Context: an optimization exercise on an open-source flow, tuned for small area and a short achievable clock period. The choices shown serve that exercise and are no tape-out recipe.
RTL that was checked went through simulation tests only; none was proved equivalent to the original.
Not every run is shown, and edits may drop behaviour that the tests do not exercise.
The RTL of runs 2 to 14 was laid out without a check of its function.

**design/flow/design.v**
```verilog
`timescale 1ns / 1ps
module pe(
    input wire clk,
    input wire rst,
    input wire load_weight,         
    input wire signed [7:0] in_n,   
    input wire signed [23:0] in_w,  
    output reg signed [7:0] out_s,  
    output reg signed [23:0] out_e  
    );
    reg signed [7:0] weight_reg;
    wire signed [15:0] mult_result;
    assign mult_result = in_n * weight_reg;
    always @(posedge clk or posedge rst) begin
        if (rst) begin
            weight_reg <= 8'd0;
            out_s <= 8'd0;
            out_e <= 24'd0;
        end
        else begin
            if (load_weight) begin
                weight_reg <= in_n;
                out_s <= in_n; 
                out_e <= in_w;
            end
            else begin
                out_s <= in_n;
                out_e <= in_w + {{8{mult_result[15]}}, mult_result}; 
            end
        end
    end
endmodule
`timescale 1ns / 1ps
module skew_buffer(
    input wire clk,
    input wire rst,             
    input wire [31:0] raw_input, 
    output wire [31:0] skewed_output 
    );
    wire [7:0] in0 = raw_input[7:0];
    wire [7:0] in1 = raw_input[15:8];
    wire [7:0] in2 = raw_input[23:16];
    wire [7:0] in3 = raw_input[31:24];
    reg [7:0] d1_1;
    reg [7:0] d2_1, d2_2;
    reg [7:0] d3_1, d3_2, d3_3;
    always @(posedge clk or posedge rst) begin
        if (rst) begin
            d1_1 <= 0;
            d2_1 <= 0; d2_2 <= 0;
            d3_1 <= 0; d3_2 <= 0; d3_3 <= 0;
        end
        else begin
            d1_1 <= in1;
            d2_1 <= in2;
            d2_2 <= d2_1;
            d3_1 <= in3;
            d3_2 <= d3_1;
            d3_3 <= d3_2;
        end
    end
    assign skewed_output[7:0]   = in0;   
    assign skewed_output[15:8]  = d1_1;  
    assign skewed_output[23:16] = d2_2;  
    assign skewed_output[31:24] = d3_3;  
endmodule
`timescale 1ns / 1ps
module systolic_array(
    input wire clk,
    input wire rst,
    input wire load_weight,        
    input wire [31:0] in_n,        
    input wire [95:0] in_w,        
    output wire [31:0] out_s,      
    output wire [95:0] out_e       
    );
    parameter ROWS = 4;
    parameter COLS = 4;
    wire signed [7:0]  conn_n [ROWS:0][COLS-1:0]; 
    wire signed [23:0] conn_w [ROWS-1:0][COLS:0]; 
    genvar i, j;
    generate
        for (j = 0; j < COLS; j = j + 1) begin : INPUT_MAP_N
            assign conn_n[0][j] = in_n[8*j +: 8]; 
        end
        for (i = 0; i < ROWS; i = i + 1) begin : INPUT_MAP_W
            assign conn_w[i][0] = in_w[24*i +: 24];
        end
        for (i = 0; i < ROWS; i = i + 1) begin : ROW_LOOP
            for (j = 0; j < COLS; j = j + 1) begin : COL_LOOP
                pe pe_inst (
                    .clk(clk),
                    .rst(rst),
                    .load_weight(load_weight),
                    .in_n(conn_n[i][j]),      
                    .in_w(conn_w[i][j]),      
                    .out_s(conn_n[i+1][j]),   
                    .out_e(conn_w[i][j+1])    
                );
            end
        end
        for (j = 0; j < COLS; j = j + 1) begin : OUTPUT_MAP_S
            assign out_s[8*j +: 8] = conn_n[ROWS][j];
        end
        for (i = 0; i < ROWS; i = i + 1) begin : OUTPUT_MAP_E
            assign out_e[24*i +: 24] = conn_w[i][COLS];
        end
    endgenerate
endmodule
`timescale 1ns / 1ps
module matrix_accelerator(
    input wire clk,
    input wire rst,
    input wire load_weight,
    input wire [31:0] activation_in, 
    output wire [95:0] result_out    
    );
    wire [31:0] skewed_activations;
    wire [95:0] zero_west_input;
    wire [31:0] array_input_n;
    assign zero_west_input = 96'd0;
    skew_buffer skew_unit (
        .clk(clk),
        .rst(rst),
        .raw_input(activation_in),
        .skewed_output(skewed_activations)
    );
    assign array_input_n = (load_weight) ? activation_in : skewed_activations;
    systolic_array array_core (
        .clk(clk),
        .rst(rst),
        .load_weight(load_weight),
        .in_n(array_input_n),      
        .in_w(zero_west_input),   
        .out_s(),                  
        .out_e(result_out)         
    );
endmodule
```
**design/flow/run.sh**
```bash
#!/bin/bash
# synth_recipe.tcl (not shown) runs the flow's synth.tcl, then flattens the netlist and writes it again
# the make line also repeats each setting of config.mk as NAME=value (left out here)
make -C /OpenROAD-flow-scripts/flow DESIGN_CONFIG=/design/flow/config.mk WORK_HOME=/design/flow/orfs CLKGATE_MAP_FILE= SYNTH_SCRIPT=/design/flow/synth_recipe.tcl finish
```
**design/flow/config.mk**
```make
export PLATFORM = sky130hd
export DESIGN_NAME = matrix_accelerator
export DESIGN_NICKNAME = matrix_accelerator
export VERILOG_FILES = /design/flow/design.v
export SDC_FILE = /design/flow/constraint.sdc
export NUM_CORES = 4
export LEC_CHECK = 0
export CAP_MARGIN = 20
export CORE_MARGIN = 2
export CORE_UTILIZATION = 40
export SLEW_MARGIN = 20
```
**design/flow/constraint.sdc**
```tcl
create_clock -name core_clock -period 8.0 [get_ports {clk}]
set_input_delay 1.6000 -clock core_clock [delete_from_list [all_inputs] [get_ports {clk}]]
set_output_delay 1.6000 -clock core_clock [all_outputs]
set_load 0.01 [all_outputs]
```
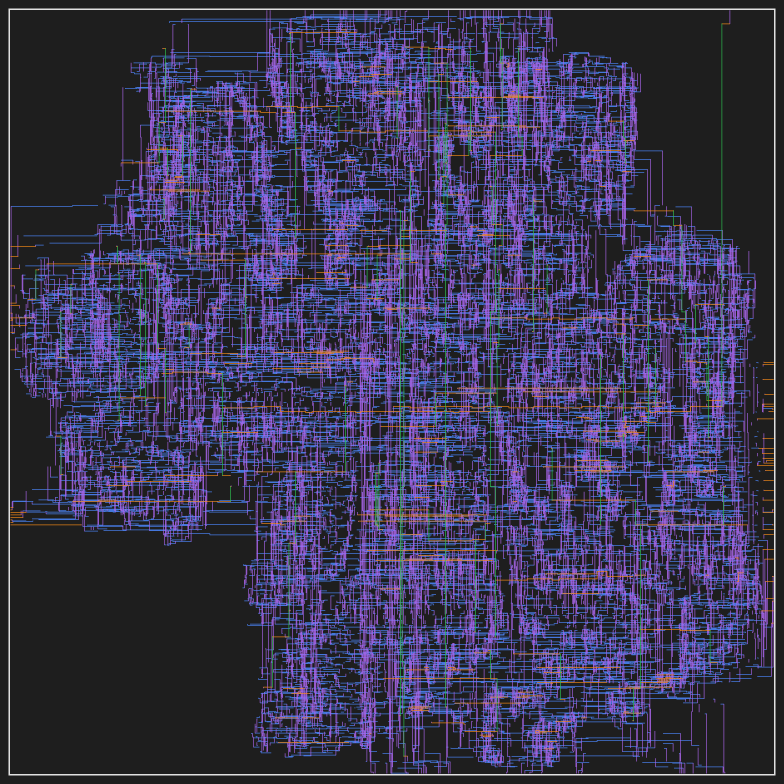
Fig. 1. Metal layers overlaid (run 1).
Blue stands for met1, wire length 72.5 mm. Orange stands for met3, wire length 4860 µm. Green stands for met4, wire length 4100 µm. Purple stands for met2, wire length 78.1 mm.

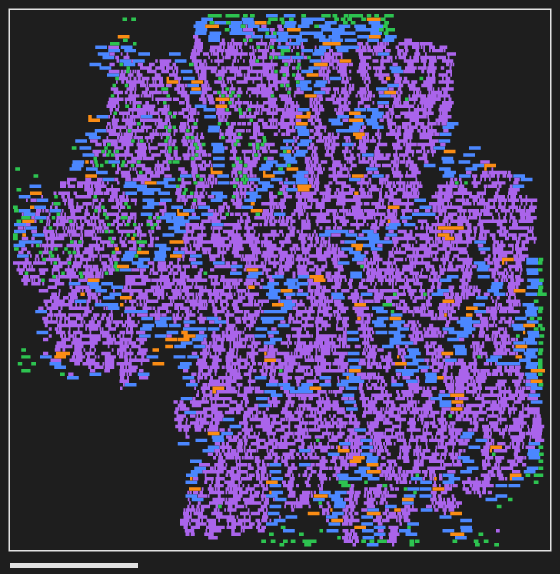
Fig. 2. Cell classes on the final placement (run 1).
The bar under the picture is 100 µm long.
Blue stands for flip-flops, cells 624, share of their area 21%. Orange stands for clock drivers and dummy loads, cells 145, share of their area 3.8%. Purple stands for all other logic, cells 6549, share of their area 71%. Green stands for other buffers and delay cells, cells 354, share of their area 4.0%.

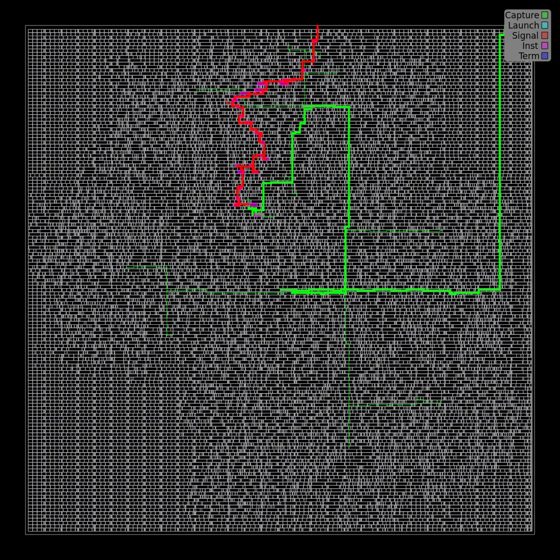
Fig. 3. Worst path highlighted (run 1).
crit path time final: 7.60 ns
final core occ: 0.451
worst setup margin: 0.401 ns
Sum Neg Setup Slack: 0 ns
final non-filler cell total: 10.0k

==> results.cfg, run 1 <==
[yosys]
syn_avg_cell_area_um2 = 9.58
syn_inst = 7297
synth_cell_types = 84

[clock_network]
cts.root.buffer_cell = clkbuf_16
clk_path_buf_depth = 3
cts_setup_buffers = 0
postCtsResizedCells = 0

[worst_setup_path]
slowest_delay_ns = 0.52
endpoint_kind = flip-flop

[floorplanning]
rows = 153
coreArea_mm2 = 0.174

[cells_and_area]
drive_gt1_frac = 0.0701
seq_cell_count = 624
nNonClkInverters = 1307

[timing]
timing.hold.ws_ns = 0.342
setup_viol = 0
fin_skew_ns = 0.0254

[status]
status = finished clean

[route]
viasPerCell = 4.92
drt-total-wl_um = 160000

[placed_design]
gp_congestion = 0.871
place_inst = 9852

[grt]
grt.overflow.total = 0
Fig. 4: run 1, gate-type map
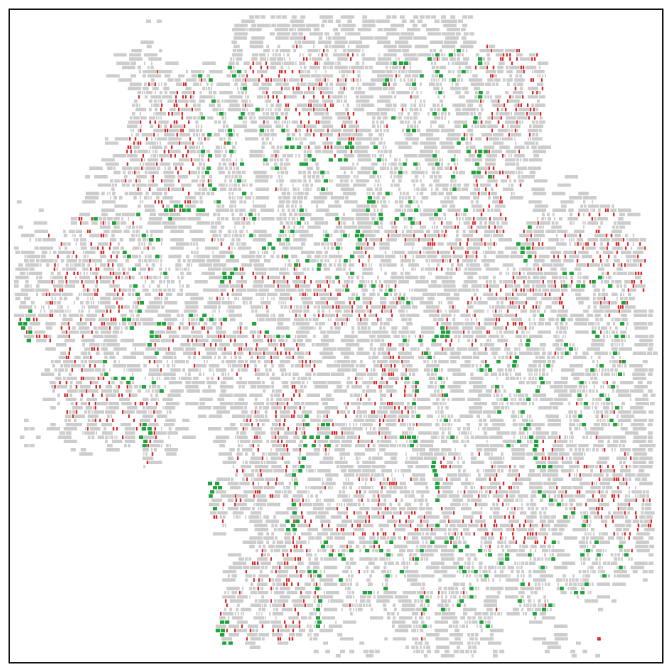

## Run 2: files that changed since run 1, shown whole
==> design/flow/design.v <==
`timescale 1ns / 1ps
module pe #(
    parameter WI = 0,       
    parameter WO = 16       
) (
    input  wire                 clk,
    input  wire                 rst,
    input  wire                 load_weight,
    input  wire                 hold,        
    input  wire [7:0]           in_n,
    input  wire [7:0]           in_m,        
    input  wire [(WI>0?WI:1)-1:0] in_w,
    output reg  [7:0]           out_s,
    output reg  [WO-1:0]        out_e
);
    reg  [7:0]    weight_reg;
    wire [WO-1:0] sum;
    wire [WO-1:0] w_ext;
    generate
        if (WI == 0) begin : C0
            assign w_ext = {WO{1'b0}};
            mac_0_16 mac (.a(in_m), .b(weight_reg), .y(sum));
        end else begin : CJ
            assign w_ext = {{(WO-WI){in_w[WI-1]}}, in_w};
            if (WI == 16)
                mac_16_17 mac (.a(in_m), .b(weight_reg), .e(in_w), .y(sum));
            else if (WO == 17)
                mac_17_17 mac (.a(in_m), .b(weight_reg), .e(in_w), .y(sum));
            else
                mac_17_18 mac (.a(in_m), .b(weight_reg), .e(in_w), .y(sum));
        end
    endgenerate
    always @(posedge clk or posedge rst)
        if (rst) out_s <= 8'd0;
        else     out_s <= in_n;
    always @(posedge clk)
        if (load_weight) weight_reg <= in_n;
    always @(posedge clk)
        if (rst)       out_e <= {WO{1'b0}};
        else if (hold) out_e <= w_ext;
        else           out_e <= sum;
endmodule
module mac_0_16 (
    input  wire [7:0] a,
    input  wire [7:0] b,
    output wire [15:0] y
);
    wire t0 = a[0] & b[0];
    wire t1 = a[0] & b[1];
    wire t2 = a[0] & b[2];
    wire t3 = a[0] & b[3];
    wire t4 = a[0] & b[4];
    wire t5 = a[0] & b[5];
    wire t6 = a[0] & b[6];
    wire t7 = ~(a[0] & b[7]);
    wire t8 = a[1] & b[0];
    wire t9 = a[1] & b[1];
    wire t10 = a[1] & b[2];
    wire t11 = a[1] & b[3];
    wire t12 = a[1] & b[4];
    wire t13 = a[1] & b[5];
    wire t14 = a[1] & b[6];
    wire t15 = ~(a[1] & b[7]);
    wire t16 = a[2] & b[0];
    wire t17 = a[2] & b[1];
    wire t18 = a[2] & b[2];
    wire t19 = a[2] & b[3];
    wire t20 = a[2] & b[4];
    wire t21 = a[2] & b[5];
    wire t22 = a[2] & b[6];
    wire t23 = ~(a[2] & b[7]);
    wire t24 = a[3] & b[0];
    wire t25 = a[3] & b[1];
    wire t26 = a[3] & b[2];
    wire t27 = a[3] & b[3];
    wire t28 = a[3] & b[4];
    wire t29 = a[3] & b[5];
    wire t30 = a[3] & b[6];
    wire t31 = ~(a[3] & b[7]);
    wire t32 = a[4] & b[0];
    wire t33 = a[4] & b[1];
    wire t34 = a[4] & b[2];
    wire t35 = a[4] & b[3];
    wire t36 = a[4] & b[4];
    wire t37 = a[4] & b[5];
    wire t38 = a[4] & b[6];
    wire t39 = ~(a[4] & b[7]);
    wire t40 = a[5] & b[0];
    wire t41 = a[5] & b[1];
    wire t42 = a[5] & b[2];
    wire t43 = a[5] & b[3];
    wire t44 = a[5] & b[4];
    wire t45 = a[5] & b[5];
    wire t46 = a[5] & b[6];
    wire t47 = ~(a[5] & b[7]);
    wire t48 = a[6] & b[0];
    wire t49 = a[6] & b[1];
    wire t50 = a[6] & b[2];
    wire t51 = a[6] & b[3];
    wire t52 = a[6] & b[4];
    wire t53 = a[6] & b[5];
    wire t54 = a[6] & b[6];
    wire t55 = ~(a[6] & b[7]);
    wire t56 = ~(a[7] & b[0]);
    wire t57 = ~(a[7] & b[1]);
    wire t58 = ~(a[7] & b[2]);
    wire t59 = ~(a[7] & b[3]);
    wire t60 = ~(a[7] & b[4]);
    wire t61 = ~(a[7] & b[5]);
    wire t62 = ~(a[7] & b[6]);
    wire t63 = a[7] & b[7];
    wire t64 = t6 ^ t13;
    wire t65 = t6 & t13;
    wire t66 = t7 ^ t14 ^ t21;
    wire t67 = (t7 & t14) | (t7 & t21) | (t14 & t21);
    wire t68 = t28 ^ t35;
    wire t69 = t28 & t35;
    wire t70 = t15 ^ t22 ^ t29;
    wire t71 = (t15 & t22) | (t15 & t29) | (t22 & t29);
    wire t72 = t36 ^ t43 ^ t50;
    wire t73 = (t36 & t43) | (t36 & t50) | (t43 & t50);
    wire t74 = t23 ^ t30 ^ t37;
    wire t75 = (t23 & t30) | (t23 & t37) | (t30 & t37);
    wire t76 = t4 ^ t11;
    wire t77 = t4 & t11;
    wire t78 = t5 ^ t12 ^ t19;
    wire t79 = (t5 & t12) | (t5 & t19) | (t12 & t19);
    wire t80 = t26 ^ t33;
    wire t81 = t26 & t33;
    wire t82 = t20 ^ t27 ^ t34;
    wire t83 = (t20 & t27) | (t20 & t34) | (t27 & t34);
    wire t84 = t41 ^ t48 ^ t64;
    wire t85 = (t41 & t48) | (t41 & t64) | (t48 & t64);
    wire t86 = t42 ^ t49 ^ t56;
    wire t87 = (t42 & t49) | (t42 & t56) | (t49 & t56);
    wire t88 = t66 ^ t68 ^ t65;
    wire t89 = (t66 & t68) | (t66 & t65) | (t68 & t65);
    wire t90 = t57 ^ 1'b1 ^ t70;
    wire t91 = (t57 & 1'b1) | (t57 & t70) | (1'b1 & t70);
    wire t92 = t72 ^ t67 ^ t69;
    wire t93 = (t72 & t67) | (t72 & t69) | (t67 & t69);
    wire t94 = t44 ^ t51 ^ t58;
    wire t95 = (t44 & t51) | (t44 & t58) | (t51 & t58);
    wire t96 = t74 ^ t71 ^ t73;
    wire t97 = (t74 & t71) | (t74 & t73) | (t71 & t73);
    wire t98 = t31 ^ t38 ^ t45;
    wire t99 = (t31 & t38) | (t31 & t45) | (t38 & t45);
    wire t100 = t52 ^ t59 ^ t75;
    wire t101 = (t52 & t59) | (t52 & t75) | (t59 & t75);
    wire t102 = t39 ^ t46 ^ t53;
    wire t103 = (t39 & t46) | (t39 & t53) | (t46 & t53);
    wire t104 = t3 ^ t10;
    wire t105 = t3 & t10;
    wire t106 = t18 ^ t25 ^ t32;
    wire t107 = (t18 & t25) | (t18 & t32) | (t25 & t32);
    wire t108 = t40 ^ t78 ^ t80;
    wire t109 = (t40 & t78) | (t40 & t80) | (t78 & t80);
    wire t110 = t82 ^ t84 ^ t79;
    wire t111 = (t82 & t84) | (t82 & t79) | (t84 & t79);
    wire t112 = t86 ^ t88 ^ t83;
    wire t113 = (t86 & t88) | (t86 & t83) | (t88 & t83);
    wire t114 = t90 ^ t92 ^ t87;
    wire t115 = (t90 & t92) | (t90 & t87) | (t92 & t87);
    wire t116 = t94 ^ t96 ^ t91;
    wire t117 = (t94 & t96) | (t94 & t91) | (t96 & t91);
    wire t118 = t98 ^ t100 ^ t95;
    wire t119 = (t98 & t100) | (t98 & t95) | (t100 & t95);
    wire t120 = t60 ^ t102 ^ t99;
    wire t121 = (t60 & t102) | (t60 & t99) | (t102 & t99);
    wire t122 = t47 ^ t54 ^ t61;
    wire t123 = (t47 & t54) | (t47 & t61) | (t54 & t61);
    wire t124 = t2 ^ t9;
    wire t125 = t2 & t9;
    wire t126 = t17 ^ t24 ^ t104;
    wire t127 = (t17 & t24) | (t17 & t104) | (t24 & t104);
    wire t128 = t76 ^ t106 ^ t105;
    wire t129 = (t76 & t106) | (t76 & t105) | (t106 & t105);
    wire t130 = t77 ^ t108 ^ t107;
    wire t131 = (t77 & t108) | (t77 & t107) | (t108 & t107);
    wire t132 = t81 ^ t110 ^ t109;
    wire t133 = (t81 & t110) | (t81 & t109) | (t110 & t109);
    wire t134 = t85 ^ t112 ^ t111;
    wire t135 = (t85 & t112) | (t85 & t111) | (t112 & t111);
    wire t136 = t89 ^ t114 ^ t113;
    wire t137 = (t89 & t114) | (t89 & t113) | (t114 & t113);
    wire t138 = t93 ^ t116 ^ t115;
    wire t139 = (t93 & t116) | (t93 & t115) | (t116 & t115);
    wire t140 = t97 ^ t118 ^ t117;
    wire t141 = (t97 & t118) | (t97 & t117) | (t118 & t117);
    wire t142 = t101 ^ t120 ^ t119;
    wire t143 = (t101 & t120) | (t101 & t119) | (t120 & t119);
    wire t144 = t103 ^ t122 ^ t121;
    wire t145 = (t103 & t122) | (t103 & t121) | (t122 & t121);
    wire t146 = t55 ^ t62 ^ t123;
    wire t147 = (t55 & t62) | (t55 & t123) | (t62 & t123);
    wire [15:0] ra = {1'b1, t63, t146, t144, t142, t140, t138, t136, t134, t132, t130, t128, t126, t16, t1, t0};
    wire [15:0] rb = {1'b0, t147, t145, t143, t141, t139, t137, t135, t133, t131, t129, t127, t125, t124, t8, 1'b0};
    assign y = ra + rb;
endmodule
module mac_16_17 (
    input  wire [7:0] a,
    input  wire [7:0] b,
    input  wire [15:0] e,
    output wire [16:0] y
);
    wire t0 = a[0] & b[0];
    wire t1 = a[0] & b[1];
    wire t2 = a[0] & b[2];
    wire t3 = a[0] & b[3];
    wire t4 = a[0] & b[4];
    wire t5 = a[0] & b[5];
    wire t6 = a[0] & b[6];
    wire t7 = ~(a[0] & b[7]);
    wire t8 = a[1] & b[0];
    wire t9 = a[1] & b[1];
    wire t10 = a[1] & b[2];
    wire t11 = a[1] & b[3];
    wire t12 = a[1] & b[4];
    wire t13 = a[1] & b[5];
    wire t14 = a[1] & b[6];
    wire t15 = ~(a[1] & b[7]);
    wire t16 = a[2] & b[0];
    wire t17 = a[2] & b[1];
    wire t18 = a[2] & b[2];
    wire t19 = a[2] & b[3];
    wire t20 = a[2] & b[4];
    wire t21 = a[2] & b[5];
    wire t22 = a[2] & b[6];
    wire t23 = ~(a[2] & b[7]);
    wire t24 = a[3] & b[0];
    wire t25 = a[3] & b[1];
    wire t26 = a[3] & b[2];
    wire t27 = a[3] & b[3];
    wire t28 = a[3] & b[4];
    wire t29 = a[3] & b[5];
    wire t30 = a[3] & b[6];
    wire t31 = ~(a[3] & b[7]);
    wire t32 = a[4] & b[0];
    wire t33 = a[4] & b[1];
    wire t34 = a[4] & b[2];
    wire t35 = a[4] & b[3];
    wire t36 = a[4] & b[4];
    wire t37 = a[4] & b[5];
    wire t38 = a[4] & b[6];
    wire t39 = ~(a[4] & b[7]);
    wire t40 = a[5] & b[0];
    wire t41 = a[5] & b[1];
    wire t42 = a[5] & b[2];
    wire t43 = a[5] & b[3];
    wire t44 = a[5] & b[4];
    wire t45 = a[5] & b[5];
    wire t46 = a[5] & b[6];
    wire t47 = ~(a[5] & b[7]);
    wire t48 = a[6] & b[0];
    wire t49 = a[6] & b[1];
    wire t50 = a[6] & b[2];
    wire t51 = a[6] & b[3];
    wire t52 = a[6] & b[4];
    wire t53 = a[6] & b[5];
    wire t54 = a[6] & b[6];
    wire t55 = ~(a[6] & b[7]);
    wire t56 = ~(a[7] & b[0]);
    wire t57 = ~(a[7] & b[1]);
    wire t58 = ~(a[7] & b[2]);
    wire t59 = ~(a[7] & b[3]);
    wire t60 = ~(a[7] & b[4]);
    wire t61 = ~(a[7] & b[5]);
    wire t62 = ~(a[7] & b[6]);
    wire t63 = a[7] & b[7];
    wire t64 = ~e[15];
    wire t65 = t5 ^ t12;
    wire t66 = t5 & t12;
    wire t67 = t6 ^ t13 ^ t20;
    wire t68 = (t6 & t13) | (t6 & t20) | (t13 & t20);
    wire t69 = t27 ^ t34;
    wire t70 = t27 & t34;
    wire t71 = t7 ^ t14 ^ t21;
    wire t72 = (t7 & t14) | (t7 & t21) | (t14 & t21);
    wire t73 = t28 ^ t35 ^ t42;
    wire t74 = (t28 & t35) | (t28 & t42) | (t35 & t42);
    wire t75 = t49 ^ t56;
    wire t76 = t49 & t56;
    wire t77 = t15 ^ t22 ^ t29;
    wire t78 = (t15 & t22) | (t15 & t29) | (t22 & t29);
    wire t79 = t36 ^ t43 ^ t50;
    wire t80 = (t36 & t43) | (t36 & t50) | (t43 & t50);
    wire t81 = t57 ^ e[8] ^ 1'b1;
    wire t82 = (t57 & e[8]) | (t57 & 1'b1) | (e[8] & 1'b1);
    wire t83 = t23 ^ t30 ^ t37;
    wire t84 = (t23 & t30) | (t23 & t37) | (t30 & t37);
    wire t85 = t44 ^ t51 ^ t58;
    wire t86 = (t44 & t51) | (t44 & t58) | (t51 & t58);
    wire t87 = t31 ^ t38 ^ t45;
    wire t88 = (t31 & t38) | (t31 & t45) | (t38 & t45);
    wire t89 = t3 ^ t10;
    wire t90 = t3 & t10;
    wire t91 = t4 ^ t11 ^ t18;
    wire t92 = (t4 & t11) | (t4 & t18) | (t11 & t18);
    wire t93 = t25 ^ t32;
    wire t94 = t25 & t32;
    wire t95 = t19 ^ t26 ^ t33;
    wire t96 = (t19 & t26) | (t19 & t33) | (t26 & t33);
    wire t97 = t40 ^ e[5] ^ t65;
    wire t98 = (t40 & e[5]) | (t40 & t65) | (e[5] & t65);
    wire t99 = t41 ^ t48 ^ e[6];
    wire t100 = (t41 & t48) | (t41 & e[6]) | (t48 & e[6]);
    wire t101 = t67 ^ t69 ^ t66;
    wire t102 = (t67 & t69) | (t67 & t66) | (t69 & t66);
    wire t103 = e[7] ^ t71 ^ t73;
    wire t104 = (e[7] & t71) | (e[7] & t73) | (t71 & t73);
    wire t105 = t75 ^ t68 ^ t70;
    wire t106 = (t75 & t68) | (t75 & t70) | (t68 & t70);
    wire t107 = t77 ^ t79 ^ t81;
    wire t108 = (t77 & t79) | (t77 & t81) | (t79 & t81);
    wire t109 = t72 ^ t74 ^ t76;
    wire t110 = (t72 & t74) | (t72 & t76) | (t74 & t76);
    wire t111 = e[9] ^ t83 ^ t85;
    wire t112 = (e[9] & t83) | (e[9] & t85) | (t83 & t85);
    wire t113 = t78 ^ t80 ^ t82;
    wire t114 = (t78 & t80) | (t78 & t82) | (t80 & t82);
    wire t115 = t52 ^ t59 ^ e[10];
    wire t116 = (t52 & t59) | (t52 & e[10]) | (t59 & e[10]);
    wire t117 = t87 ^ t84 ^ t86;
    wire t118 = (t87 & t84) | (t87 & t86) | (t84 & t86);
    wire t119 = t39 ^ t46 ^ t53;
    wire t120 = (t39 & t46) | (t39 & t53) | (t46 & t53);
    wire t121 = t60 ^ e[11] ^ t88;
    wire t122 = (t60 & e[11]) | (t60 & t88) | (e[11] & t88);
    wire t123 = t47 ^ t54 ^ t61;
    wire t124 = (t47 & t54) | (t47 & t61) | (t54 & t61);
    wire t125 = t2 ^ t9;
    wire t126 = t2 & t9;
    wire t127 = t17 ^ t24 ^ e[3];
    wire t128 = (t17 & t24) | (t17 & e[3]) | (t24 & e[3]);
    wire t129 = e[4] ^ t91 ^ t93;
    wire t130 = (e[4] & t91) | (e[4] & t93) | (t91 & t93);
    wire t131 = t95 ^ t97 ^ t92;
    wire t132 = (t95 & t97) | (t95 & t92) | (t97 & t92);
    wire t133 = t99 ^ t101 ^ t96;
    wire t134 = (t99 & t101) | (t99 & t96) | (t101 & t96);
    wire t135 = t103 ^ t105 ^ t100;
    wire t136 = (t103 & t105) | (t103 & t100) | (t105 & t100);
    wire t137 = t107 ^ t109 ^ t104;
    wire t138 = (t107 & t109) | (t107 & t104) | (t109 & t104);
    wire t139 = t111 ^ t113 ^ t108;
    wire t140 = (t111 & t113) | (t111 & t108) | (t113 & t108);
    wire t141 = t115 ^ t117 ^ t112;
    wire t142 = (t115 & t117) | (t115 & t112) | (t117 & t112);
    wire t143 = t119 ^ t121 ^ t116;
    wire t144 = (t119 & t121) | (t119 & t116) | (t121 & t116);
    wire t145 = e[12] ^ t123 ^ t120;
    wire t146 = (e[12] & t123) | (e[12] & t120) | (t123 & t120);
    wire t147 = t55 ^ t62 ^ e[13];
    wire t148 = (t55 & t62) | (t55 & e[13]) | (t62 & e[13]);
    wire t149 = t1 ^ t8;
    wire t150 = t1 & t8;
    wire t151 = t16 ^ e[2] ^ t125;
    wire t152 = (t16 & e[2]) | (t16 & t125) | (e[2] & t125);
    wire t153 = t89 ^ t127 ^ t126;
    wire t154 = (t89 & t127) | (t89 & t126) | (t127 & t126);
    wire t155 = t90 ^ t129 ^ t128;
    wire t156 = (t90 & t129) | (t90 & t128) | (t129 & t128);
    wire t157 = t94 ^ t131 ^ t130;
    wire t158 = (t94 & t131) | (t94 & t130) | (t131 & t130);
    wire t159 = t98 ^ t133 ^ t132;
    wire t160 = (t98 & t133) | (t98 & t132) | (t133 & t132);
    wire t161 = t102 ^ t135 ^ t134;
    wire t162 = (t102 & t135) | (t102 & t134) | (t135 & t134);
    wire t163 = t106 ^ t137 ^ t136;
    wire t164 = (t106 & t137) | (t106 & t136) | (t137 & t136);
    wire t165 = t110 ^ t139 ^ t138;
    wire t166 = (t110 & t139) | (t110 & t138) | (t139 & t138);
    wire t167 = t114 ^ t141 ^ t140;
    wire t168 = (t114 & t141) | (t114 & t140) | (t141 & t140);
    wire t169 = t118 ^ t143 ^ t142;
    wire t170 = (t118 & t143) | (t118 & t142) | (t143 & t142);
    wire t171 = t122 ^ t145 ^ t144;
    wire t172 = (t122 & t145) | (t122 & t144) | (t145 & t144);
    wire t173 = t124 ^ t147 ^ t146;
    wire t174 = (t124 & t147) | (t124 & t146) | (t147 & t146);
    wire t175 = t63 ^ e[14] ^ t148;
    wire t176 = (t63 & e[14]) | (t63 & t148) | (e[14] & t148);
    wire [16:0] ra = {1'b1, t64, t175, t173, t171, t169, t167, t165, t163, t161, t159, t157, t155, t153, t151, e[1], t0};
    wire [16:0] rb = {1'b0, t176, t174, t172, t170, t168, t166, t164, t162, t160, t158, t156, t154, t152, t150, t149, e[0]};
    assign y = ra + rb;
endmodule
module mac_17_17 (
    input  wire [7:0] a,
    input  wire [7:0] b,
    input  wire [16:0] e,
    output wire [16:0] y
);
    wire t0 = a[0] & b[0];
    wire t1 = a[0] & b[1];
    wire t2 = a[0] & b[2];
    wire t3 = a[0] & b[3];
    wire t4 = a[0] & b[4];
    wire t5 = a[0] & b[5];
    wire t6 = a[0] & b[6];
    wire t7 = ~(a[0] & b[7]);
    wire t8 = a[1] & b[0];
    wire t9 = a[1] & b[1];
    wire t10 = a[1] & b[2];
    wire t11 = a[1] & b[3];
    wire t12 = a[1] & b[4];
    wire t13 = a[1] & b[5];
    wire t14 = a[1] & b[6];
    wire t15 = ~(a[1] & b[7]);
    wire t16 = a[2] & b[0];
    wire t17 = a[2] & b[1];
    wire t18 = a[2] & b[2];
    wire t19 = a[2] & b[3];
    wire t20 = a[2] & b[4];
    wire t21 = a[2] & b[5];
    wire t22 = a[2] & b[6];
    wire t23 = ~(a[2] & b[7]);
    wire t24 = a[3] & b[0];
    wire t25 = a[3] & b[1];
    wire t26 = a[3] & b[2];
    wire t27 = a[3] & b[3];
    wire t28 = a[3] & b[4];
    wire t29 = a[3] & b[5];
    wire t30 = a[3] & b[6];
    wire t31 = ~(a[3] & b[7]);
    wire t32 = a[4] & b[0];
    wire t33 = a[4] & b[1];
    wire t34 = a[4] & b[2];
    wire t35 = a[4] & b[3];
    wire t36 = a[4] & b[4];
    wire t37 = a[4] & b[5];
    wire t38 = a[4] & b[6];
    wire t39 = ~(a[4] & b[7]);
    wire t40 = a[5] & b[0];
    wire t41 = a[5] & b[1];
    wire t42 = a[5] & b[2];
    wire t43 = a[5] & b[3];
    wire t44 = a[5] & b[4];
    wire t45 = a[5] & b[5];
    wire t46 = a[5] & b[6];
    wire t47 = ~(a[5] & b[7]);
    wire t48 = a[6] & b[0];
    wire t49 = a[6] & b[1];
    wire t50 = a[6] & b[2];
    wire t51 = a[6] & b[3];
    wire t52 = a[6] & b[4];
    wire t53 = a[6] & b[5];
    wire t54 = a[6] & b[6];
    wire t55 = ~(a[6] & b[7]);
    wire t56 = ~(a[7] & b[0]);
    wire t57 = ~(a[7] & b[1]);
    wire t58 = ~(a[7] & b[2]);
    wire t59 = ~(a[7] & b[3]);
    wire t60 = ~(a[7] & b[4]);
    wire t61 = ~(a[7] & b[5]);
    wire t62 = ~(a[7] & b[6]);
    wire t63 = a[7] & b[7];
    wire t64 = ~e[16];
    wire t65 = t5 ^ t12;
    wire t66 = t5 & t12;
    wire t67 = t6 ^ t13 ^ t20;
    wire t68 = (t6 & t13) | (t6 & t20) | (t13 & t20);
    wire t69 = t27 ^ t34;
    wire t70 = t27 & t34;
    wire t71 = t7 ^ t14 ^ t21;
    wire t72 = (t7 & t14) | (t7 & t21) | (t14 & t21);
    wire t73 = t28 ^ t35 ^ t42;
    wire t74 = (t28 & t35) | (t28 & t42) | (t35 & t42);
    wire t75 = t49 ^ t56;
    wire t76 = t49 & t56;
    wire t77 = t15 ^ t22 ^ t29;
    wire t78 = (t15 & t22) | (t15 & t29) | (t22 & t29);
    wire t79 = t36 ^ t43 ^ t50;
    wire t80 = (t36 & t43) | (t36 & t50) | (t43 & t50);
    wire t81 = t57 ^ e[8] ^ 1'b1;
    wire t82 = (t57 & e[8]) | (t57 & 1'b1) | (e[8] & 1'b1);
    wire t83 = t23 ^ t30 ^ t37;
    wire t84 = (t23 & t30) | (t23 & t37) | (t30 & t37);
    wire t85 = t44 ^ t51 ^ t58;
    wire t86 = (t44 & t51) | (t44 & t58) | (t51 & t58);
    wire t87 = t31 ^ t38 ^ t45;
    wire t88 = (t31 & t38) | (t31 & t45) | (t38 & t45);
    wire t89 = t3 ^ t10;
    wire t90 = t3 & t10;
    wire t91 = t4 ^ t11 ^ t18;
    wire t92 = (t4 & t11) | (t4 & t18) | (t11 & t18);
    wire t93 = t25 ^ t32;
    wire t94 = t25 & t32;
    wire t95 = t19 ^ t26 ^ t33;
    wire t96 = (t19 & t26) | (t19 & t33) | (t26 & t33);
    wire t97 = t40 ^ e[5] ^ t65;
    wire t98 = (t40 & e[5]) | (t40 & t65) | (e[5] & t65);
    wire t99 = t41 ^ t48 ^ e[6];
    wire t100 = (t41 & t48) | (t41 & e[6]) | (t48 & e[6]);
    wire t101 = t67 ^ t69 ^ t66;
    wire t102 = (t67 & t69) | (t67 & t66) | (t69 & t66);
    wire t103 = e[7] ^ t71 ^ t73;
    wire t104 = (e[7] & t71) | (e[7] & t73) | (t71 & t73);
    wire t105 = t75 ^ t68 ^ t70;
    wire t106 = (t75 & t68) | (t75 & t70) | (t68 & t70);
    wire t107 = t77 ^ t79 ^ t81;
    wire t108 = (t77 & t79) | (t77 & t81) | (t79 & t81);
    wire t109 = t72 ^ t74 ^ t76;
    wire t110 = (t72 & t74) | (t72 & t76) | (t74 & t76);
    wire t111 = e[9] ^ t83 ^ t85;
    wire t112 = (e[9] & t83) | (e[9] & t85) | (t83 & t85);
    wire t113 = t78 ^ t80 ^ t82;
    wire t114 = (t78 & t80) | (t78 & t82) | (t80 & t82);
    wire t115 = t52 ^ t59 ^ e[10];
    wire t116 = (t52 & t59) | (t52 & e[10]) | (t59 & e[10]);
    wire t117 = t87 ^ t84 ^ t86;
    wire t118 = (t87 & t84) | (t87 & t86) | (t84 & t86);
    wire t119 = t39 ^ t46 ^ t53;
    wire t120 = (t39 & t46) | (t39 & t53) | (t46 & t53);
    wire t121 = t60 ^ e[11] ^ t88;
    wire t122 = (t60 & e[11]) | (t60 & t88) | (e[11] & t88);
    wire t123 = t47 ^ t54 ^ t61;
    wire t124 = (t47 & t54) | (t47 & t61) | (t54 & t61);
    wire t125 = t2 ^ t9;
    wire t126 = t2 & t9;
    wire t127 = t17 ^ t24 ^ e[3];
    wire t128 = (t17 & t24) | (t17 & e[3]) | (t24 & e[3]);
    wire t129 = e[4] ^ t91 ^ t93;
    wire t130 = (e[4] & t91) | (e[4] & t93) | (t91 & t93);
    wire t131 = t95 ^ t97 ^ t92;
    wire t132 = (t95 & t97) | (t95 & t92) | (t97 & t92);
    wire t133 = t99 ^ t101 ^ t96;
    wire t134 = (t99 & t101) | (t99 & t96) | (t101 & t96);
    wire t135 = t103 ^ t105 ^ t100;
    wire t136 = (t103 & t105) | (t103 & t100) | (t105 & t100);
    wire t137 = t107 ^ t109 ^ t104;
    wire t138 = (t107 & t109) | (t107 & t104) | (t109 & t104);
    wire t139 = t111 ^ t113 ^ t108;
    wire t140 = (t111 & t113) | (t111 & t108) | (t113 & t108);
    wire t141 = t115 ^ t117 ^ t112;
    wire t142 = (t115 & t117) | (t115 & t112) | (t117 & t112);
    wire t143 = t119 ^ t121 ^ t116;
    wire t144 = (t119 & t121) | (t119 & t116) | (t121 & t116);
    wire t145 = e[12] ^ t123 ^ t120;
    wire t146 = (e[12] & t123) | (e[12] & t120) | (t123 & t120);
    wire t147 = t55 ^ t62 ^ e[13];
    wire t148 = (t55 & t62) | (t55 & e[13]) | (t62 & e[13]);
    wire t149 = t1 ^ t8;
    wire t150 = t1 & t8;
    wire t151 = t16 ^ e[2] ^ t125;
    wire t152 = (t16 & e[2]) | (t16 & t125) | (e[2] & t125);
    wire t153 = t89 ^ t127 ^ t126;
    wire t154 = (t89 & t127) | (t89 & t126) | (t127 & t126);
    wire t155 = t90 ^ t129 ^ t128;
    wire t156 = (t90 & t129) | (t90 & t128) | (t129 & t128);
    wire t157 = t94 ^ t131 ^ t130;
    wire t158 = (t94 & t131) | (t94 & t130) | (t131 & t130);
    wire t159 = t98 ^ t133 ^ t132;
    wire t160 = (t98 & t133) | (t98 & t132) | (t133 & t132);
    wire t161 = t102 ^ t135 ^ t134;
    wire t162 = (t102 & t135) | (t102 & t134) | (t135 & t134);
    wire t163 = t106 ^ t137 ^ t136;
    wire t164 = (t106 & t137) | (t106 & t136) | (t137 & t136);
    wire t165 = t110 ^ t139 ^ t138;
    wire t166 = (t110 & t139) | (t110 & t138) | (t139 & t138);
    wire t167 = t114 ^ t141 ^ t140;
    wire t168 = (t114 & t141) | (t114 & t140) | (t141 & t140);
    wire t169 = t118 ^ t143 ^ t142;
    wire t170 = (t118 & t143) | (t118 & t142) | (t143 & t142);
    wire t171 = t122 ^ t145 ^ t144;
    wire t172 = (t122 & t145) | (t122 & t144) | (t145 & t144);
    wire t173 = t124 ^ t147 ^ t146;
    wire t174 = (t124 & t147) | (t124 & t146) | (t147 & t146);
    wire t175 = t63 ^ e[14] ^ t148;
    wire t176 = (t63 & e[14]) | (t63 & t148) | (e[14] & t148);
    wire t177 = e[15] ^ 1'b1;
    wire t178 = e[15] & 1'b1;
    wire [16:0] ra = {t64, t177, t175, t173, t171, t169, t167, t165, t163, t161, t159, t157, t155, t153, t151, e[1], t0};
    wire [16:0] rb = {t178, t176, t174, t172, t170, t168, t166, t164, t162, t160, t158, t156, t154, t152, t150, t149, e[0]};
    assign y = ra + rb;
endmodule
module mac_17_18 (
    input  wire [7:0] a,
    input  wire [7:0] b,
    input  wire [16:0] e,
    output wire [17:0] y
);
    wire t0 = a[0] & b[0];
    wire t1 = a[0] & b[1];
    wire t2 = a[0] & b[2];
    wire t3 = a[0] & b[3];
    wire t4 = a[0] & b[4];
    wire t5 = a[0] & b[5];
    wire t6 = a[0] & b[6];
    wire t7 = ~(a[0] & b[7]);
    wire t8 = a[1] & b[0];
    wire t9 = a[1] & b[1];
    wire t10 = a[1] & b[2];
    wire t11 = a[1] & b[3];
    wire t12 = a[1] & b[4];
    wire t13 = a[1] & b[5];
    wire t14 = a[1] & b[6];
    wire t15 = ~(a[1] & b[7]);
    wire t16 = a[2] & b[0];
    wire t17 = a[2] & b[1];
    wire t18 = a[2] & b[2];
    wire t19 = a[2] & b[3];
    wire t20 = a[2] & b[4];
    wire t21 = a[2] & b[5];
    wire t22 = a[2] & b[6];
    wire t23 = ~(a[2] & b[7]);
    wire t24 = a[3] & b[0];
    wire t25 = a[3] & b[1];
    wire t26 = a[3] & b[2];
    wire t27 = a[3] & b[3];
    wire t28 = a[3] & b[4];
    wire t29 = a[3] & b[5];
    wire t30 = a[3] & b[6];
    wire t31 = ~(a[3] & b[7]);
    wire t32 = a[4] & b[0];
    wire t33 = a[4] & b[1];
    wire t34 = a[4] & b[2];
    wire t35 = a[4] & b[3];
    wire t36 = a[4] & b[4];
    wire t37 = a[4] & b[5];
    wire t38 = a[4] & b[6];
    wire t39 = ~(a[4] & b[7]);
    wire t40 = a[5] & b[0];
    wire t41 = a[5] & b[1];
    wire t42 = a[5] & b[2];
    wire t43 = a[5] & b[3];
    wire t44 = a[5] & b[4];
    wire t45 = a[5] & b[5];
    wire t46 = a[5] & b[6];
    wire t47 = ~(a[5] & b[7]);
    wire t48 = a[6] & b[0];
    wire t49 = a[6] & b[1];
    wire t50 = a[6] & b[2];
    wire t51 = a[6] & b[3];
    wire t52 = a[6] & b[4];
    wire t53 = a[6] & b[5];
    wire t54 = a[6] & b[6];
    wire t55 = ~(a[6] & b[7]);
    wire t56 = ~(a[7] & b[0]);
    wire t57 = ~(a[7] & b[1]);
    wire t58 = ~(a[7] & b[2]);
    wire t59 = ~(a[7] & b[3]);
    wire t60 = ~(a[7] & b[4]);
    wire t61 = ~(a[7] & b[5]);
    wire t62 = ~(a[7] & b[6]);
    wire t63 = a[7] & b[7];
    wire t64 = ~e[16];
    wire t65 = t5 ^ t12;
    wire t66 = t5 & t12;
    wire t67 = t6 ^ t13 ^ t20;
    wire t68 = (t6 & t13) | (t6 & t20) | (t13 & t20);
    wire t69 = t27 ^ t34;
    wire t70 = t27 & t34;
    wire t71 = t7 ^ t14 ^ t21;
    wire t72 = (t7 & t14) | (t7 & t21) | (t14 & t21);
    wire t73 = t28 ^ t35 ^ t42;
    wire t74 = (t28 & t35) | (t28 & t42) | (t35 & t42);
    wire t75 = t49 ^ t56;
    wire t76 = t49 & t56;
    wire t77 = t15 ^ t22 ^ t29;
    wire t78 = (t15 & t22) | (t15 & t29) | (t22 & t29);
    wire t79 = t36 ^ t43 ^ t50;
    wire t80 = (t36 & t43) | (t36 & t50) | (t43 & t50);
    wire t81 = t57 ^ e[8] ^ 1'b1;
    wire t82 = (t57 & e[8]) | (t57 & 1'b1) | (e[8] & 1'b1);
    wire t83 = t23 ^ t30 ^ t37;
    wire t84 = (t23 & t30) | (t23 & t37) | (t30 & t37);
    wire t85 = t44 ^ t51 ^ t58;
    wire t86 = (t44 & t51) | (t44 & t58) | (t51 & t58);
    wire t87 = t31 ^ t38 ^ t45;
    wire t88 = (t31 & t38) | (t31 & t45) | (t38 & t45);
    wire t89 = t3 ^ t10;
    wire t90 = t3 & t10;
    wire t91 = t4 ^ t11 ^ t18;
    wire t92 = (t4 & t11) | (t4 & t18) | (t11 & t18);
    wire t93 = t25 ^ t32;
    wire t94 = t25 & t32;
    wire t95 = t19 ^ t26 ^ t33;
    wire t96 = (t19 & t26) | (t19 & t33) | (t26 & t33);
    wire t97 = t40 ^ e[5] ^ t65;
    wire t98 = (t40 & e[5]) | (t40 & t65) | (e[5] & t65);
    wire t99 = t41 ^ t48 ^ e[6];
    wire t100 = (t41 & t48) | (t41 & e[6]) | (t48 & e[6]);
    wire t101 = t67 ^ t69 ^ t66;
    wire t102 = (t67 & t69) | (t67 & t66) | (t69 & t66);
    wire t103 = e[7] ^ t71 ^ t73;
    wire t104 = (e[7] & t71) | (e[7] & t73) | (t71 & t73);
    wire t105 = t75 ^ t68 ^ t70;
    wire t106 = (t75 & t68) | (t75 & t70) | (t68 & t70);
    wire t107 = t77 ^ t79 ^ t81;
    wire t108 = (t77 & t79) | (t77 & t81) | (t79 & t81);
    wire t109 = t72 ^ t74 ^ t76;
    wire t110 = (t72 & t74) | (t72 & t76) | (t74 & t76);
    wire t111 = e[9] ^ t83 ^ t85;
    wire t112 = (e[9] & t83) | (e[9] & t85) | (t83 & t85);
    wire t113 = t78 ^ t80 ^ t82;
    wire t114 = (t78 & t80) | (t78 & t82) | (t80 & t82);
    wire t115 = t52 ^ t59 ^ e[10];
    wire t116 = (t52 & t59) | (t52 & e[10]) | (t59 & e[10]);
    wire t117 = t87 ^ t84 ^ t86;
    wire t118 = (t87 & t84) | (t87 & t86) | (t84 & t86);
    wire t119 = t39 ^ t46 ^ t53;
    wire t120 = (t39 & t46) | (t39 & t53) | (t46 & t53);
    wire t121 = t60 ^ e[11] ^ t88;
    wire t122 = (t60 & e[11]) | (t60 & t88) | (e[11] & t88);
    wire t123 = t47 ^ t54 ^ t61;
    wire t124 = (t47 & t54) | (t47 & t61) | (t54 & t61);
    wire t125 = t2 ^ t9;
    wire t126 = t2 & t9;
    wire t127 = t17 ^ t24 ^ e[3];
    wire t128 = (t17 & t24) | (t17 & e[3]) | (t24 & e[3]);
    wire t129 = e[4] ^ t91 ^ t93;
    wire t130 = (e[4] & t91) | (e[4] & t93) | (t91 & t93);
    wire t131 = t95 ^ t97 ^ t92;
    wire t132 = (t95 & t97) | (t95 & t92) | (t97 & t92);
    wire t133 = t99 ^ t101 ^ t96;
    wire t134 = (t99 & t101) | (t99 & t96) | (t101 & t96);
    wire t135 = t103 ^ t105 ^ t100;
    wire t136 = (t103 & t105) | (t103 & t100) | (t105 & t100);
    wire t137 = t107 ^ t109 ^ t104;
    wire t138 = (t107 & t109) | (t107 & t104) | (t109 & t104);
    wire t139 = t111 ^ t113 ^ t108;
    wire t140 = (t111 & t113) | (t111 & t108) | (t113 & t108);
    wire t141 = t115 ^ t117 ^ t112;
    wire t142 = (t115 & t117) | (t115 & t112) | (t117 & t112);
    wire t143 = t119 ^ t121 ^ t116;
    wire t144 = (t119 & t121) | (t119 & t116) | (t121 & t116);
    wire t145 = e[12] ^ t123 ^ t120;
    wire t146 = (e[12] & t123) | (e[12] & t120) | (t123 & t120);
    wire t147 = t55 ^ t62 ^ e[13];
    wire t148 = (t55 & t62) | (t55 & e[13]) | (t62 & e[13]);
    wire t149 = t1 ^ t8;
    wire t150 = t1 & t8;
    wire t151 = t16 ^ e[2] ^ t125;
    wire t152 = (t16 & e[2]) | (t16 & t125) | (e[2] & t125);
    wire t153 = t89 ^ t127 ^ t126;
    wire t154 = (t89 & t127) | (t89 & t126) | (t127 & t126);
    wire t155 = t90 ^ t129 ^ t128;
    wire t156 = (t90 & t129) | (t90 & t128) | (t129 & t128);
    wire t157 = t94 ^ t131 ^ t130;
    wire t158 = (t94 & t131) | (t94 & t130) | (t131 & t130);
    wire t159 = t98 ^ t133 ^ t132;
    wire t160 = (t98 & t133) | (t98 & t132) | (t133 & t132);
    wire t161 = t102 ^ t135 ^ t134;
    wire t162 = (t102 & t135) | (t102 & t134) | (t135 & t134);
    wire t163 = t106 ^ t137 ^ t136;
    wire t164 = (t106 & t137) | (t106 & t136) | (t137 & t136);
    wire t165 = t110 ^ t139 ^ t138;
    wire t166 = (t110 & t139) | (t110 & t138) | (t139 & t138);
    wire t167 = t114 ^ t141 ^ t140;
    wire t168 = (t114 & t141) | (t114 & t140) | (t141 & t140);
    wire t169 = t118 ^ t143 ^ t142;
    wire t170 = (t118 & t143) | (t118 & t142) | (t143 & t142);
    wire t171 = t122 ^ t145 ^ t144;
    wire t172 = (t122 & t145) | (t122 & t144) | (t145 & t144);
    wire t173 = t124 ^ t147 ^ t146;
    wire t174 = (t124 & t147) | (t124 & t146) | (t147 & t146);
    wire t175 = t63 ^ e[14] ^ t148;
    wire t176 = (t63 & e[14]) | (t63 & t148) | (e[14] & t148);
    wire t177 = e[15] ^ 1'b1;
    wire t178 = e[15] & 1'b1;
    wire [17:0] ra = {1'b1, t64, t177, t175, t173, t171, t169, t167, t165, t163, t161, t159, t157, t155, t153, t151, e[1], t0};
    wire [17:0] rb = {1'b0, t178, t176, t174, t172, t170, t168, t166, t164, t162, t160, t158, t156, t154, t152, t150, t149, e[0]};
    assign y = ra + rb;
endmodule
`timescale 1ns / 1ps
module skew_buffer(
    input  wire        clk,
    input  wire        rst,
    input  wire [31:0] raw_input,
    output wire [31:0] skewed_output
);
    reg [7:0] d1_1;
    reg [7:0] d2_1, d2_2;
    reg [7:0] d3_1, d3_2, d3_3;
    always @(posedge clk or posedge rst) begin
        if (rst) begin
            d1_1 <= 0;
            d2_1 <= 0; d2_2 <= 0;
            d3_1 <= 0; d3_2 <= 0; d3_3 <= 0;
        end else begin
            d1_1 <= raw_input[15:8];
            d2_1 <= raw_input[23:16];
            d2_2 <= d2_1;
            d3_1 <= raw_input[31:24];
            d3_2 <= d3_1;
            d3_3 <= d3_2;
        end
    end
    assign skewed_output = {d3_3, d2_2, d1_1, raw_input[7:0]};
endmodule
`timescale 1ns / 1ps
module systolic_array(
    input  wire        clk,
    input  wire        rst,
    input  wire        load_weight,
    input  wire        hold,
    input  wire [31:0] in_n,
    input  wire [31:0] in_m,        
    output wire [95:0] out_e
);
    genvar i, j;
    generate
        for (i = 0; i < 4; i = i + 1) begin : ROW
            wire [7:0]  n0, n1, n2, n3;
            wire [7:0]  m0, m1, m2, m3;
            wire [15:0] e0;
            wire [16:0] e1, e2;
            wire [17:0] e3;
            wire [7:0]  s0, s1, s2, s3;
            if (i == 0) begin : TOP
                assign {n3, n2, n1, n0} = in_n;
                assign {m3, m2, m1, m0} = in_m;
            end else begin : BELOW
                assign {n3, n2, n1, n0} = {ROW[i-1].s3, ROW[i-1].s2, ROW[i-1].s1, ROW[i-1].s0};
                assign {m3, m2, m1, m0} = {n3, n2, n1, n0};
            end
            pe #(.WI(0),  .WO(16)) c0 (clk, rst, load_weight, hold, n0, m0, 1'b0, s0, e0);
            pe #(.WI(16), .WO(17)) c1 (clk, rst, load_weight, hold, n1, m1, e0,   s1, e1);
            pe #(.WI(17), .WO(17)) c2 (clk, rst, load_weight, hold, n2, m2, e1,   s2, e2);
            pe #(.WI(17), .WO(18)) c3 (clk, rst, load_weight, hold, n3, m3, e2,   s3, e3);
            assign out_e[24*i +: 24] = {{6{e3[17]}}, e3};
        end
    endgenerate
endmodule
`timescale 1ns / 1ps
module matrix_accelerator(
    input  wire        clk,
    input  wire        rst,
    input  wire        load_weight,
    input  wire [31:0] activation_in,
    output wire [95:0] result_out
);
    wire [31:0] skewed;
    skew_buffer skew_unit (
        .clk(clk),
        .rst(rst),
        .raw_input(activation_in),
        .skewed_output(skewed)
    );
    reg valid;
    always @(posedge clk or posedge rst)
        if (rst)              valid <= 1'b0;
        else if (load_weight) valid <= 1'b1;
    wire [31:0] in_n = {load_weight ? activation_in[31:8] : skewed[31:8],
                        activation_in[7:0]};
    systolic_array array_core (
        .clk(clk),
        .rst(rst),
        .load_weight(load_weight),
        .hold(load_weight | ~valid),
        .in_n(in_n),
        .in_m(skewed),   
        .out_e(result_out)
    );
endmodule
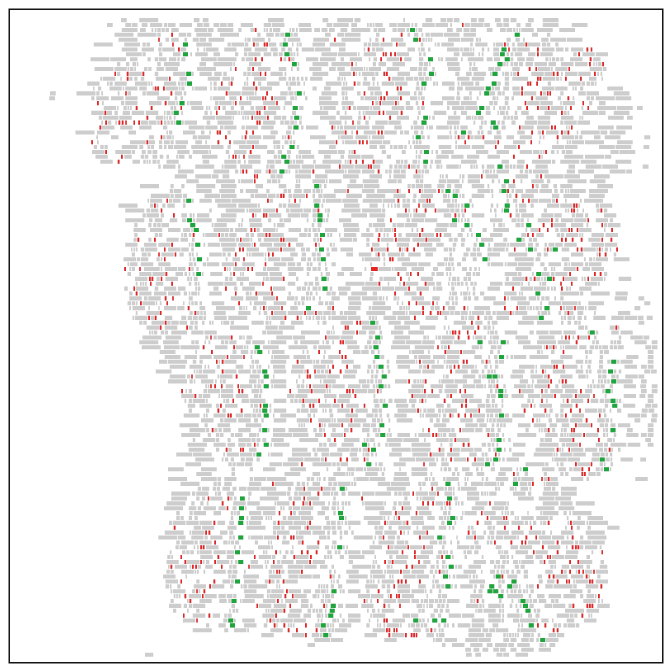
Fig. 5. Gate-type map (run 2).
Green stands for XOR/XNOR gates, cells 175. Red stands for inverters, cells 816.
final non-filler cell total: 7171
fraction of area in multi-input gates: 0.617
most common cell after layout, fill and taps aside: inv_1

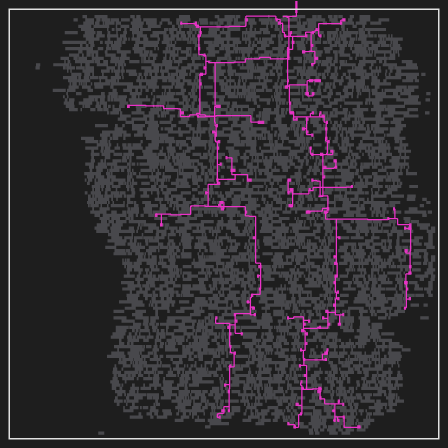
Fig. 6. I/O nets highlighted (run 2).
Magenta stands for rst, bits 1, direction input, edge top, end cells 169, buffers 3, wire 2300 µm.

==> results.cfg, run 2 <==
[clock_network]
cts_tree = done
cts.root.buffer_cell = clkbuf_16
postCtsResizedCells = 0
cts_setup_buffers = 0

[timing]
setup_tns_ns = 0
timing.final.ws_setup_ns = 2.30
fin_skew_ns = 0.0286
timing.hold.ws_ns = 0.349
period_needed_ns = 5.70
drv_slew = 0
worst_pin_slew_ns = 0.889
setup_viol = 0

[cells_and_area]
antenna_cells = 0
final_core_util = 0.444
nNonClkInverters = 816
seq_cell_count = 545
drive_gt1_frac = 0.0336
nNonClkBuffers = 144

[worst_setup_path]
crit_top_cell = fa_1
worstReg2RegEnd = array_core.ROW[0].c2.out_e[16]
slowest_delay_ns = 0.69
endpoint_kind = flip-flop
rr_worst_depth = 16

[yosys]
syn_avg_cell_area_um2 = 9.56
yosysMostFrequentCell = inv_1
syn_inst = 5400
ys_ff_latch = 545
synth_edf_count = 128
synth.area.mux_share = 0.00824
synth_cell_types = 77

[floorplanning]
initial_utilization = 0.404
rows = 131
coreArea_mm2 = 0.128

[route]
drt-total-wl_um = 122000
viasPerCell = 5.04

[grt]
grtUsageMet2 = 0.308
grt_max_degree = 142
grt.overflow.total = 0

[placed_design]
place_inst = 7050
dp_slack_ns = 1.64
gp_congestion = 0.867

[status]
status = finished clean
==> inputs of run 3 (changes only) <==
--- a/design/flow/config.mk
+++ b/design/flow/config.mk
@@ -6,6 +6,8 @@
 export NUM_CORES = 4
 export LEC_CHECK = 0
+export ABC_CLOCK_PERIOD_IN_PS = 4000
 export CAP_MARGIN = 20
 export CORE_MARGIN = 2
 export CORE_UTILIZATION = 40
+export SETUP_SLACK_MARGIN = 3.0
 export SLEW_MARGIN = 20
==> results.cfg, run 3 <==
[status]
status = finished clean

[cells_and_area]
layoutNonFillerInstCount = 7234
multi_input_area_share = 0.612
seqAreaFraction = 0.225
final_core_util = 0.450
final_cell_mix = inv_1, nand2_1, fa_1
largest_register = array_core.ROW.c3.out_e
final_common_cell = inv_1
antenna_cells = 0
nNonClkBuffers = 202
nNonClkInverters = 816
seq_cell_count = 545
drive_gt1_frac = 0.0580

[worst_setup_path]
crit_top_cell = fa_1
cp_data_arrival_time_ns = 5.39
endpoint_kind = flip-flop
rr_worst_depth = 14
worstReg2RegEnd = array_core.ROW[2].c2.out_e[16]
slowest_delay_ns = 0.56

[yosys]
yosysMostFrequentCell = inv_1
synth_edf_count = 128
syn_avg_cell_area_um2 = 9.56
synth_cell_types = 77
synth.area.mux_share = 0.00824
syn_inst = 5400
ys_ff_latch = 545

[timing]
setup_viol = 0
timing.final.ws_setup_ns = 3.16
period_needed_ns = 4.84
setup_tns_ns = 0
fin_skew_ns = 0.0276
timing.hold.ws_ns = 0.348
worst_pin_slew_ns = 0.976
hold_viol_final = 0
drv_slew = 0

[grt]
grt.overflow.total = 0
grt_max_degree = 108

[clock_network]
cts_setup_buffers = 5
clk_path_buf_depth = 3
cts_tree = done

[floorplanning]
rows = 131
coreArea_mm2 = 0.128

[route]
wl_met2_um = 56200
drt-total-wl_um = 122000
viasPerCell = 5.03

[placed_design]
gp_congestion = 0.849
place_inst = 7053
dp_slack_ns = 2.07

[min_path]
hold_path.class = flip-flop to flip-flop
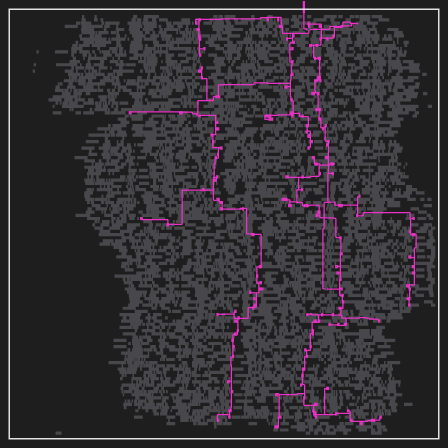
Fig. 7. I/O nets highlighted (run 3).
Magenta stands for rst, bits 1, direction input, edge top, end cells 169, buffers 4, wire 2290 µm.
port bufs: 130
I/O pin count: 131

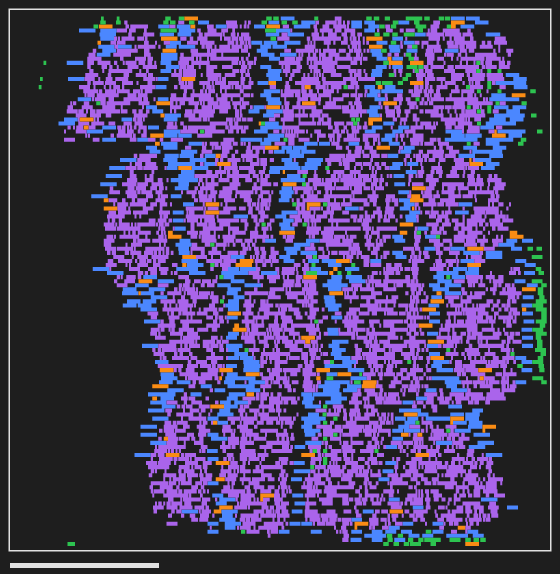
Fig. 8. Cell classes on the final placement (run 3).
The bar under the picture is 100 µm long.
Blue stands for flip-flops, cells 545, share of their area 23%. Orange stands for clock drivers and dummy loads, cells 126, share of their area 4.2%. Purple stands for all other logic, cells 4699, share of their area 69%. Green stands for other buffers and delay cells, cells 202, share of their area 3.3%.

Fig. 9: run 3, metal layers overlaid
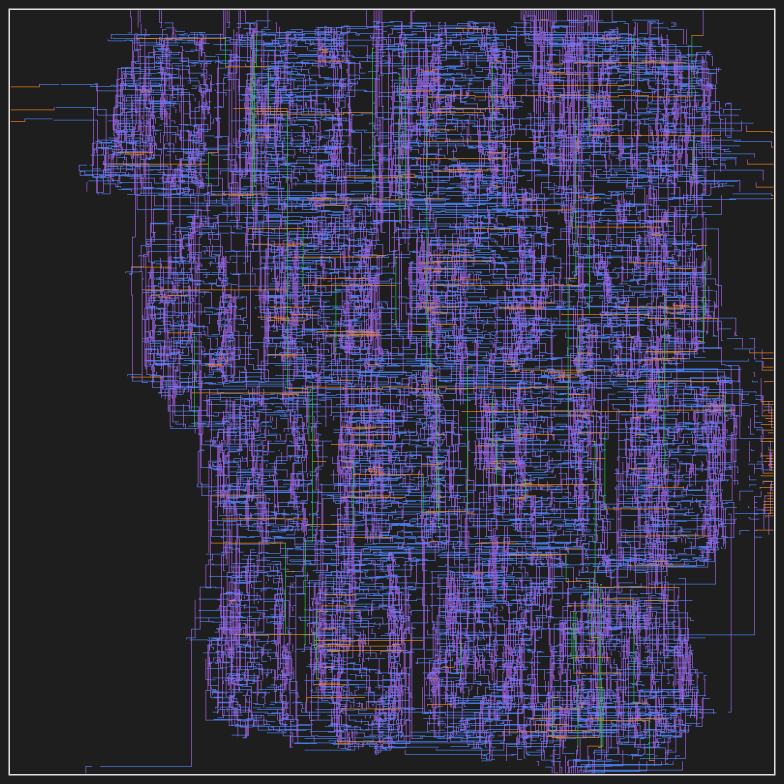

==> inputs of run 4 (changes only) <==
--- a/design/flow/config.mk
+++ b/design/flow/config.mk
@@ -10,4 +10,3 @@
 export CORE_MARGIN = 2
 export CORE_UTILIZATION = 40
-export SETUP_SLACK_MARGIN = 3.0
 export SLEW_MARGIN = 20
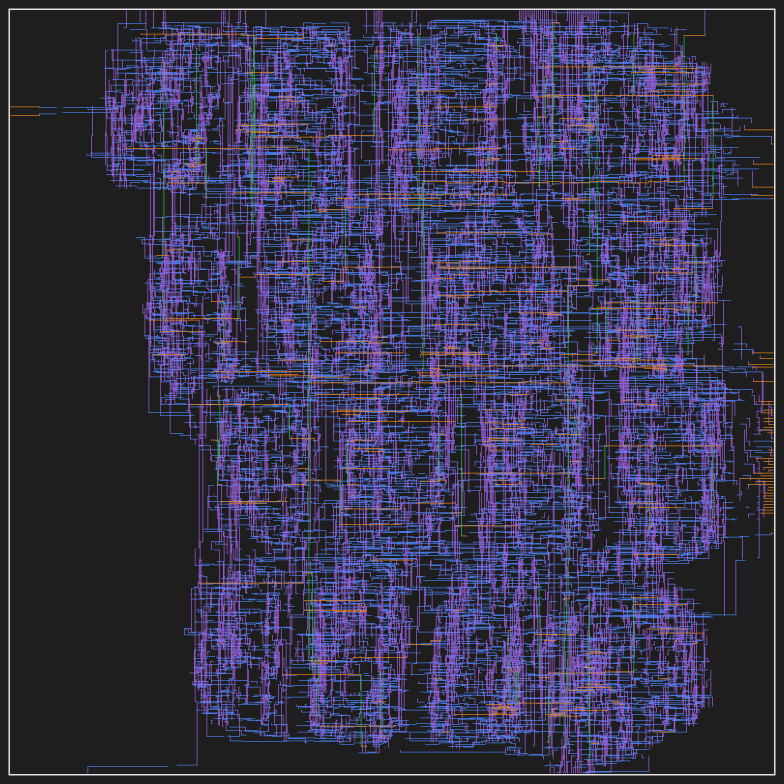
Fig. 10. Metal layers overlaid (run 4).
Blue stands for met1, wire length 58.0 mm. Purple stands for met2, wire length 56.3 mm. Green stands for met4, wire length 2460 µm. Orange stands for met3, wire length 4930 µm.

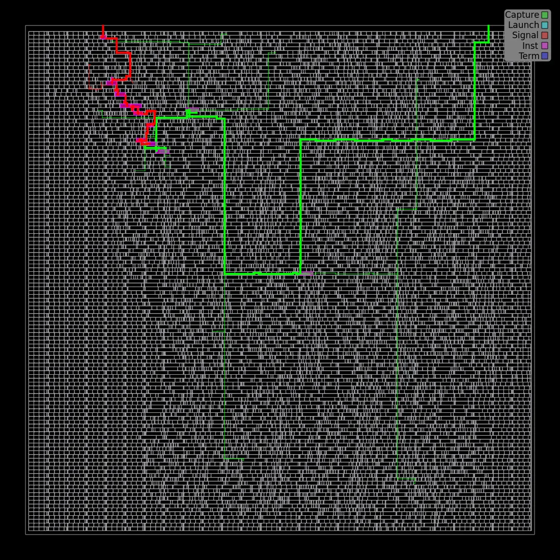
Fig. 11. Worst path highlighted (run 4).
crit path time final: 5.70 ns
worst setup margin: 2.30 ns
final core occ: 0.444

==> results.cfg, run 4 <==
[status]
status = finished clean

[yosys]
synth.area.mux_share = 0.00824
yosysSeqAreaShare = 0.250
synth_cell_types = 77
ys.flop_type = dfxtp_1
yosysMostFrequentCell = inv_1
syn_inst = 5400
synth_edf_count = 128
ys_ff_latch = 545
syn_avg_cell_area_um2 = 9.56

[cells_and_area]
layoutNonFillerInstCount = 7171
nNonClkBuffers = 144
nNonClkInverters = 816
antenna_cells = 0
seqAreaFraction = 0.228
multi_input_area_share = 0.617
seq_cell_count = 545
drive_gt1_frac = 0.0336
final_cell_mix = inv_1, nand2_1, fa_1

[min_path]
hold_path.class = flip-flop to flip-flop

[placed_design]
gp_congestion = 0.867
numPortBuffers = 130
dp_slack_ns = 1.64
place_inst = 7050

[floorplanning]
rows = 131
initial_utilization = 0.404
coreArea_mm2 = 0.128
ioPinCount = 131

[timing]
fmax_mhz = 176
setup_viol = 0
hold_viol_final = 0
fin_skew_ns = 0.0286
timing.hold.ws_ns = 0.349
worst_pin_slew_ns = 0.889
drv_slew = 0

[grt]
grt.overflow.total = 0
grtUsageMet2 = 0.308
grt_max_degree = 142

[worst_setup_path]
critPathCapture = array_core.ROW[0].c0.out_e[13]
slowest_delay_ns = 0.69
endpoint_kind = flip-flop
critPathSlowestCell = clkdlybuf4s50_1

[clock_network]
postCtsResizedCells = 0
cts.root.buffer_cell = clkbuf_16
clk_path_buf_depth = 3
cts_setup_buffers = 0
cts_tree = done

[route]
wl_met2_um = 56300
drt-total-wl_um = 122000
Fig. 12: run 4, cell classes on the final placement
The bar under the picture is 100 µm long.
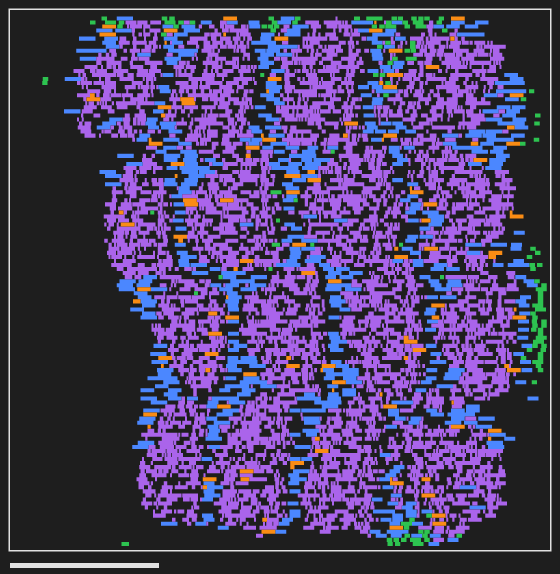

==> run 5: too many edits to list; what changed since run 4 <==
design/flow/design.v: 855 -> 870 lines; modules unchanged: 2
  pe: edited, 41 -> 50 lines
  mac_0_16: edited, 157 -> 157 lines
  mac_16_17: edited, 187 -> 187 lines
  mac_17_17: edited, 189 -> 188 lines
  mac_17_18: edited, 189 -> 188 lines
  csa_fa: new, 4 lines
  csa_ha: new, 4 lines
  systolic_array: edited, 33 -> 33 lines
==> module mac_17_17 as of run 5 <==
module mac_17_17 (
    input  wire [7:0] a,
    input  wire [7:0] b,
    input  wire [16:0] e,
    output wire [16:0] y
);
    wire t0 = a[0] & b[0];
    wire t1 = a[0] & b[1];
    wire t2 = a[0] & b[2];
    wire t3 = a[0] & b[3];
    wire t4 = a[0] & b[4];
    wire t5 = a[0] & b[5];
    wire t6 = a[0] & b[6];
    wire t7 = ~(a[0] & b[7]);
    wire t8 = a[1] & b[0];
    wire t9 = a[1] & b[1];
    wire t10 = a[1] & b[2];
    wire t11 = a[1] & b[3];
    wire t12 = a[1] & b[4];
    wire t13 = a[1] & b[5];
    wire t14 = a[1] & b[6];
    wire t15 = ~(a[1] & b[7]);
    wire t16 = a[2] & b[0];
    wire t17 = a[2] & b[1];
    wire t18 = a[2] & b[2];
    wire t19 = a[2] & b[3];
    wire t20 = a[2] & b[4];
    wire t21 = a[2] & b[5];
    wire t22 = a[2] & b[6];
    wire t23 = ~(a[2] & b[7]);
    wire t24 = a[3] & b[0];
    wire t25 = a[3] & b[1];
    wire t26 = a[3] & b[2];
    wire t27 = a[3] & b[3];
    wire t28 = a[3] & b[4];
    wire t29 = a[3] & b[5];
    wire t30 = a[3] & b[6];
    wire t31 = ~(a[3] & b[7]);
    wire t32 = a[4] & b[0];
    wire t33 = a[4] & b[1];
    wire t34 = a[4] & b[2];
    wire t35 = a[4] & b[3];
    wire t36 = a[4] & b[4];
    wire t37 = a[4] & b[5];
    wire t38 = a[4] & b[6];
    wire t39 = ~(a[4] & b[7]);
    wire t40 = a[5] & b[0];
    wire t41 = a[5] & b[1];
    wire t42 = a[5] & b[2];
    wire t43 = a[5] & b[3];
    wire t44 = a[5] & b[4];
    wire t45 = a[5] & b[5];
    wire t46 = a[5] & b[6];
    wire t47 = ~(a[5] & b[7]);
    wire t48 = a[6] & b[0];
    wire t49 = a[6] & b[1];
    wire t50 = a[6] & b[2];
    wire t51 = a[6] & b[3];
    wire t52 = a[6] & b[4];
    wire t53 = a[6] & b[5];
    wire t54 = a[6] & b[6];
    wire t55 = ~(a[6] & b[7]);
    wire t56 = ~(a[7] & b[0]);
    wire t57 = ~(a[7] & b[1]);
    wire t58 = ~(a[7] & b[2]);
    wire t59 = ~(a[7] & b[3]);
    wire t60 = ~(a[7] & b[4]);
    wire t61 = ~(a[7] & b[5]);
    wire t62 = ~(a[7] & b[6]);
    wire t63 = a[7] & b[7];
    wire t64 = ~e[16];
    wire t65, t66;
    csa_ha ut65 (.a(t5), .b(t12), .s(t65), .co(t66));
    wire t67, t68;
    csa_fa ut67 (.a(t6), .b(t13), .c(t20), .s(t67), .co(t68));
    wire t69, t70;
    csa_ha ut69 (.a(t27), .b(t34), .s(t69), .co(t70));
    wire t71, t72;
    csa_fa ut71 (.a(t7), .b(t14), .c(t21), .s(t71), .co(t72));
    wire t73, t74;
    csa_fa ut73 (.a(t28), .b(t35), .c(t42), .s(t73), .co(t74));
    wire t75, t76;
    csa_ha ut75 (.a(t49), .b(t56), .s(t75), .co(t76));
    wire t77, t78;
    csa_fa ut77 (.a(t15), .b(t22), .c(t29), .s(t77), .co(t78));
    wire t79, t80;
    csa_fa ut79 (.a(t36), .b(t43), .c(t50), .s(t79), .co(t80));
    wire t81 = ~(t57 ^ e[8]);
    wire t82 = t57 | e[8];
    wire t83, t84;
    csa_fa ut83 (.a(t23), .b(t30), .c(t37), .s(t83), .co(t84));
    wire t85, t86;
    csa_fa ut85 (.a(t44), .b(t51), .c(t58), .s(t85), .co(t86));
    wire t87, t88;
    csa_fa ut87 (.a(t31), .b(t38), .c(t45), .s(t87), .co(t88));
    wire t89, t90;
    csa_ha ut89 (.a(t3), .b(t10), .s(t89), .co(t90));
    wire t91, t92;
    csa_fa ut91 (.a(t4), .b(t11), .c(t18), .s(t91), .co(t92));
    wire t93, t94;
    csa_ha ut93 (.a(t25), .b(t32), .s(t93), .co(t94));
    wire t95, t96;
    csa_fa ut95 (.a(t19), .b(t26), .c(t33), .s(t95), .co(t96));
    wire t97, t98;
    csa_fa ut97 (.a(t40), .b(e[5]), .c(t65), .s(t97), .co(t98));
    wire t99, t100;
    csa_fa ut99 (.a(t41), .b(t48), .c(e[6]), .s(t99), .co(t100));
    wire t101, t102;
    csa_fa ut101 (.a(t67), .b(t69), .c(t66), .s(t101), .co(t102));
    wire t103, t104;
    csa_fa ut103 (.a(e[7]), .b(t71), .c(t73), .s(t103), .co(t104));
    wire t105, t106;
    csa_fa ut105 (.a(t75), .b(t68), .c(t70), .s(t105), .co(t106));
    wire t107, t108;
    csa_fa ut107 (.a(t77), .b(t79), .c(t81), .s(t107), .co(t108));
    wire t109, t110;
    csa_fa ut109 (.a(t72), .b(t74), .c(t76), .s(t109), .co(t110));
    wire t111, t112;
    csa_fa ut111 (.a(e[9]), .b(t83), .c(t85), .s(t111), .co(t112));
    wire t113, t114;
    csa_fa ut113 (.a(t78), .b(t80), .c(t82), .s(t113), .co(t114));
    wire t115, t116;
    csa_fa ut115 (.a(t52), .b(t59), .c(e[10]), .s(t115), .co(t116));
    wire t117, t118;
    csa_fa ut117 (.a(t87), .b(t84), .c(t86), .s(t117), .co(t118));
    wire t119, t120;
    csa_fa ut119 (.a(t39), .b(t46), .c(t53), .s(t119), .co(t120));
    wire t121, t122;
    csa_fa ut121 (.a(t60), .b(e[11]), .c(t88), .s(t121), .co(t122));
    wire t123, t124;
    csa_fa ut123 (.a(t47), .b(t54), .c(t61), .s(t123), .co(t124));
    wire t125, t126;
    csa_ha ut125 (.a(t2), .b(t9), .s(t125), .co(t126));
    wire t127, t128;
    csa_fa ut127 (.a(t17), .b(t24), .c(e[3]), .s(t127), .co(t128));
    wire t129, t130;
    csa_fa ut129 (.a(e[4]), .b(t91), .c(t93), .s(t129), .co(t130));
    wire t131, t132;
    csa_fa ut131 (.a(t95), .b(t97), .c(t92), .s(t131), .co(t132));
    wire t133, t134;
    csa_fa ut133 (.a(t99), .b(t101), .c(t96), .s(t133), .co(t134));
    wire t135, t136;
    csa_fa ut135 (.a(t103), .b(t105), .c(t100), .s(t135), .co(t136));
    wire t137, t138;
    csa_fa ut137 (.a(t107), .b(t109), .c(t104), .s(t137), .co(t138));
    wire t139, t140;
    csa_fa ut139 (.a(t111), .b(t113), .c(t108), .s(t139), .co(t140));
    wire t141, t142;
    csa_fa ut141 (.a(t115), .b(t117), .c(t112), .s(t141), .co(t142));
    wire t143, t144;
    csa_fa ut143 (.a(t119), .b(t121), .c(t116), .s(t143), .co(t144));
    wire t145, t146;
    csa_fa ut145 (.a(e[12]), .b(t123), .c(t120), .s(t145), .co(t146));
    wire t147, t148;
    csa_fa ut147 (.a(t55), .b(t62), .c(e[13]), .s(t147), .co(t148));
    wire t149, t150;
    csa_ha ut149 (.a(t1), .b(t8), .s(t149), .co(t150));
    wire t151, t152;
    csa_fa ut151 (.a(t16), .b(e[2]), .c(t125), .s(t151), .co(t152));
    wire t153, t154;
    csa_fa ut153 (.a(t89), .b(t127), .c(t126), .s(t153), .co(t154));
    wire t155, t156;
    csa_fa ut155 (.a(t90), .b(t129), .c(t128), .s(t155), .co(t156));
    wire t157, t158;
    csa_fa ut157 (.a(t94), .b(t131), .c(t130), .s(t157), .co(t158));
    wire t159, t160;
    csa_fa ut159 (.a(t98), .b(t133), .c(t132), .s(t159), .co(t160));
    wire t161, t162;
    csa_fa ut161 (.a(t102), .b(t135), .c(t134), .s(t161), .co(t162));
    wire t163, t164;
    csa_fa ut163 (.a(t106), .b(t137), .c(t136), .s(t163), .co(t164));
    wire t165, t166;
    csa_fa ut165 (.a(t110), .b(t139), .c(t138), .s(t165), .co(t166));
    wire t167, t168;
    csa_fa ut167 (.a(t114), .b(t141), .c(t140), .s(t167), .co(t168));
    wire t169, t170;
    csa_fa ut169 (.a(t118), .b(t143), .c(t142), .s(t169), .co(t170));
    wire t171, t172;
    csa_fa ut171 (.a(t122), .b(t145), .c(t144), .s(t171), .co(t172));
    wire t173, t174;
    csa_fa ut173 (.a(t124), .b(t147), .c(t146), .s(t173), .co(t174));
    wire t175, t176;
    csa_fa ut175 (.a(t63), .b(e[14]), .c(t148), .s(t175), .co(t176));
    wire t177 = ~e[15];
    wire [16:0] ra = {t64, t177, t175, t173, t171, t169, t167, t165, t163, t161, t159, t157, t155, t153, t151, e[1], t0};
    wire [16:0] rb = {e[15], t176, t174, t172, t170, t168, t166, t164, t162, t160, t158, t156, t154, t152, t150, t149, e[0]};
    assign y = ra + rb;
endmodule
==> module pe as of run 5 <==
module pe #(
    parameter WI = 0,       
    parameter WO = 16,      
    parameter SOUTH = 1     
) (
    input  wire                 clk,
    input  wire                 rst,
    input  wire                 load_weight,
    input  wire                 hold,        
    input  wire [7:0]           in_n,
    input  wire [7:0]           in_m,        
    input  wire [(WI>0?WI:1)-1:0] in_w,
    output wire [7:0]           out_s,
    output reg  [WO-1:0]        out_e
);
    reg  [7:0]    weight_reg;
    wire [WO-1:0] sum;
    wire [WO-1:0] w_ext;
    generate
        if (WI == 0) begin : C0
            assign w_ext = {WO{1'b0}};
            mac_0_16 mac (.a(in_m), .b(weight_reg), .y(sum));
        end else begin : CJ
            assign w_ext = {{(WO-WI){in_w[WI-1]}}, in_w};
            if (WI == 16)
                mac_16_17 mac (.a(in_m), .b(weight_reg), .e(in_w), .y(sum));
            else if (WO == 17)
                mac_17_17 mac (.a(in_m), .b(weight_reg), .e(in_w), .y(sum));
            else
                mac_17_18 mac (.a(in_m), .b(weight_reg), .e(in_w), .y(sum));
        end
    endgenerate
    generate
        if (SOUTH) begin : S
            reg [7:0] q;
            always @(posedge clk or posedge rst)
                if (rst) q <= 8'd0;
                else     q <= in_n;
            assign out_s = q;
        end else begin : NS
            assign out_s = 8'd0;
        end
    endgenerate
    always @(posedge clk)
        if (load_weight) weight_reg <= in_n;
    always @(posedge clk)
        if (rst)       out_e <= {WO{1'b0}};
        else if (hold) out_e <= w_ext;
        else           out_e <= sum;
endmodule
==> module systolic_array as of run 5 <==
module systolic_array(
    input  wire        clk,
    input  wire        rst,
    input  wire        load_weight,
    input  wire        hold,
    input  wire [31:0] in_n,
    input  wire [31:0] in_m,        
    output wire [95:0] out_e
);
    genvar i, j;
    generate
        for (i = 0; i < 4; i = i + 1) begin : ROW
            wire [7:0]  n0, n1, n2, n3;
            wire [7:0]  m0, m1, m2, m3;
            wire [15:0] e0;
            wire [16:0] e1, e2;
            wire [17:0] e3;
            wire [7:0]  s0, s1, s2, s3;
            if (i == 0) begin : TOP
                assign {n3, n2, n1, n0} = in_n;
                assign {m3, m2, m1, m0} = in_m;
            end else begin : BELOW
                assign {n3, n2, n1, n0} = {ROW[i-1].s3, ROW[i-1].s2, ROW[i-1].s1, ROW[i-1].s0};
                assign {m3, m2, m1, m0} = {n3, n2, n1, n0};
            end
            pe #(.WI(0),  .WO(16), .SOUTH(i < 3)) c0 (clk, rst, load_weight, hold, n0, m0, 1'b0, s0, e0);
            pe #(.WI(16), .WO(17), .SOUTH(i < 3)) c1 (clk, rst, load_weight, hold, n1, m1, e0,   s1, e1);
            pe #(.WI(17), .WO(17), .SOUTH(i < 3)) c2 (clk, rst, load_weight, hold, n2, m2, e1,   s2, e2);
            pe #(.WI(17), .WO(18), .SOUTH(i < 3)) c3 (clk, rst, load_weight, hold, n3, m3, e2,   s3, e3);
            assign out_e[24*i +: 24] = {{6{e3[17]}}, e3};
        end
    endgenerate
endmodule
==> module csa_ha as of run 5 <==
module csa_ha (input wire a, input wire b, output wire s, output wire co);
    assign s  = a ^ b;
    assign co = a & b;
endmodule
==> module csa_fa as of run 5 <==
module csa_fa (input wire a, input wire b, input wire c, output wire s, output wire co);
    assign s  = a ^ b ^ c;
    assign co = (a & b) | (a & c) | (b & c);
endmodule
--- a/design/flow/config.mk
+++ b/design/flow/config.mk
@@ -6,7 +6,7 @@
 export NUM_CORES = 4
 export LEC_CHECK = 0
-export ABC_CLOCK_PERIOD_IN_PS = 4000
 export CAP_MARGIN = 20
 export CORE_MARGIN = 2
 export CORE_UTILIZATION = 40
+export SETUP_SLACK_MARGIN = 3.0
 export SLEW_MARGIN = 20
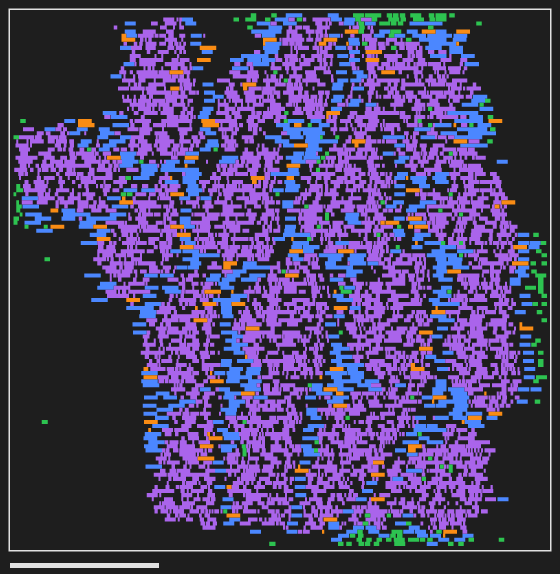
Fig. 13. Cell classes on the final placement (run 5).
The bar under the picture is 100 µm long.
Green stands for other buffers and delay cells, cells 189, share of their area 3.2%. Blue stands for flip-flops, cells 545, share of their area 24%. Orange stands for clock drivers and dummy loads, cells 125, share of their area 4.2%. Purple stands for all other logic, cells 4602, share of their area 69%.

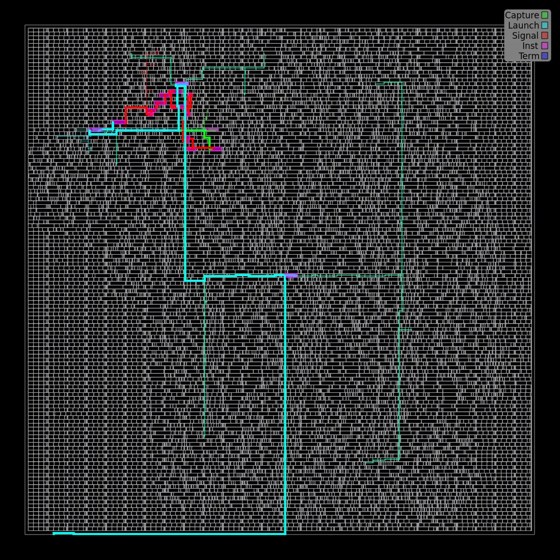
Fig. 14. Worst path highlighted (run 5).
crit path time final: 4.85 ns
final non-filler cell total: 7124
final core occ: 0.447
worst setup margin: 3.15 ns

==> results.cfg, run 5 <==
[yosys]
synth_cell_types = 89
synth_edf_count = 128
yosysSeqAreaShare = 0.253
ys_ff_latch = 545
syn_avg_cell_area_um2 = 9.66

[clock_network]
postCtsResizedCells = 20
cts_tree = done

[floorplanning]
rows = 131

[grt]
grt.overflow.total = 0
grt_max_degree = 115

[timing]
fin_skew_ns = 0.0340

[cells_and_area]
final_common_cell = inv_1
final_cell_mix = inv_1, nand2_1, fa_1
nNonClkBuffers = 189
seq_cell_count = 545
multi_input_area_share = 0.611
nNonClkInverters = 809

[status]
status = finished clean

[route]
wl_met2_um = 55000

[worst_setup_path]
critPathCapture = array_core.ROW[0].c1.out_e[15]
cp_data_arrival_time_ns = 5.42
slowest_delay_ns = 0.52

[placed_design]
dp_slack_ns = 1.98
Fig. 15: run 5, gate-type map
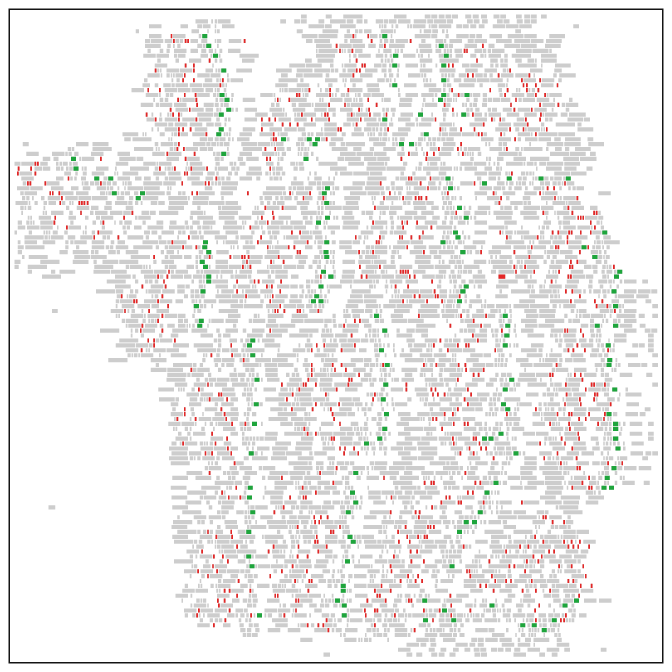

==> inputs of run 6 (changes only) <==
--- a/design/flow/config.mk
+++ b/design/flow/config.mk
@@ -11,2 +11,4 @@
 export SETUP_SLACK_MARGIN = 3.0
 export SLEW_MARGIN = 20
+export SYNTH_HIERARCHICAL = 1
+export SYNTH_MINIMUM_KEEP_SIZE = 0
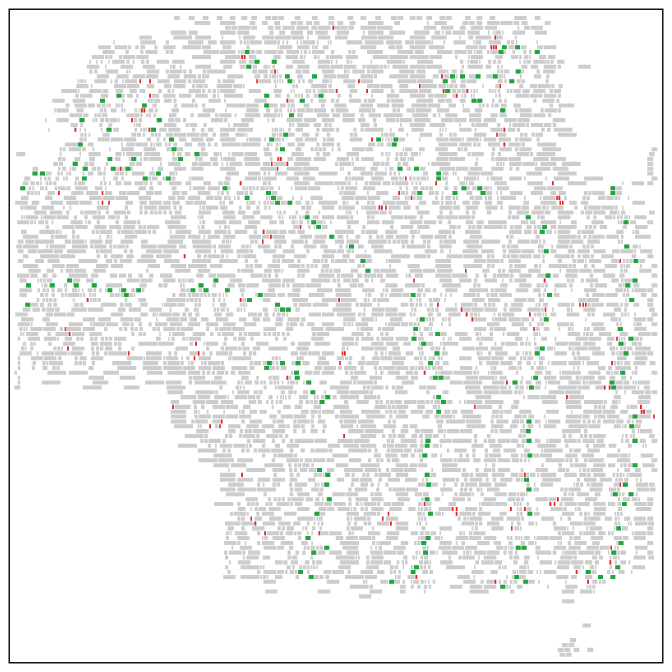
Fig. 16. Gate-type map (run 6).
Green stands for XOR/XNOR gates, cells 200, where spread over the die. Red stands for inverters, cells 130, where spread over the die.

==> results.cfg, run 6 <==
[cells_and_area]
largest_register = array_core.ROW.c3.out_e
drive_gt1_frac = 0.0553
multi_input_area_mm2 = 0.0376
final_cell_mix = and2_1, fa_1, ha_1
antenna_cells = 0
seq_cell_count = 545
seqAreaFraction = 0.227
multi_input_area_share = 0.662
nNonClkBuffers = 135
clk_share = 0.0391
final_common_cell = and2_1

[clock_network]
postCtsResizedCells = 7
cts.root.buffer_cell = clkbuf_16
cts_setup_buffers = 0
cts_tree = done

[floorplanning]
rows = 132
initial_utilization = 0.403

[worst_setup_path]
critPathMaxFanout = 10
critPathSlowestCell = clkdlybuf4s50_1
worstReg2RegEnd = array_core.ROW[1].c3.out_e[17]
slowest_delay_ns = 0.72
rr_worst_depth = 13
endpoint_kind = flip-flop
cp_data_arrival_time_ns = 5.25

[route]
drt-total-wl_um = 116000
viasPerCell = 5.14
dr_wl_met3_um = 3850
ant_nets = 0

[timing]
drv_slew = 0
hold_viol_final = 0
timing.final.ws_setup_ns = 3.25
timing.hold.ws_ns = 0.340
fmax_mhz = 210
worst_pin_slew_ns = 0.927
setup_viol = 0
fin_skew_ns = 0.0250
period_needed_ns = 4.75

[placed_design]
numPortBuffers = 130
place_inst = 6486
dp_slack_ns = 2.12
gp_congestion = 0.852

[yosys]
syn_inst = 4744
syn_avg_cell_area_um2 = 11.0

[status]
status = finished clean

[grt]
grt_max_degree = 181
grt.overflow.total = 0

[min_path]
hp-start = skew_unit.d2_1[5]
hold_path.class = flip-flop to flip-flop
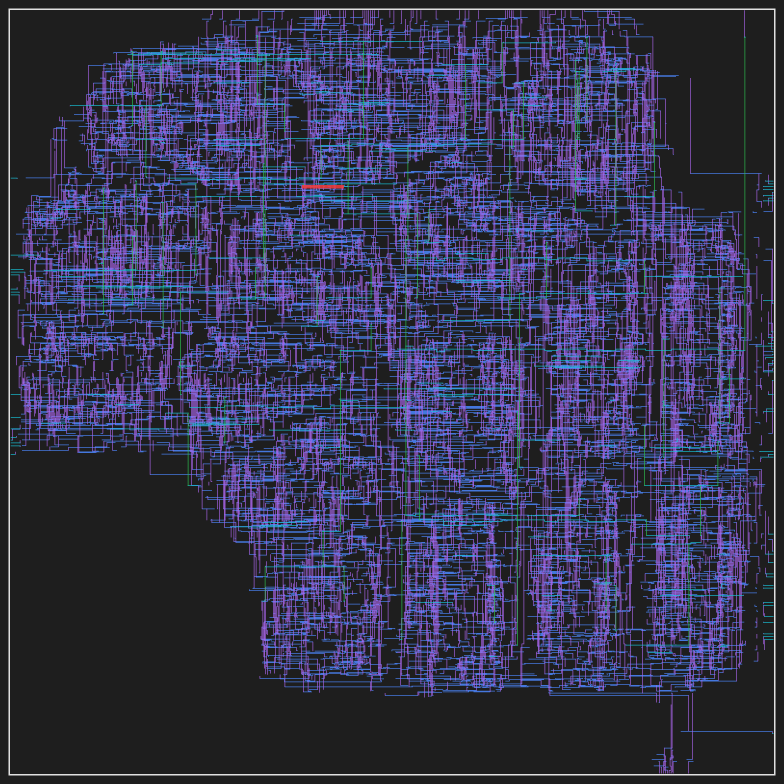
Fig. 17. Metal layers overlaid (run 6).
Blue stands for met1, wire length 55.1 mm. Purple stands for met2, wire length 54.2 mm. Green stands for met4, wire length 2450 µm. Cyan stands for met3, wire length 3850 µm. Red stands for met5, wire length 18.4 µm.

==> inputs of run 7 (changes only) <==
--- a/design/flow/config.mk
+++ b/design/flow/config.mk
@@ -9,5 +9,5 @@
 export CORE_MARGIN = 2
 export CORE_UTILIZATION = 40
-export SETUP_SLACK_MARGIN = 3.0
+export SETUP_SLACK_MARGIN = 4.5
 export SLEW_MARGIN = 20
 export SYNTH_HIERARCHICAL = 1
==> results.cfg, run 7 <==
[timing]
fmax_mhz = 223
setup_viol = 0
timing.hold.ws_ns = 0.346
drv_slew = 0
period_needed_ns = 4.49

[yosys]
syn_avg_cell_area_um2 = 11.0
syn_inst = 4744

[cells_and_area]
drive_gt1_frac = 0.313
final_core_util = 0.515
final_common_cell = fa_1
final_cell_mix = fa_1, and2_1, buf_4
antenna_cells = 1
largest_register = array_core.ROW.c3.out_e
clk_share = 0.0358
nNonClkBuffers = 639
seq_cell_count = 545
nNonClkInverters = 130
multi_input_area_share = 0.641
multi_input_area_mm2 = 0.0427

[floorplanning]
initial_utilization = 0.403
rows = 132
ioPinCount = 131

[grt]
grt_max_degree = 163
grt.overflow.total = 0

[route]
wl_met2_um = 60600
ant_nets = 0
drt-total-wl_um = 126000
dr_wl_met3_um = 3900

[clock_network]
clk_path_buf_depth = 3
cts_tree = done
cts_setup_buffers = 378
cts.root.buffer_cell = clkbuf_16

[placed_design]
place_inst = 6488
dp_slack_ns = 2.08
gp_congestion = 0.846
numPortBuffers = 130

[worst_setup_path]
cp_data_arrival_time_ns = 5.01
rr_worst_depth = 14
critPathMaxFanout = 5
endpoint_kind = flip-flop
slowest_delay_ns = 0.54
critPathSlowestCell = fa_2
critPathCapture = array_core.ROW[0].c0.out_e[12]

[min_path]
hp-start = skew_unit.d2_1[0]
hold_path.class = flip-flop to flip-flop

[status]
status = finished clean
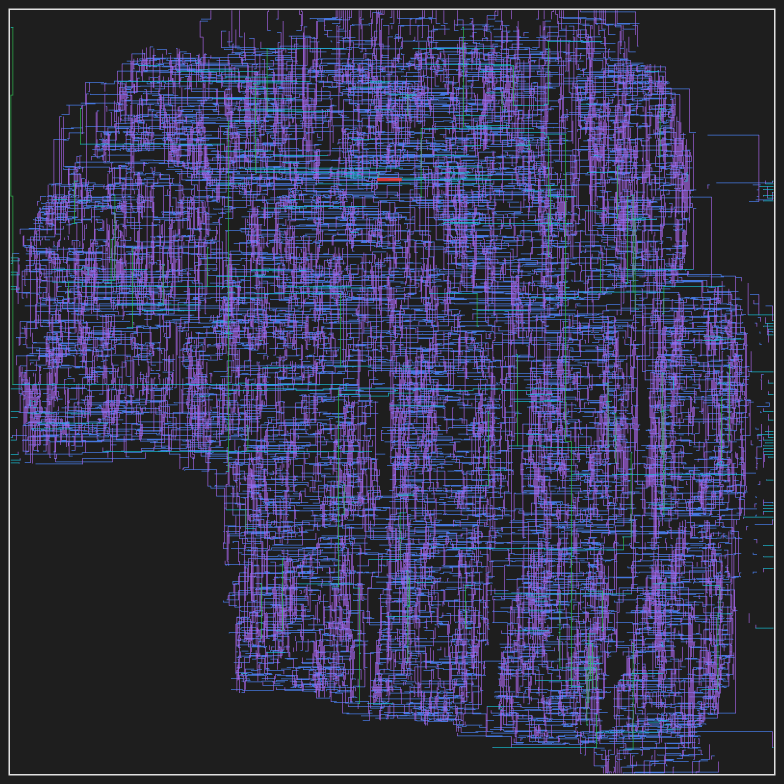
Fig. 18. Metal layers overlaid (run 7).
Blue stands for met1, wire length 59.1 mm. Green stands for met4, wire length 2290 µm. Purple stands for met2, wire length 60.6 mm. Red stands for met5, wire length 10.1 µm. Cyan stands for met3, wire length 3900 µm.

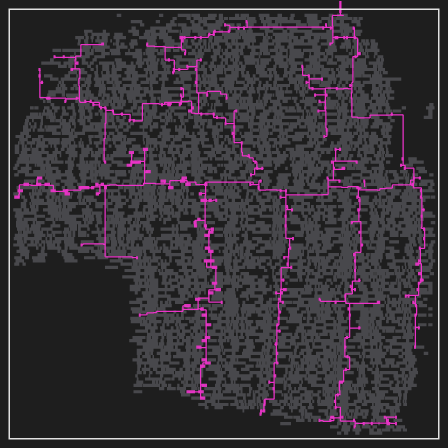
Fig. 19. I/O nets highlighted (run 7).
Magenta stands for rst, bits 1, direction input, edge top, end cells 286, buffers 2, wire 3240 µm.

==> inputs of run 8 (changes only) <==
--- a/design/flow/config.mk
+++ b/design/flow/config.mk
@@ -9,5 +9,5 @@
 export CORE_MARGIN = 2
 export CORE_UTILIZATION = 40
-export SETUP_SLACK_MARGIN = 4.5
+export SETUP_SLACK_MARGIN = 4.0
 export SLEW_MARGIN = 20
 export SYNTH_HIERARCHICAL = 1
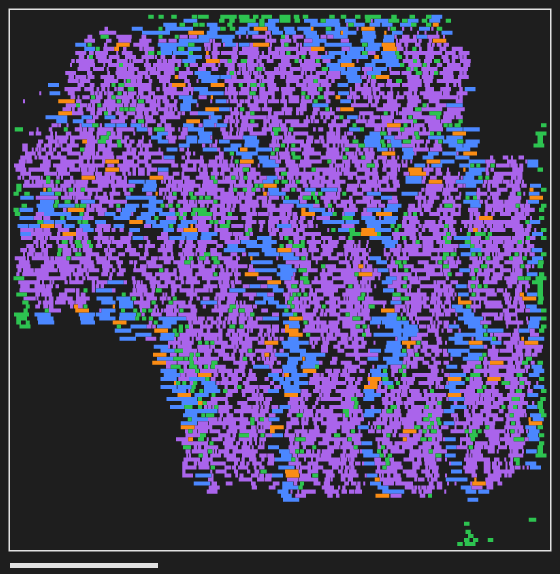
Fig. 20. Cell classes on the final placement (run 8).
The bar under the picture is 100 µm long.
Green stands for other buffers and delay cells, cells 650, share of their area 8.9%. Blue stands for flip-flops, cells 545, share of their area 21%. Orange stands for clock drivers and dummy loads, cells 124, share of their area 3.7%. Purple stands for all other logic, cells 4064, share of their area 67%.
Seq area share: 0.199
core box area: 0.129 mm²
placement row count: 132
post-route cell area: 0.0655 mm²

==> results.cfg, run 8 <==
[cells_and_area]
final_common_cell = and2_1
largest_register = array_core.ROW.c3.out_e
clk_share = 0.0357
multi_input_area_share = 0.638
final_core_util = 0.507
nNonClkBuffers = 650
antenna_cells = 0
nNonClkInverters = 130
layoutNonFillerInstCount = 7125

[timing]
fmax_mhz = 224
drv_slew = 0
period_needed_ns = 4.47
timing.final.ws_setup_ns = 3.53
fin_skew_ns = 0.0307

[worst_setup_path]
critPathCapture = array_core.ROW[0].c0.out_e[12]
crit_top_cell = fa_1
cp_data_arrival_time_ns = 4.99
slowest_delay_ns = 0.57
critPathMaxFanout = 5
rr_worst_depth = 16
endpoint_kind = flip-flop
worstReg2RegEnd = array_core.ROW[0].c3.out_e[16]

[yosys]
syn_inst = 4744

[grt]
grtUsageMet2 = 0.327

[placed_design]
dp_slack_ns = 2.10

[route]
ant_nets = 0
drt-total-wl_um = 128000
dr_wl_met3_um = 3870
wl_met2_um = 62500

[status]
status = finished clean

[min_path]
hold_path.class = flip-flop to flip-flop
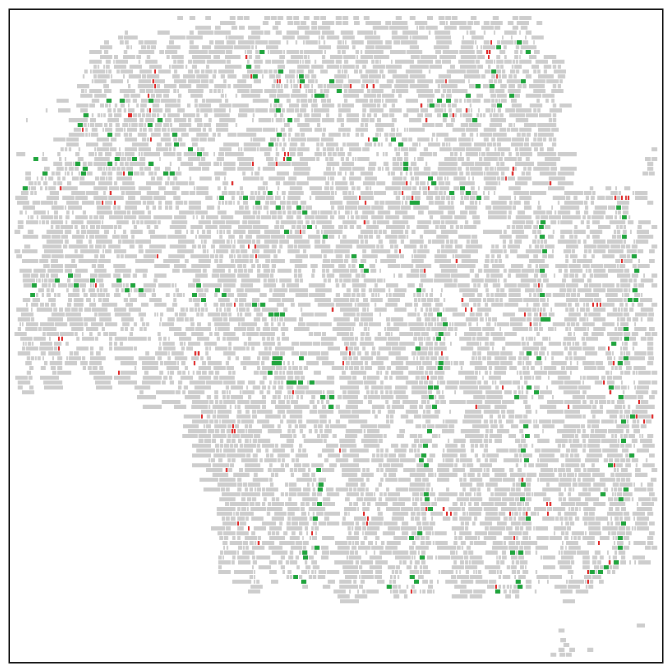
Fig. 21. Gate-type map (run 8).
Red stands for inverters, cells 130, where spread over the die. Green stands for XOR/XNOR gates, cells 200, where spread over the die.

Fig. 22: run 8, worst path highlighted
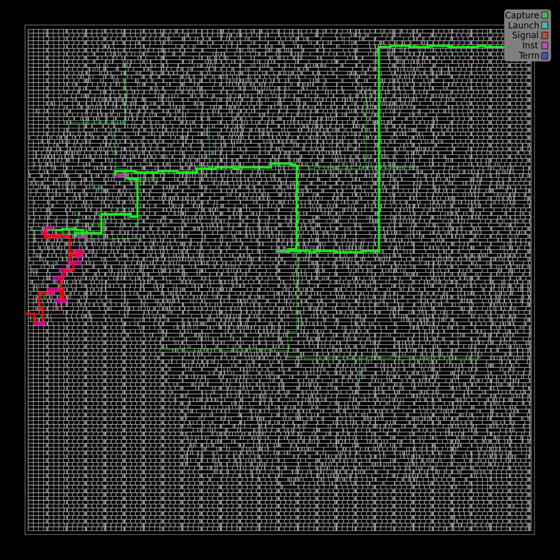

==> inputs of run 9 (changes only) <==
--- a/design/flow/config.mk
+++ b/design/flow/config.mk
@@ -6,8 +6,9 @@
 export NUM_CORES = 4
 export LEC_CHECK = 0
+export ABC_AREA = 1
 export CAP_MARGIN = 20
 export CORE_MARGIN = 2
 export CORE_UTILIZATION = 40
-export SETUP_SLACK_MARGIN = 4.0
+export SETUP_SLACK_MARGIN = 3.0
 export SLEW_MARGIN = 20
 export SYNTH_HIERARCHICAL = 1
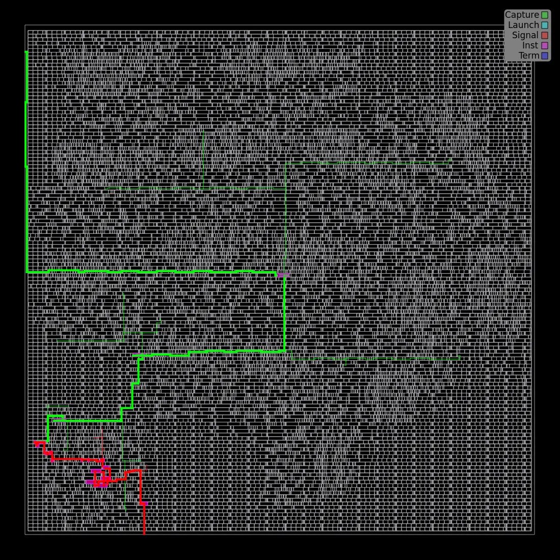
Fig. 23. Worst path highlighted (run 9).
final non-filler cell total: 9404
worst setup margin: 3.40 ns
final core occ: 0.435

==> results.cfg, run 9 <==
[timing]
timing.hold.ws_ns = 0.336
setup_tns_ns = 0
fmax_mhz = 217
hold_viol_final = 0
worst_pin_slew_ns = 1.02
period_needed_ns = 4.60
setup_viol = 0

[min_path]
hold_path.class = flip-flop to flip-flop

[cells_and_area]
nNonClkInverters = 1679
largest_register = array_core.ROW.c3.out_e
multi_input_area_mm2 = 0.0362
drive_gt1_frac = 0.0477
clk_share = 0.0400
final_cell_mix = nand2_1, inv_1, fa_1

[worst_setup_path]
critPathSlowestCell = fa_1
critPathMaxFanout = 10
critPathCapture = array_core.ROW[0].c0.out_e[14]
cp_data_arrival_time_ns = 5.16
worstReg2RegEnd = array_core.ROW[2].c3.out_e[13]
endpoint_kind = flip-flop

[grt]
grt_max_degree = 116
grt.overflow.total = 0
grtUsageMet2 = 0.344

[route]
dr_wl_met3_um = 5150
viasPerCell = 4.62
ant_nets = 0

[clock_network]
cts_tree = done
cts_setup_buffers = 0

[yosys]
syn_inst = 7595

[status]
status = finished clean

[placed_design]
place_inst = 9273
dp_slack_ns = 2.13
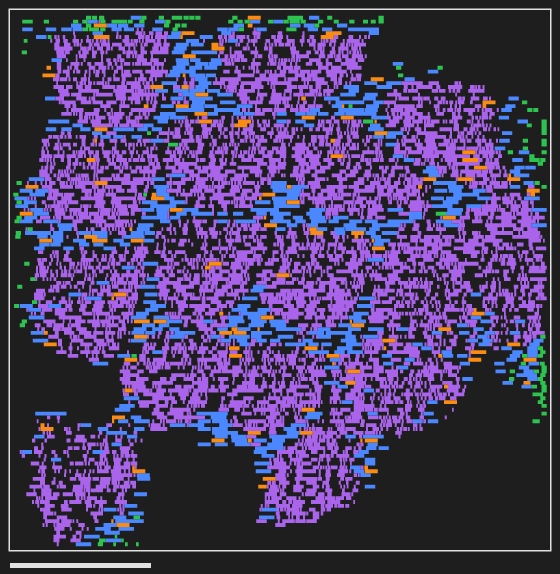
Fig. 24. Cell classes on the final placement (run 9).
The bar under the picture is 100 µm long.
Green stands for other buffers and delay cells, cells 137, share of their area 2.3%. Purple stands for all other logic, cells 6701, share of their area 72%. Orange stands for clock drivers and dummy loads, cells 130, share of their area 4.2%. Blue stands for flip-flops, cells 545, share of their area 22%.
Seq area share: 0.210
placement row count: 138
core box area: 0.142 mm²
post-route cell area: 0.0616 mm²

Fig. 25: run 9, I/O nets highlighted
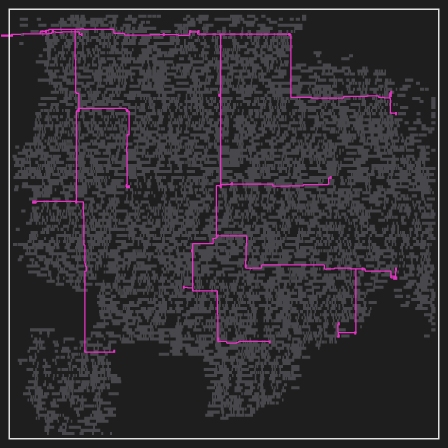

==> inputs of run 10 (changes only) <==
--- a/design/flow/config.mk
+++ b/design/flow/config.mk
@@ -6,8 +6,7 @@
 export NUM_CORES = 4
 export LEC_CHECK = 0
-export ABC_AREA = 1
 export CAP_MARGIN = 20
 export CORE_MARGIN = 2
-export CORE_UTILIZATION = 40
+export CORE_UTILIZATION = 55
 export SETUP_SLACK_MARGIN = 3.0
 export SLEW_MARGIN = 20
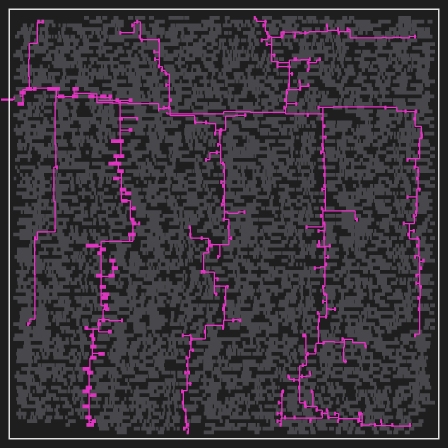
Fig. 26. I/O nets highlighted (run 10).
Magenta stands for rst, bits 1, direction input, edge left, end cells 286, buffers 3, wire 2940 µm.

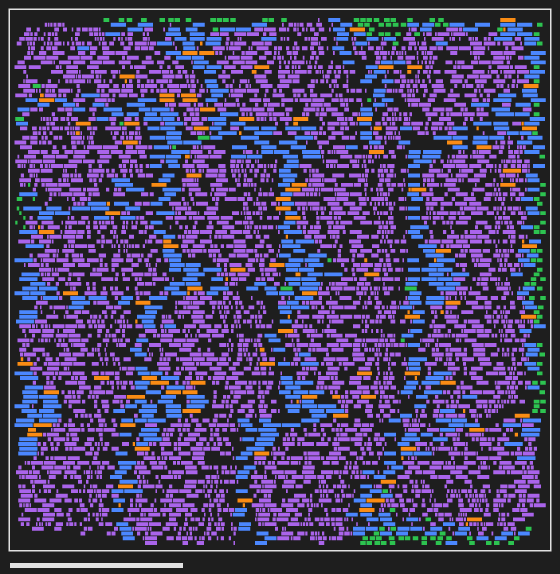
Fig. 27. Cell classes on the final placement (run 10).
The bar under the picture is 100 µm long.
Green stands for other buffers and delay cells, cells 138, share of their area 2.5%. Blue stands for flip-flops, cells 545, share of their area 24%. Orange stands for clock drivers and dummy loads, cells 124, share of their area 4.3%. Purple stands for all other logic, cells 4064, share of their area 70%.

==> results.cfg, run 10 <==
[yosys]
syn_avg_cell_area_um2 = 11.0

[timing]
setup_tns_ns = 0
timing.hold.ws_ns = 0.339
hold_viol_final = 0
fin_skew_ns = 0.0248
setup_viol = 0
fmax_mhz = 211

[min_path]
hp-start = skew_unit.d2_1[7]
hold_path.class = flip-flop to flip-flop

[floorplanning]
ioPinCount = 131
initial_utilization = 0.557

[cells_and_area]
layoutNonFillerInstCount = 6125
largest_register = array_core.ROW.c3.out_e
seq_cell_count = 545
multi_input_area_mm2 = 0.0376
final_common_cell = and2_1

[clock_network]
cts.root.buffer_cell = clkbuf_16
postCtsResizedCells = 7

[status]
status = finished clean

[worst_setup_path]
slowest_delay_ns = 0.60
critPathMaxFanout = 10
critPathCapture = array_core.ROW[0].c0.out_e[12]
worstReg2RegEnd = array_core.ROW[3].c3.out_e[17]

[placed_design]
gp_congestion = 0.868
==> inputs of run 11 (changes only) <==
--- a/design/flow/design.v
+++ b/design/flow/design.v
@@ -16,18 +16,15 @@
 );
     reg  [7:0]    weight_reg;
-    wire [WO-1:0] sum;
-    wire [WO-1:0] w_ext;
+    wire [WO-1:0] d;         
     generate
         if (WI == 0) begin : C0
-            assign w_ext = {WO{1'b0}};
-            mac_0_16 mac (.a(in_m), .b(weight_reg), .y(sum));
+            mac_0_16 mac (.a(in_m), .b(weight_reg), .hold(hold), .rst(rst), .d(d));
         end else begin : CJ
-            assign w_ext = {{(WO-WI){in_w[WI-1]}}, in_w};
             if (WI == 16)
-                mac_16_17 mac (.a(in_m), .b(weight_reg), .e(in_w), .y(sum));
+                mac_16_17 mac (.a(in_m), .b(weight_reg), .e(in_w), .hold(hold), .rst(rst), .d(d));
             else if (WO == 17)
-                mac_17_17 mac (.a(in_m), .b(weight_reg), .e(in_w), .y(sum));
+                mac_17_17 mac (.a(in_m), .b(weight_reg), .e(in_w), .hold(hold), .rst(rst), .d(d));
             else
-                mac_17_18 mac (.a(in_m), .b(weight_reg), .e(in_w), .y(sum));
+                mac_17_18 mac (.a(in_m), .b(weight_reg), .e(in_w), .hold(hold), .rst(rst), .d(d));
         end
     endgenerate
@@ -46,12 +43,12 @@
         if (load_weight) weight_reg <= in_n;
     always @(posedge clk)
-        if (rst)       out_e <= {WO{1'b0}};
-        else if (hold) out_e <= w_ext;
-        else           out_e <= sum;
+        out_e <= d;
 endmodule
 module mac_0_16 (
     input  wire [7:0] a,
     input  wire [7:0] b,
-    output wire [15:0] y
+    input  wire hold,
+    input  wire rst,
+    output wire [15:0] d
 );
     wire t0 = a[0] & b[0];
@@ -205,5 +202,7 @@
     wire [15:0] ra = {1'b1, t63, t146, t144, t142, t140, t138, t136, t134, t132, t130, t128, t126, t16, t1, t0};
     wire [15:0] rb = {1'b0, t147, t145, t143, t141, t139, t137, t135, t133, t131, t129, t127, t125, t124, t8, 1'b0};
-    assign y = ra + rb;
+    wire [15:0] y = ra + rb;
+    wire [15:0] e_ext = 16'd0;
+    assign d = rst ? 16'd0 : hold ? e_ext : y;
 endmodule
 module mac_16_17 (
@@ -211,5 +210,7 @@
     input  wire [7:0] b,
     input  wire [15:0] e,
-    output wire [16:0] y
+    input  wire hold,
+    input  wire rst,
+    output wire [16:0] d
 );
     wire t0 = a[0] & b[0];
@@ -392,5 +393,7 @@
     wire [16:0] ra = {1'b1, t64, t175, t173, t171, t169, t167, t165, t163, t161, t159, t157, t155, t153, t151, e[1], t0};
     wire [16:0] rb = {1'b0, t176, t174, t172, t170, t168, t166, t164, t162, t160, t158, t156, t154, t152, t150, t149, e[0]};
-    assign y = ra + rb;
+    wire [16:0] y = ra + rb;
+    wire [16:0] e_ext = {{1{e[15]}}, e};
+    assign d = rst ? 17'd0 : hold ? e_ext : y;
 endmodule
 module mac_17_17 (
@@ -398,5 +401,7 @@
     input  wire [7:0] b,
     input  wire [16:0] e,
-    output wire [16:0] y
+    input  wire hold,
+    input  wire rst,
+    output wire [16:0] d
 );
     wire t0 = a[0] & b[0];
@@ -580,5 +585,7 @@
     wire [16:0] ra = {t64, t177, t175, t173, t171, t169, t167, t165, t163, t161, t159, t157, t155, t153, t151, e[1], t0};
     wire [16:0] rb = {e[15], t176, t174, t172, t170, t168, t166, t164, t162, t160, t158, t156, t154, t152, t150, t149, e[0]};
-    assign y = ra + rb;
+    wire [16:0] y = ra + rb;
+    wire [16:0] e_ext = {{0{e[16]}}, e};
+    assign d = rst ? 17'd0 : hold ? e_ext : y;
 endmodule
 module mac_17_18 (
@@ -586,5 +593,7 @@
     input  wire [7:0] b,
     input  wire [16:0] e,
-    output wire [17:0] y
+    input  wire hold,
+    input  wire rst,
+    output wire [17:0] d
 );
     wire t0 = a[0] & b[0];
@@ -768,5 +777,7 @@
     wire [17:0] ra = {1'b1, t64, t177, t175, t173, t171, t169, t167, t165, t163, t161, t159, t157, t155, t153, t151, e[1], t0};
     wire [17:0] rb = {1'b0, e[15], t176, t174, t172, t170, t168, t166, t164, t162, t160, t158, t156, t154, t152, t150, t149, e[0]};
-    assign y = ra + rb;
+    wire [17:0] y = ra + rb;
+    wire [17:0] e_ext = {{1{e[16]}}, e};
+    assign d = rst ? 18'd0 : hold ? e_ext : y;
 endmodule
 module csa_fa (input wire a, input wire b, input wire c, output wire s, output wire co);
--- a/design/flow/config.mk
+++ b/design/flow/config.mk
@@ -8,6 +8,6 @@
 export CAP_MARGIN = 20
 export CORE_MARGIN = 2
-export CORE_UTILIZATION = 55
-export SETUP_SLACK_MARGIN = 3.0
+export CORE_UTILIZATION = 40
+export SETUP_SLACK_MARGIN = 3.5
 export SLEW_MARGIN = 20
 export SYNTH_HIERARCHICAL = 1
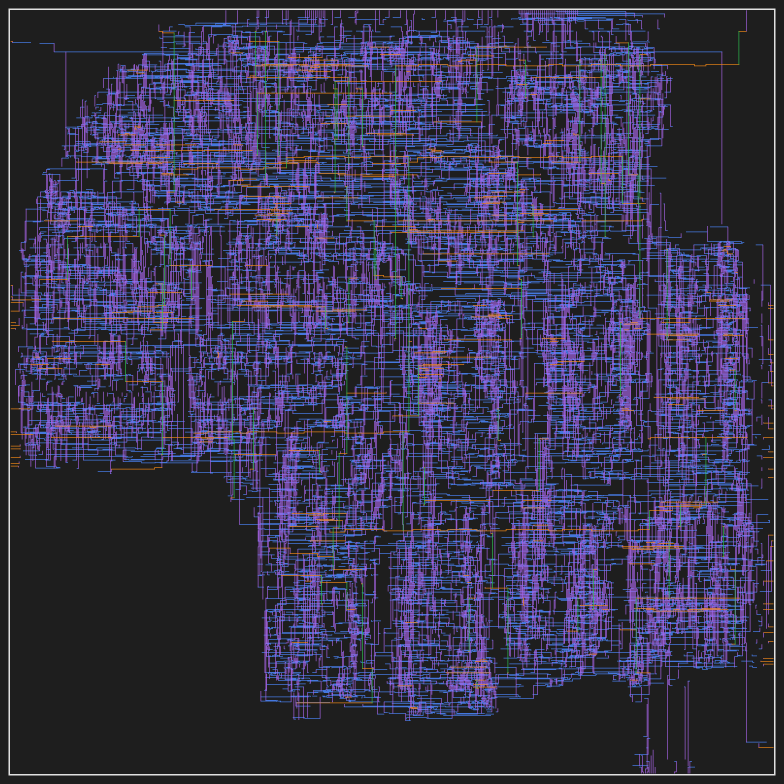
Fig. 28. Metal layers overlaid (run 11).
Orange stands for met3, wire length 4660 µm. Green stands for met4, wire length 2360 µm. Purple stands for met2, wire length 58.5 mm. Blue stands for met1, wire length 55.6 mm.
via count: 35.7k
final WL: 121000 µm
GR Util All Layers: 0.188
WL/cell: 18.0 µm

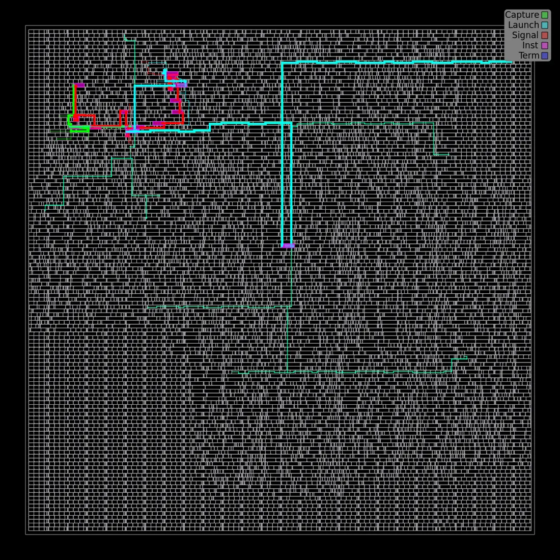
Fig. 29. Worst path highlighted (run 11).
final core occ: 0.460
worst setup margin: 3.50 ns
crit path time final: 4.50 ns
final non-filler cell total: 6746

==> results.cfg, run 11 <==
[cells_and_area]
final_cell_mix = and2_1, fa_1, nand2_1
multi_input_area_mm2 = 0.0381
nNonClkBuffers = 253
seqAreaFraction = 0.222
antenna_cells = 0
largest_register = array_core.ROW.c3.out_e
buffer_area_frac = 0.0394
seq_cell_count = 545
nNonClkInverters = 174
final_common_cell = and2_1
multi_input_area_share = 0.652

[worst_setup_path]
worstReg2RegEnd = array_core.ROW[0].c2.out_e[15]
critPathCapture = array_core.ROW[0].c2.out_e[15]
slowest_delay_ns = 0.60
cp_data_arrival_time_ns = 5.03
critPathSlowestCell = fa_2
rr_worst_depth = 12
endpoint_kind = flip-flop

[grt]
grt.overflow.total = 0
grt_max_degree = 130
grtUsageMet2 = 0.315

[timing]
setup_viol = 0
drv_slew = 0
hold_viol_final = 0
worst_pin_slew_ns = 0.985
fmax_mhz = 222
timing.hold.ws_ns = 0.345
fin_skew_ns = 0.0222

[placed_design]
place_inst = 6506
dp_slack_ns = 2.26
detailed_place_hpwl_um = 94100
gp_congestion = 0.870
numPortBuffers = 130

[yosys]
syn_avg_cell_area_um2 = 10.6
mappedNetlistArea_mm2 = 0.0513
syn_inst = 4828

[min_path]
hold_end = skew_unit.d2_2[6]

[clock_network]
postCtsResizedCells = 92
clk_path_buf_depth = 3
cts_setup_buffers = 29
cts_tree = done
cts.root.buffer_cell = clkbuf_16

[status]
status = finished clean

[floorplanning]
coreArea_mm2 = 0.127
initial_utilization = 0.403
ioPinCount = 131

[route]
viasPerCell = 5.29
wl_met2_um = 58500
==> inputs of run 12 (changes only) <==
--- a/design/flow/config.mk
+++ b/design/flow/config.mk
@@ -9,5 +9,5 @@
 export CORE_MARGIN = 2
 export CORE_UTILIZATION = 40
-export SETUP_SLACK_MARGIN = 3.5
+export SETUP_SLACK_MARGIN = 3.0
 export SLEW_MARGIN = 20
 export SYNTH_HIERARCHICAL = 1
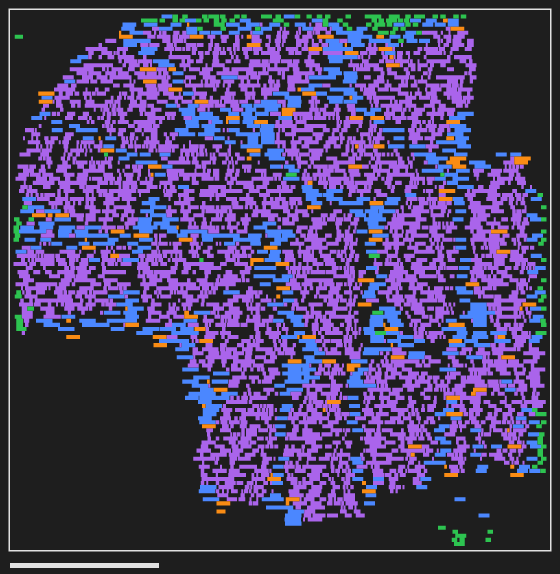
Fig. 30. Cell classes on the final placement (run 12).
The bar under the picture is 100 µm long.
Blue stands for flip-flops, cells 545, share of their area 24%. Purple stands for all other logic, cells 4160, share of their area 69%. Orange stands for clock drivers and dummy loads, cells 130, share of their area 4.5%. Green stands for other buffers and delay cells, cells 137, share of their area 2.6%.
placement row count: 131
Seq area share: 0.228
final core occ: 0.445
post-route cell area: 0.0567 mm²
core box area: 0.127 mm²

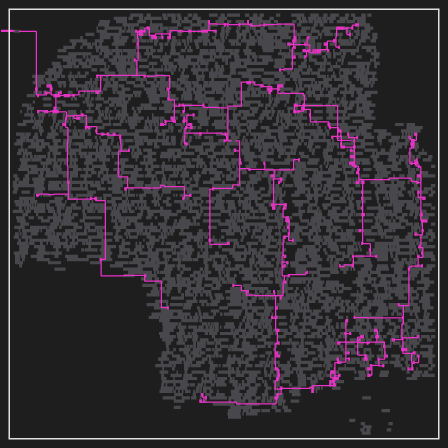
Fig. 31. I/O nets highlighted (run 12).
Magenta stands for rst, bits 1, direction input, edge left, end cells 270, buffers 3, wire 3260 µm.

==> results.cfg, run 12 <==
[status]
status = finished clean

[grt]
grt.overflow.total = 0

[cells_and_area]
final_cell_mix = and2_1, fa_1, nand2_1
final_common_cell = and2_1
clk_share = 0.0438
nNonClkBuffers = 137
multi_input_area_mm2 = 0.0372
seq_cell_count = 545
multi_input_area_share = 0.655

[min_path]
hp-start = skew_unit.d3_1[7]

[route]
viasPerCell = 5.32
vias = 35300
ant_nets = 0

[worst_setup_path]
slowest_delay_ns = 0.57
critPathCapture = array_core.ROW[0].c0.out_e[15]
critPathSlowestCell = fa_1
worstReg2RegEnd = array_core.ROW[3].c2.out_e[16]

[timing]
hold_viol_final = 0
drv_slew = 0
timing.final.ws_setup_ns = 3.22
setup_tns_ns = 0

[yosys]
syn_avg_cell_area_um2 = 10.6
mappedNetlistArea_mm2 = 0.0513

[clock_network]
cts.root.buffer_cell = clkbuf_16
postCtsResizedCells = 2
cts_setup_buffers = 0

[floorplanning]
ioPinCount = 131
initial_utilization = 0.403

[placed_design]
numPortBuffers = 130
detailed_place_hpwl_um = 93900
dp_slack_ns = 2.25
## Run 13: large edit since run 12, in outline
design/flow/design.v: 881 -> 1145 lines; modules unchanged: 6
  mac_0_16: edited, 161 -> 223 lines
  mac_16_17: edited, 191 -> 257 lines
  mac_17_17: edited, 192 -> 258 lines
  mac_17_18: edited, 192 -> 262 lines
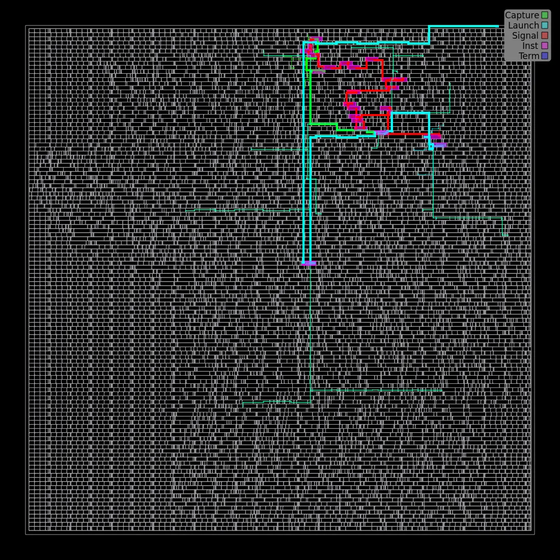
Fig. 32. Worst path highlighted (run 13).
final core occ: 0.467
crit path time final: 7.09 ns
final non-filler cell total: 5341

==> results.cfg, run 13 <==
[timing]
drv_slew = 0
fin_skew_ns = 0.0257
hold_viol_final = 0
timing.hold.ws_ns = 0.344
worst_pin_slew_ns = 0.946

[cells_and_area]
drive_gt1_frac = 0.209
seqAreaFraction = 0.248
final_common_cell = and2_1
design_area_mm2 = 0.0523
seq_cell_count = 545
clk_share = 0.0413
buffer_area_frac = 0.0579
multi_input_area_share = 0.603
nNonClkBuffers = 352

[clock_network]
cts.root.buffer_cell = clkbuf_16
cts_tree = done
postCtsResizedCells = 159
clk_path_buf_depth = 3

[worst_setup_path]
cp_data_arrival_time_ns = 7.69
critPathCapture = array_core.ROW[0].c3.out_e[16]
crit_top_cell = fa_2
critPathSlowestCell = fa_1

[yosys]
syn_inst = 3476
mappedNetlistArea_mm2 = 0.0450
syn_avg_cell_area_um2 = 12.9

[placed_design]
dp_slack_ns = 0.0839
gp_congestion = 0.829

[min_path]
hold_end = skew_unit.d3_2[3]
hp-start = skew_unit.d3_1[3]

[route]
vias = 25300
wl_met2_um = 45400
dr_wl_met3_um = 3060
wl_per_cell_um = 17.7
viasPerCell = 4.73
drt-total-wl_um = 94700
ant_nets = 0

[grt]
grt_max_degree = 116
grt_usage = 0.172
grtUsageMet2 = 0.280
grt.overflow.total = 0

[floorplanning]
rows = 123
ioPinCount = 131
initial_utilization = 0.402

[status]
status = finished clean
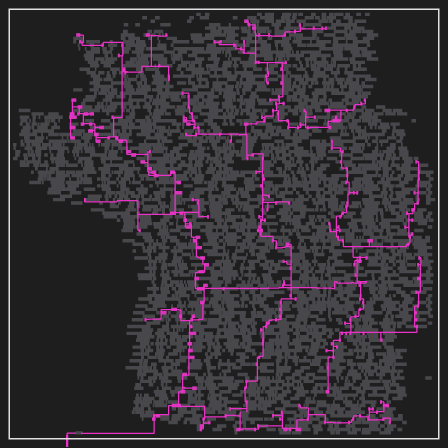
Fig. 33. I/O nets highlighted (run 13).
Magenta stands for rst, bits 1, direction input, edge bottom, end cells 286, buffers 4, wire 3060 µm.

--- run 14: outline of the changes from run 13 ---
design/flow/design.v: 1145 -> 1299 lines; modules unchanged: 6
  mac_0_16: edited, 223 -> 260 lines
  mac_16_17: edited, 257 -> 295 lines
  mac_17_17: edited, 258 -> 296 lines
  mac_17_18: edited, 262 -> 303 lines
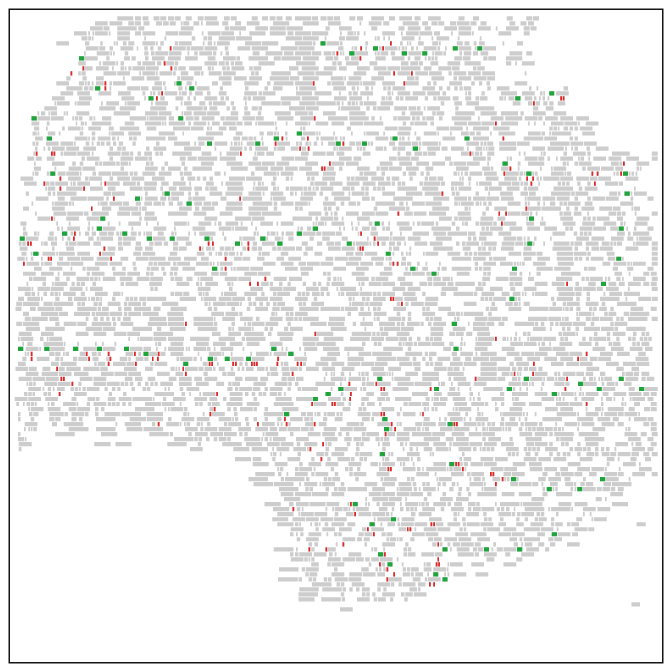
Fig. 34. Gate-type map (run 14).
Green stands for XOR/XNOR gates, cells 108, where spread over the die. Red stands for inverters, cells 198, where spread over the die.
fraction of area in multi-input gates: 0.639
final non-filler cell total: 6080
most common cell after layout, fill and taps aside: fa_1

==> results.cfg, run 14 <==
[status]
status = finished clean

[placed_design]
place_inst = 5922
numPortBuffers = 130
dp_slack_ns = 2.01
detailed_place_hpwl_um = 84100
gp_congestion = 0.814

[cells_and_area]
seq_cell_count = 545
nNonClkInverters = 198
design_area_mm2 = 0.0546
multi_input_area_mm2 = 0.0349
final_cell_mix = fa_1, and2_1, nor2_1
largest_register = array_core.ROW.c3.out_e
seqAreaFraction = 0.238
nNonClkBuffers = 172
drive_gt1_frac = 0.0790
final_core_util = 0.448

[route]
drt-total-wl_um = 106000
ant_nets = 0
wl_per_cell_um = 17.4
dr_wl_met3_um = 3070
wl_met2_um = 51700
viasPerCell = 5.00

[worst_setup_path]
cp_data_arrival_time_ns = 5.46
critPathSlowestCell = clkdlybuf4s50_1
worstReg2RegEnd = array_core.ROW[2].c1.out_e[15]
slowest_delay_ns = 0.71
endpoint_kind = flip-flop
critPathMaxFanout = 10

[yosys]
mappedNetlistArea_mm2 = 0.0490
syn_inst = 4272
syn_avg_cell_area_um2 = 11.5

[timing]
fin_skew_ns = 0.0312
timing.hold.ws_ns = 0.345
period_needed_ns = 4.88
fmax_mhz = 205

[clock_network]
clk_path_buf_depth = 3
postCtsResizedCells = 10
cts.root.buffer_cell = clkbuf_16

[grt]
grtUsageMet2 = 0.302
grt.overflow.total = 0

[floorplanning]
initial_utilization = 0.403
rows = 128
coreArea_mm2 = 0.122
ioPinCount = 131

[min_path]
hp-start = skew_unit.d3_1[0]
hold_end = skew_unit.d3_2[0]
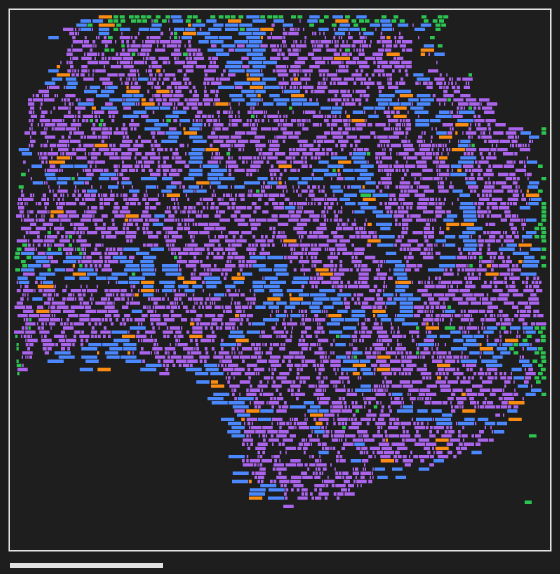
Fig. 35. Cell classes on the final placement (run 14).
The bar under the picture is 100 µm long.
Orange stands for clock drivers and dummy loads, cells 126, share of their area 4.4%. Purple stands for all other logic, cells 3612, share of their area 68%. Green stands for other buffers and delay cells, cells 172, share of their area 3.1%. Blue stands for flip-flops, cells 545, share of their area 25%.

==> re-timing with driven ports <==
Ports are ideal in the flow. The routed layouts listed here were re-timed in OpenROAD. Step 1 assumes that a clkbuf_16 drives the clock port and a buf_2 every other input. Step 2, shift: input delay + t, output delay - t, t = (earliest + latest rising clock arrival at the registers) / 2. This alone moves slack from input paths to output paths. a / b / c = no drivers / after step 1 / after step 2; a / b = the first two.
run | shift t [ns] | setup WS [ns] | hold WS [ns] | clock arrival spread, ns | worst data-port slew with drivers (ns)
run 1 | 0.777 | 0.401 / 0.461 / -0.316 | 0.342 / 0.342 / 0.342 | 0.026 / 0.026 | 0.09
run 2 | 0.734 | 2.304 / 2.357 / 1.624 | 0.349 / 0.349 / 0.349 | 0.030 / 0.029 | 0.05
run 3 | 0.720 | 3.157 / 3.157 / 2.508 | 0.348 / 0.348 / 0.348 | 0.040 / 0.040 | 0.05
run 4 | 0.734 | 2.304 / 2.357 / 1.624 | 0.349 / 0.349 / 0.349 | 0.030 / 0.029 | 0.05
run 5 | 0.728 | 3.155 / 3.155 / 2.499 | 0.329 / 0.329 / 0.329 | 0.041 / 0.041 | 0.14
run 6 | 0.714 | 3.249 / 3.273 / 2.585 | 0.340 / 0.340 / 0.340 | 0.027 / 0.026 | 0.05
run 7 | 0.717 | 3.506 / 3.529 / 2.812 | 0.346 / 0.346 / 0.346 | 0.046 / 0.046 | 0.06
run 8 | 0.718 | 3.528 / 3.553 / 2.834 | 0.347 / 0.347 / 0.347 | 0.036 / 0.035 | 0.06
run 9 | 0.734 | 3.400 / 3.440 / 2.706 | 0.336 / 0.336 / 0.336 | 0.061 / 0.061 | 0.10
run 10 | 0.675 | 3.253 / 3.287 / 2.612 | 0.339 / 0.339 / 0.339 | 0.028 / 0.028 | 0.07
run 11 | 0.716 | 3.503 / 3.503 / 2.865 | 0.345 / 0.345 / 0.345 | 0.027 / 0.027 | 0.07
run 12 | 0.746 | 3.222 / 3.271 / 2.534 | 0.333 / 0.333 / 0.333 | 0.024 / 0.023 | 0.07
run 13 | 0.732 | 0.910 / 0.910 / 0.621 | 0.344 / 0.344 / 0.344 | 0.028 / 0.028 | 0.07
run 14 | 0.694 | 3.121 / 3.136 / 2.442 | 0.345 / 0.345 / 0.345 | 0.034 / 0.034 | 0.08
With both steps, setup timing fails in run 1, where it was met with ideal ports. For run 1, which loses most, drivers alone change the setup slack by +0.060 ns; drivers and shift together by -0.717 ns.
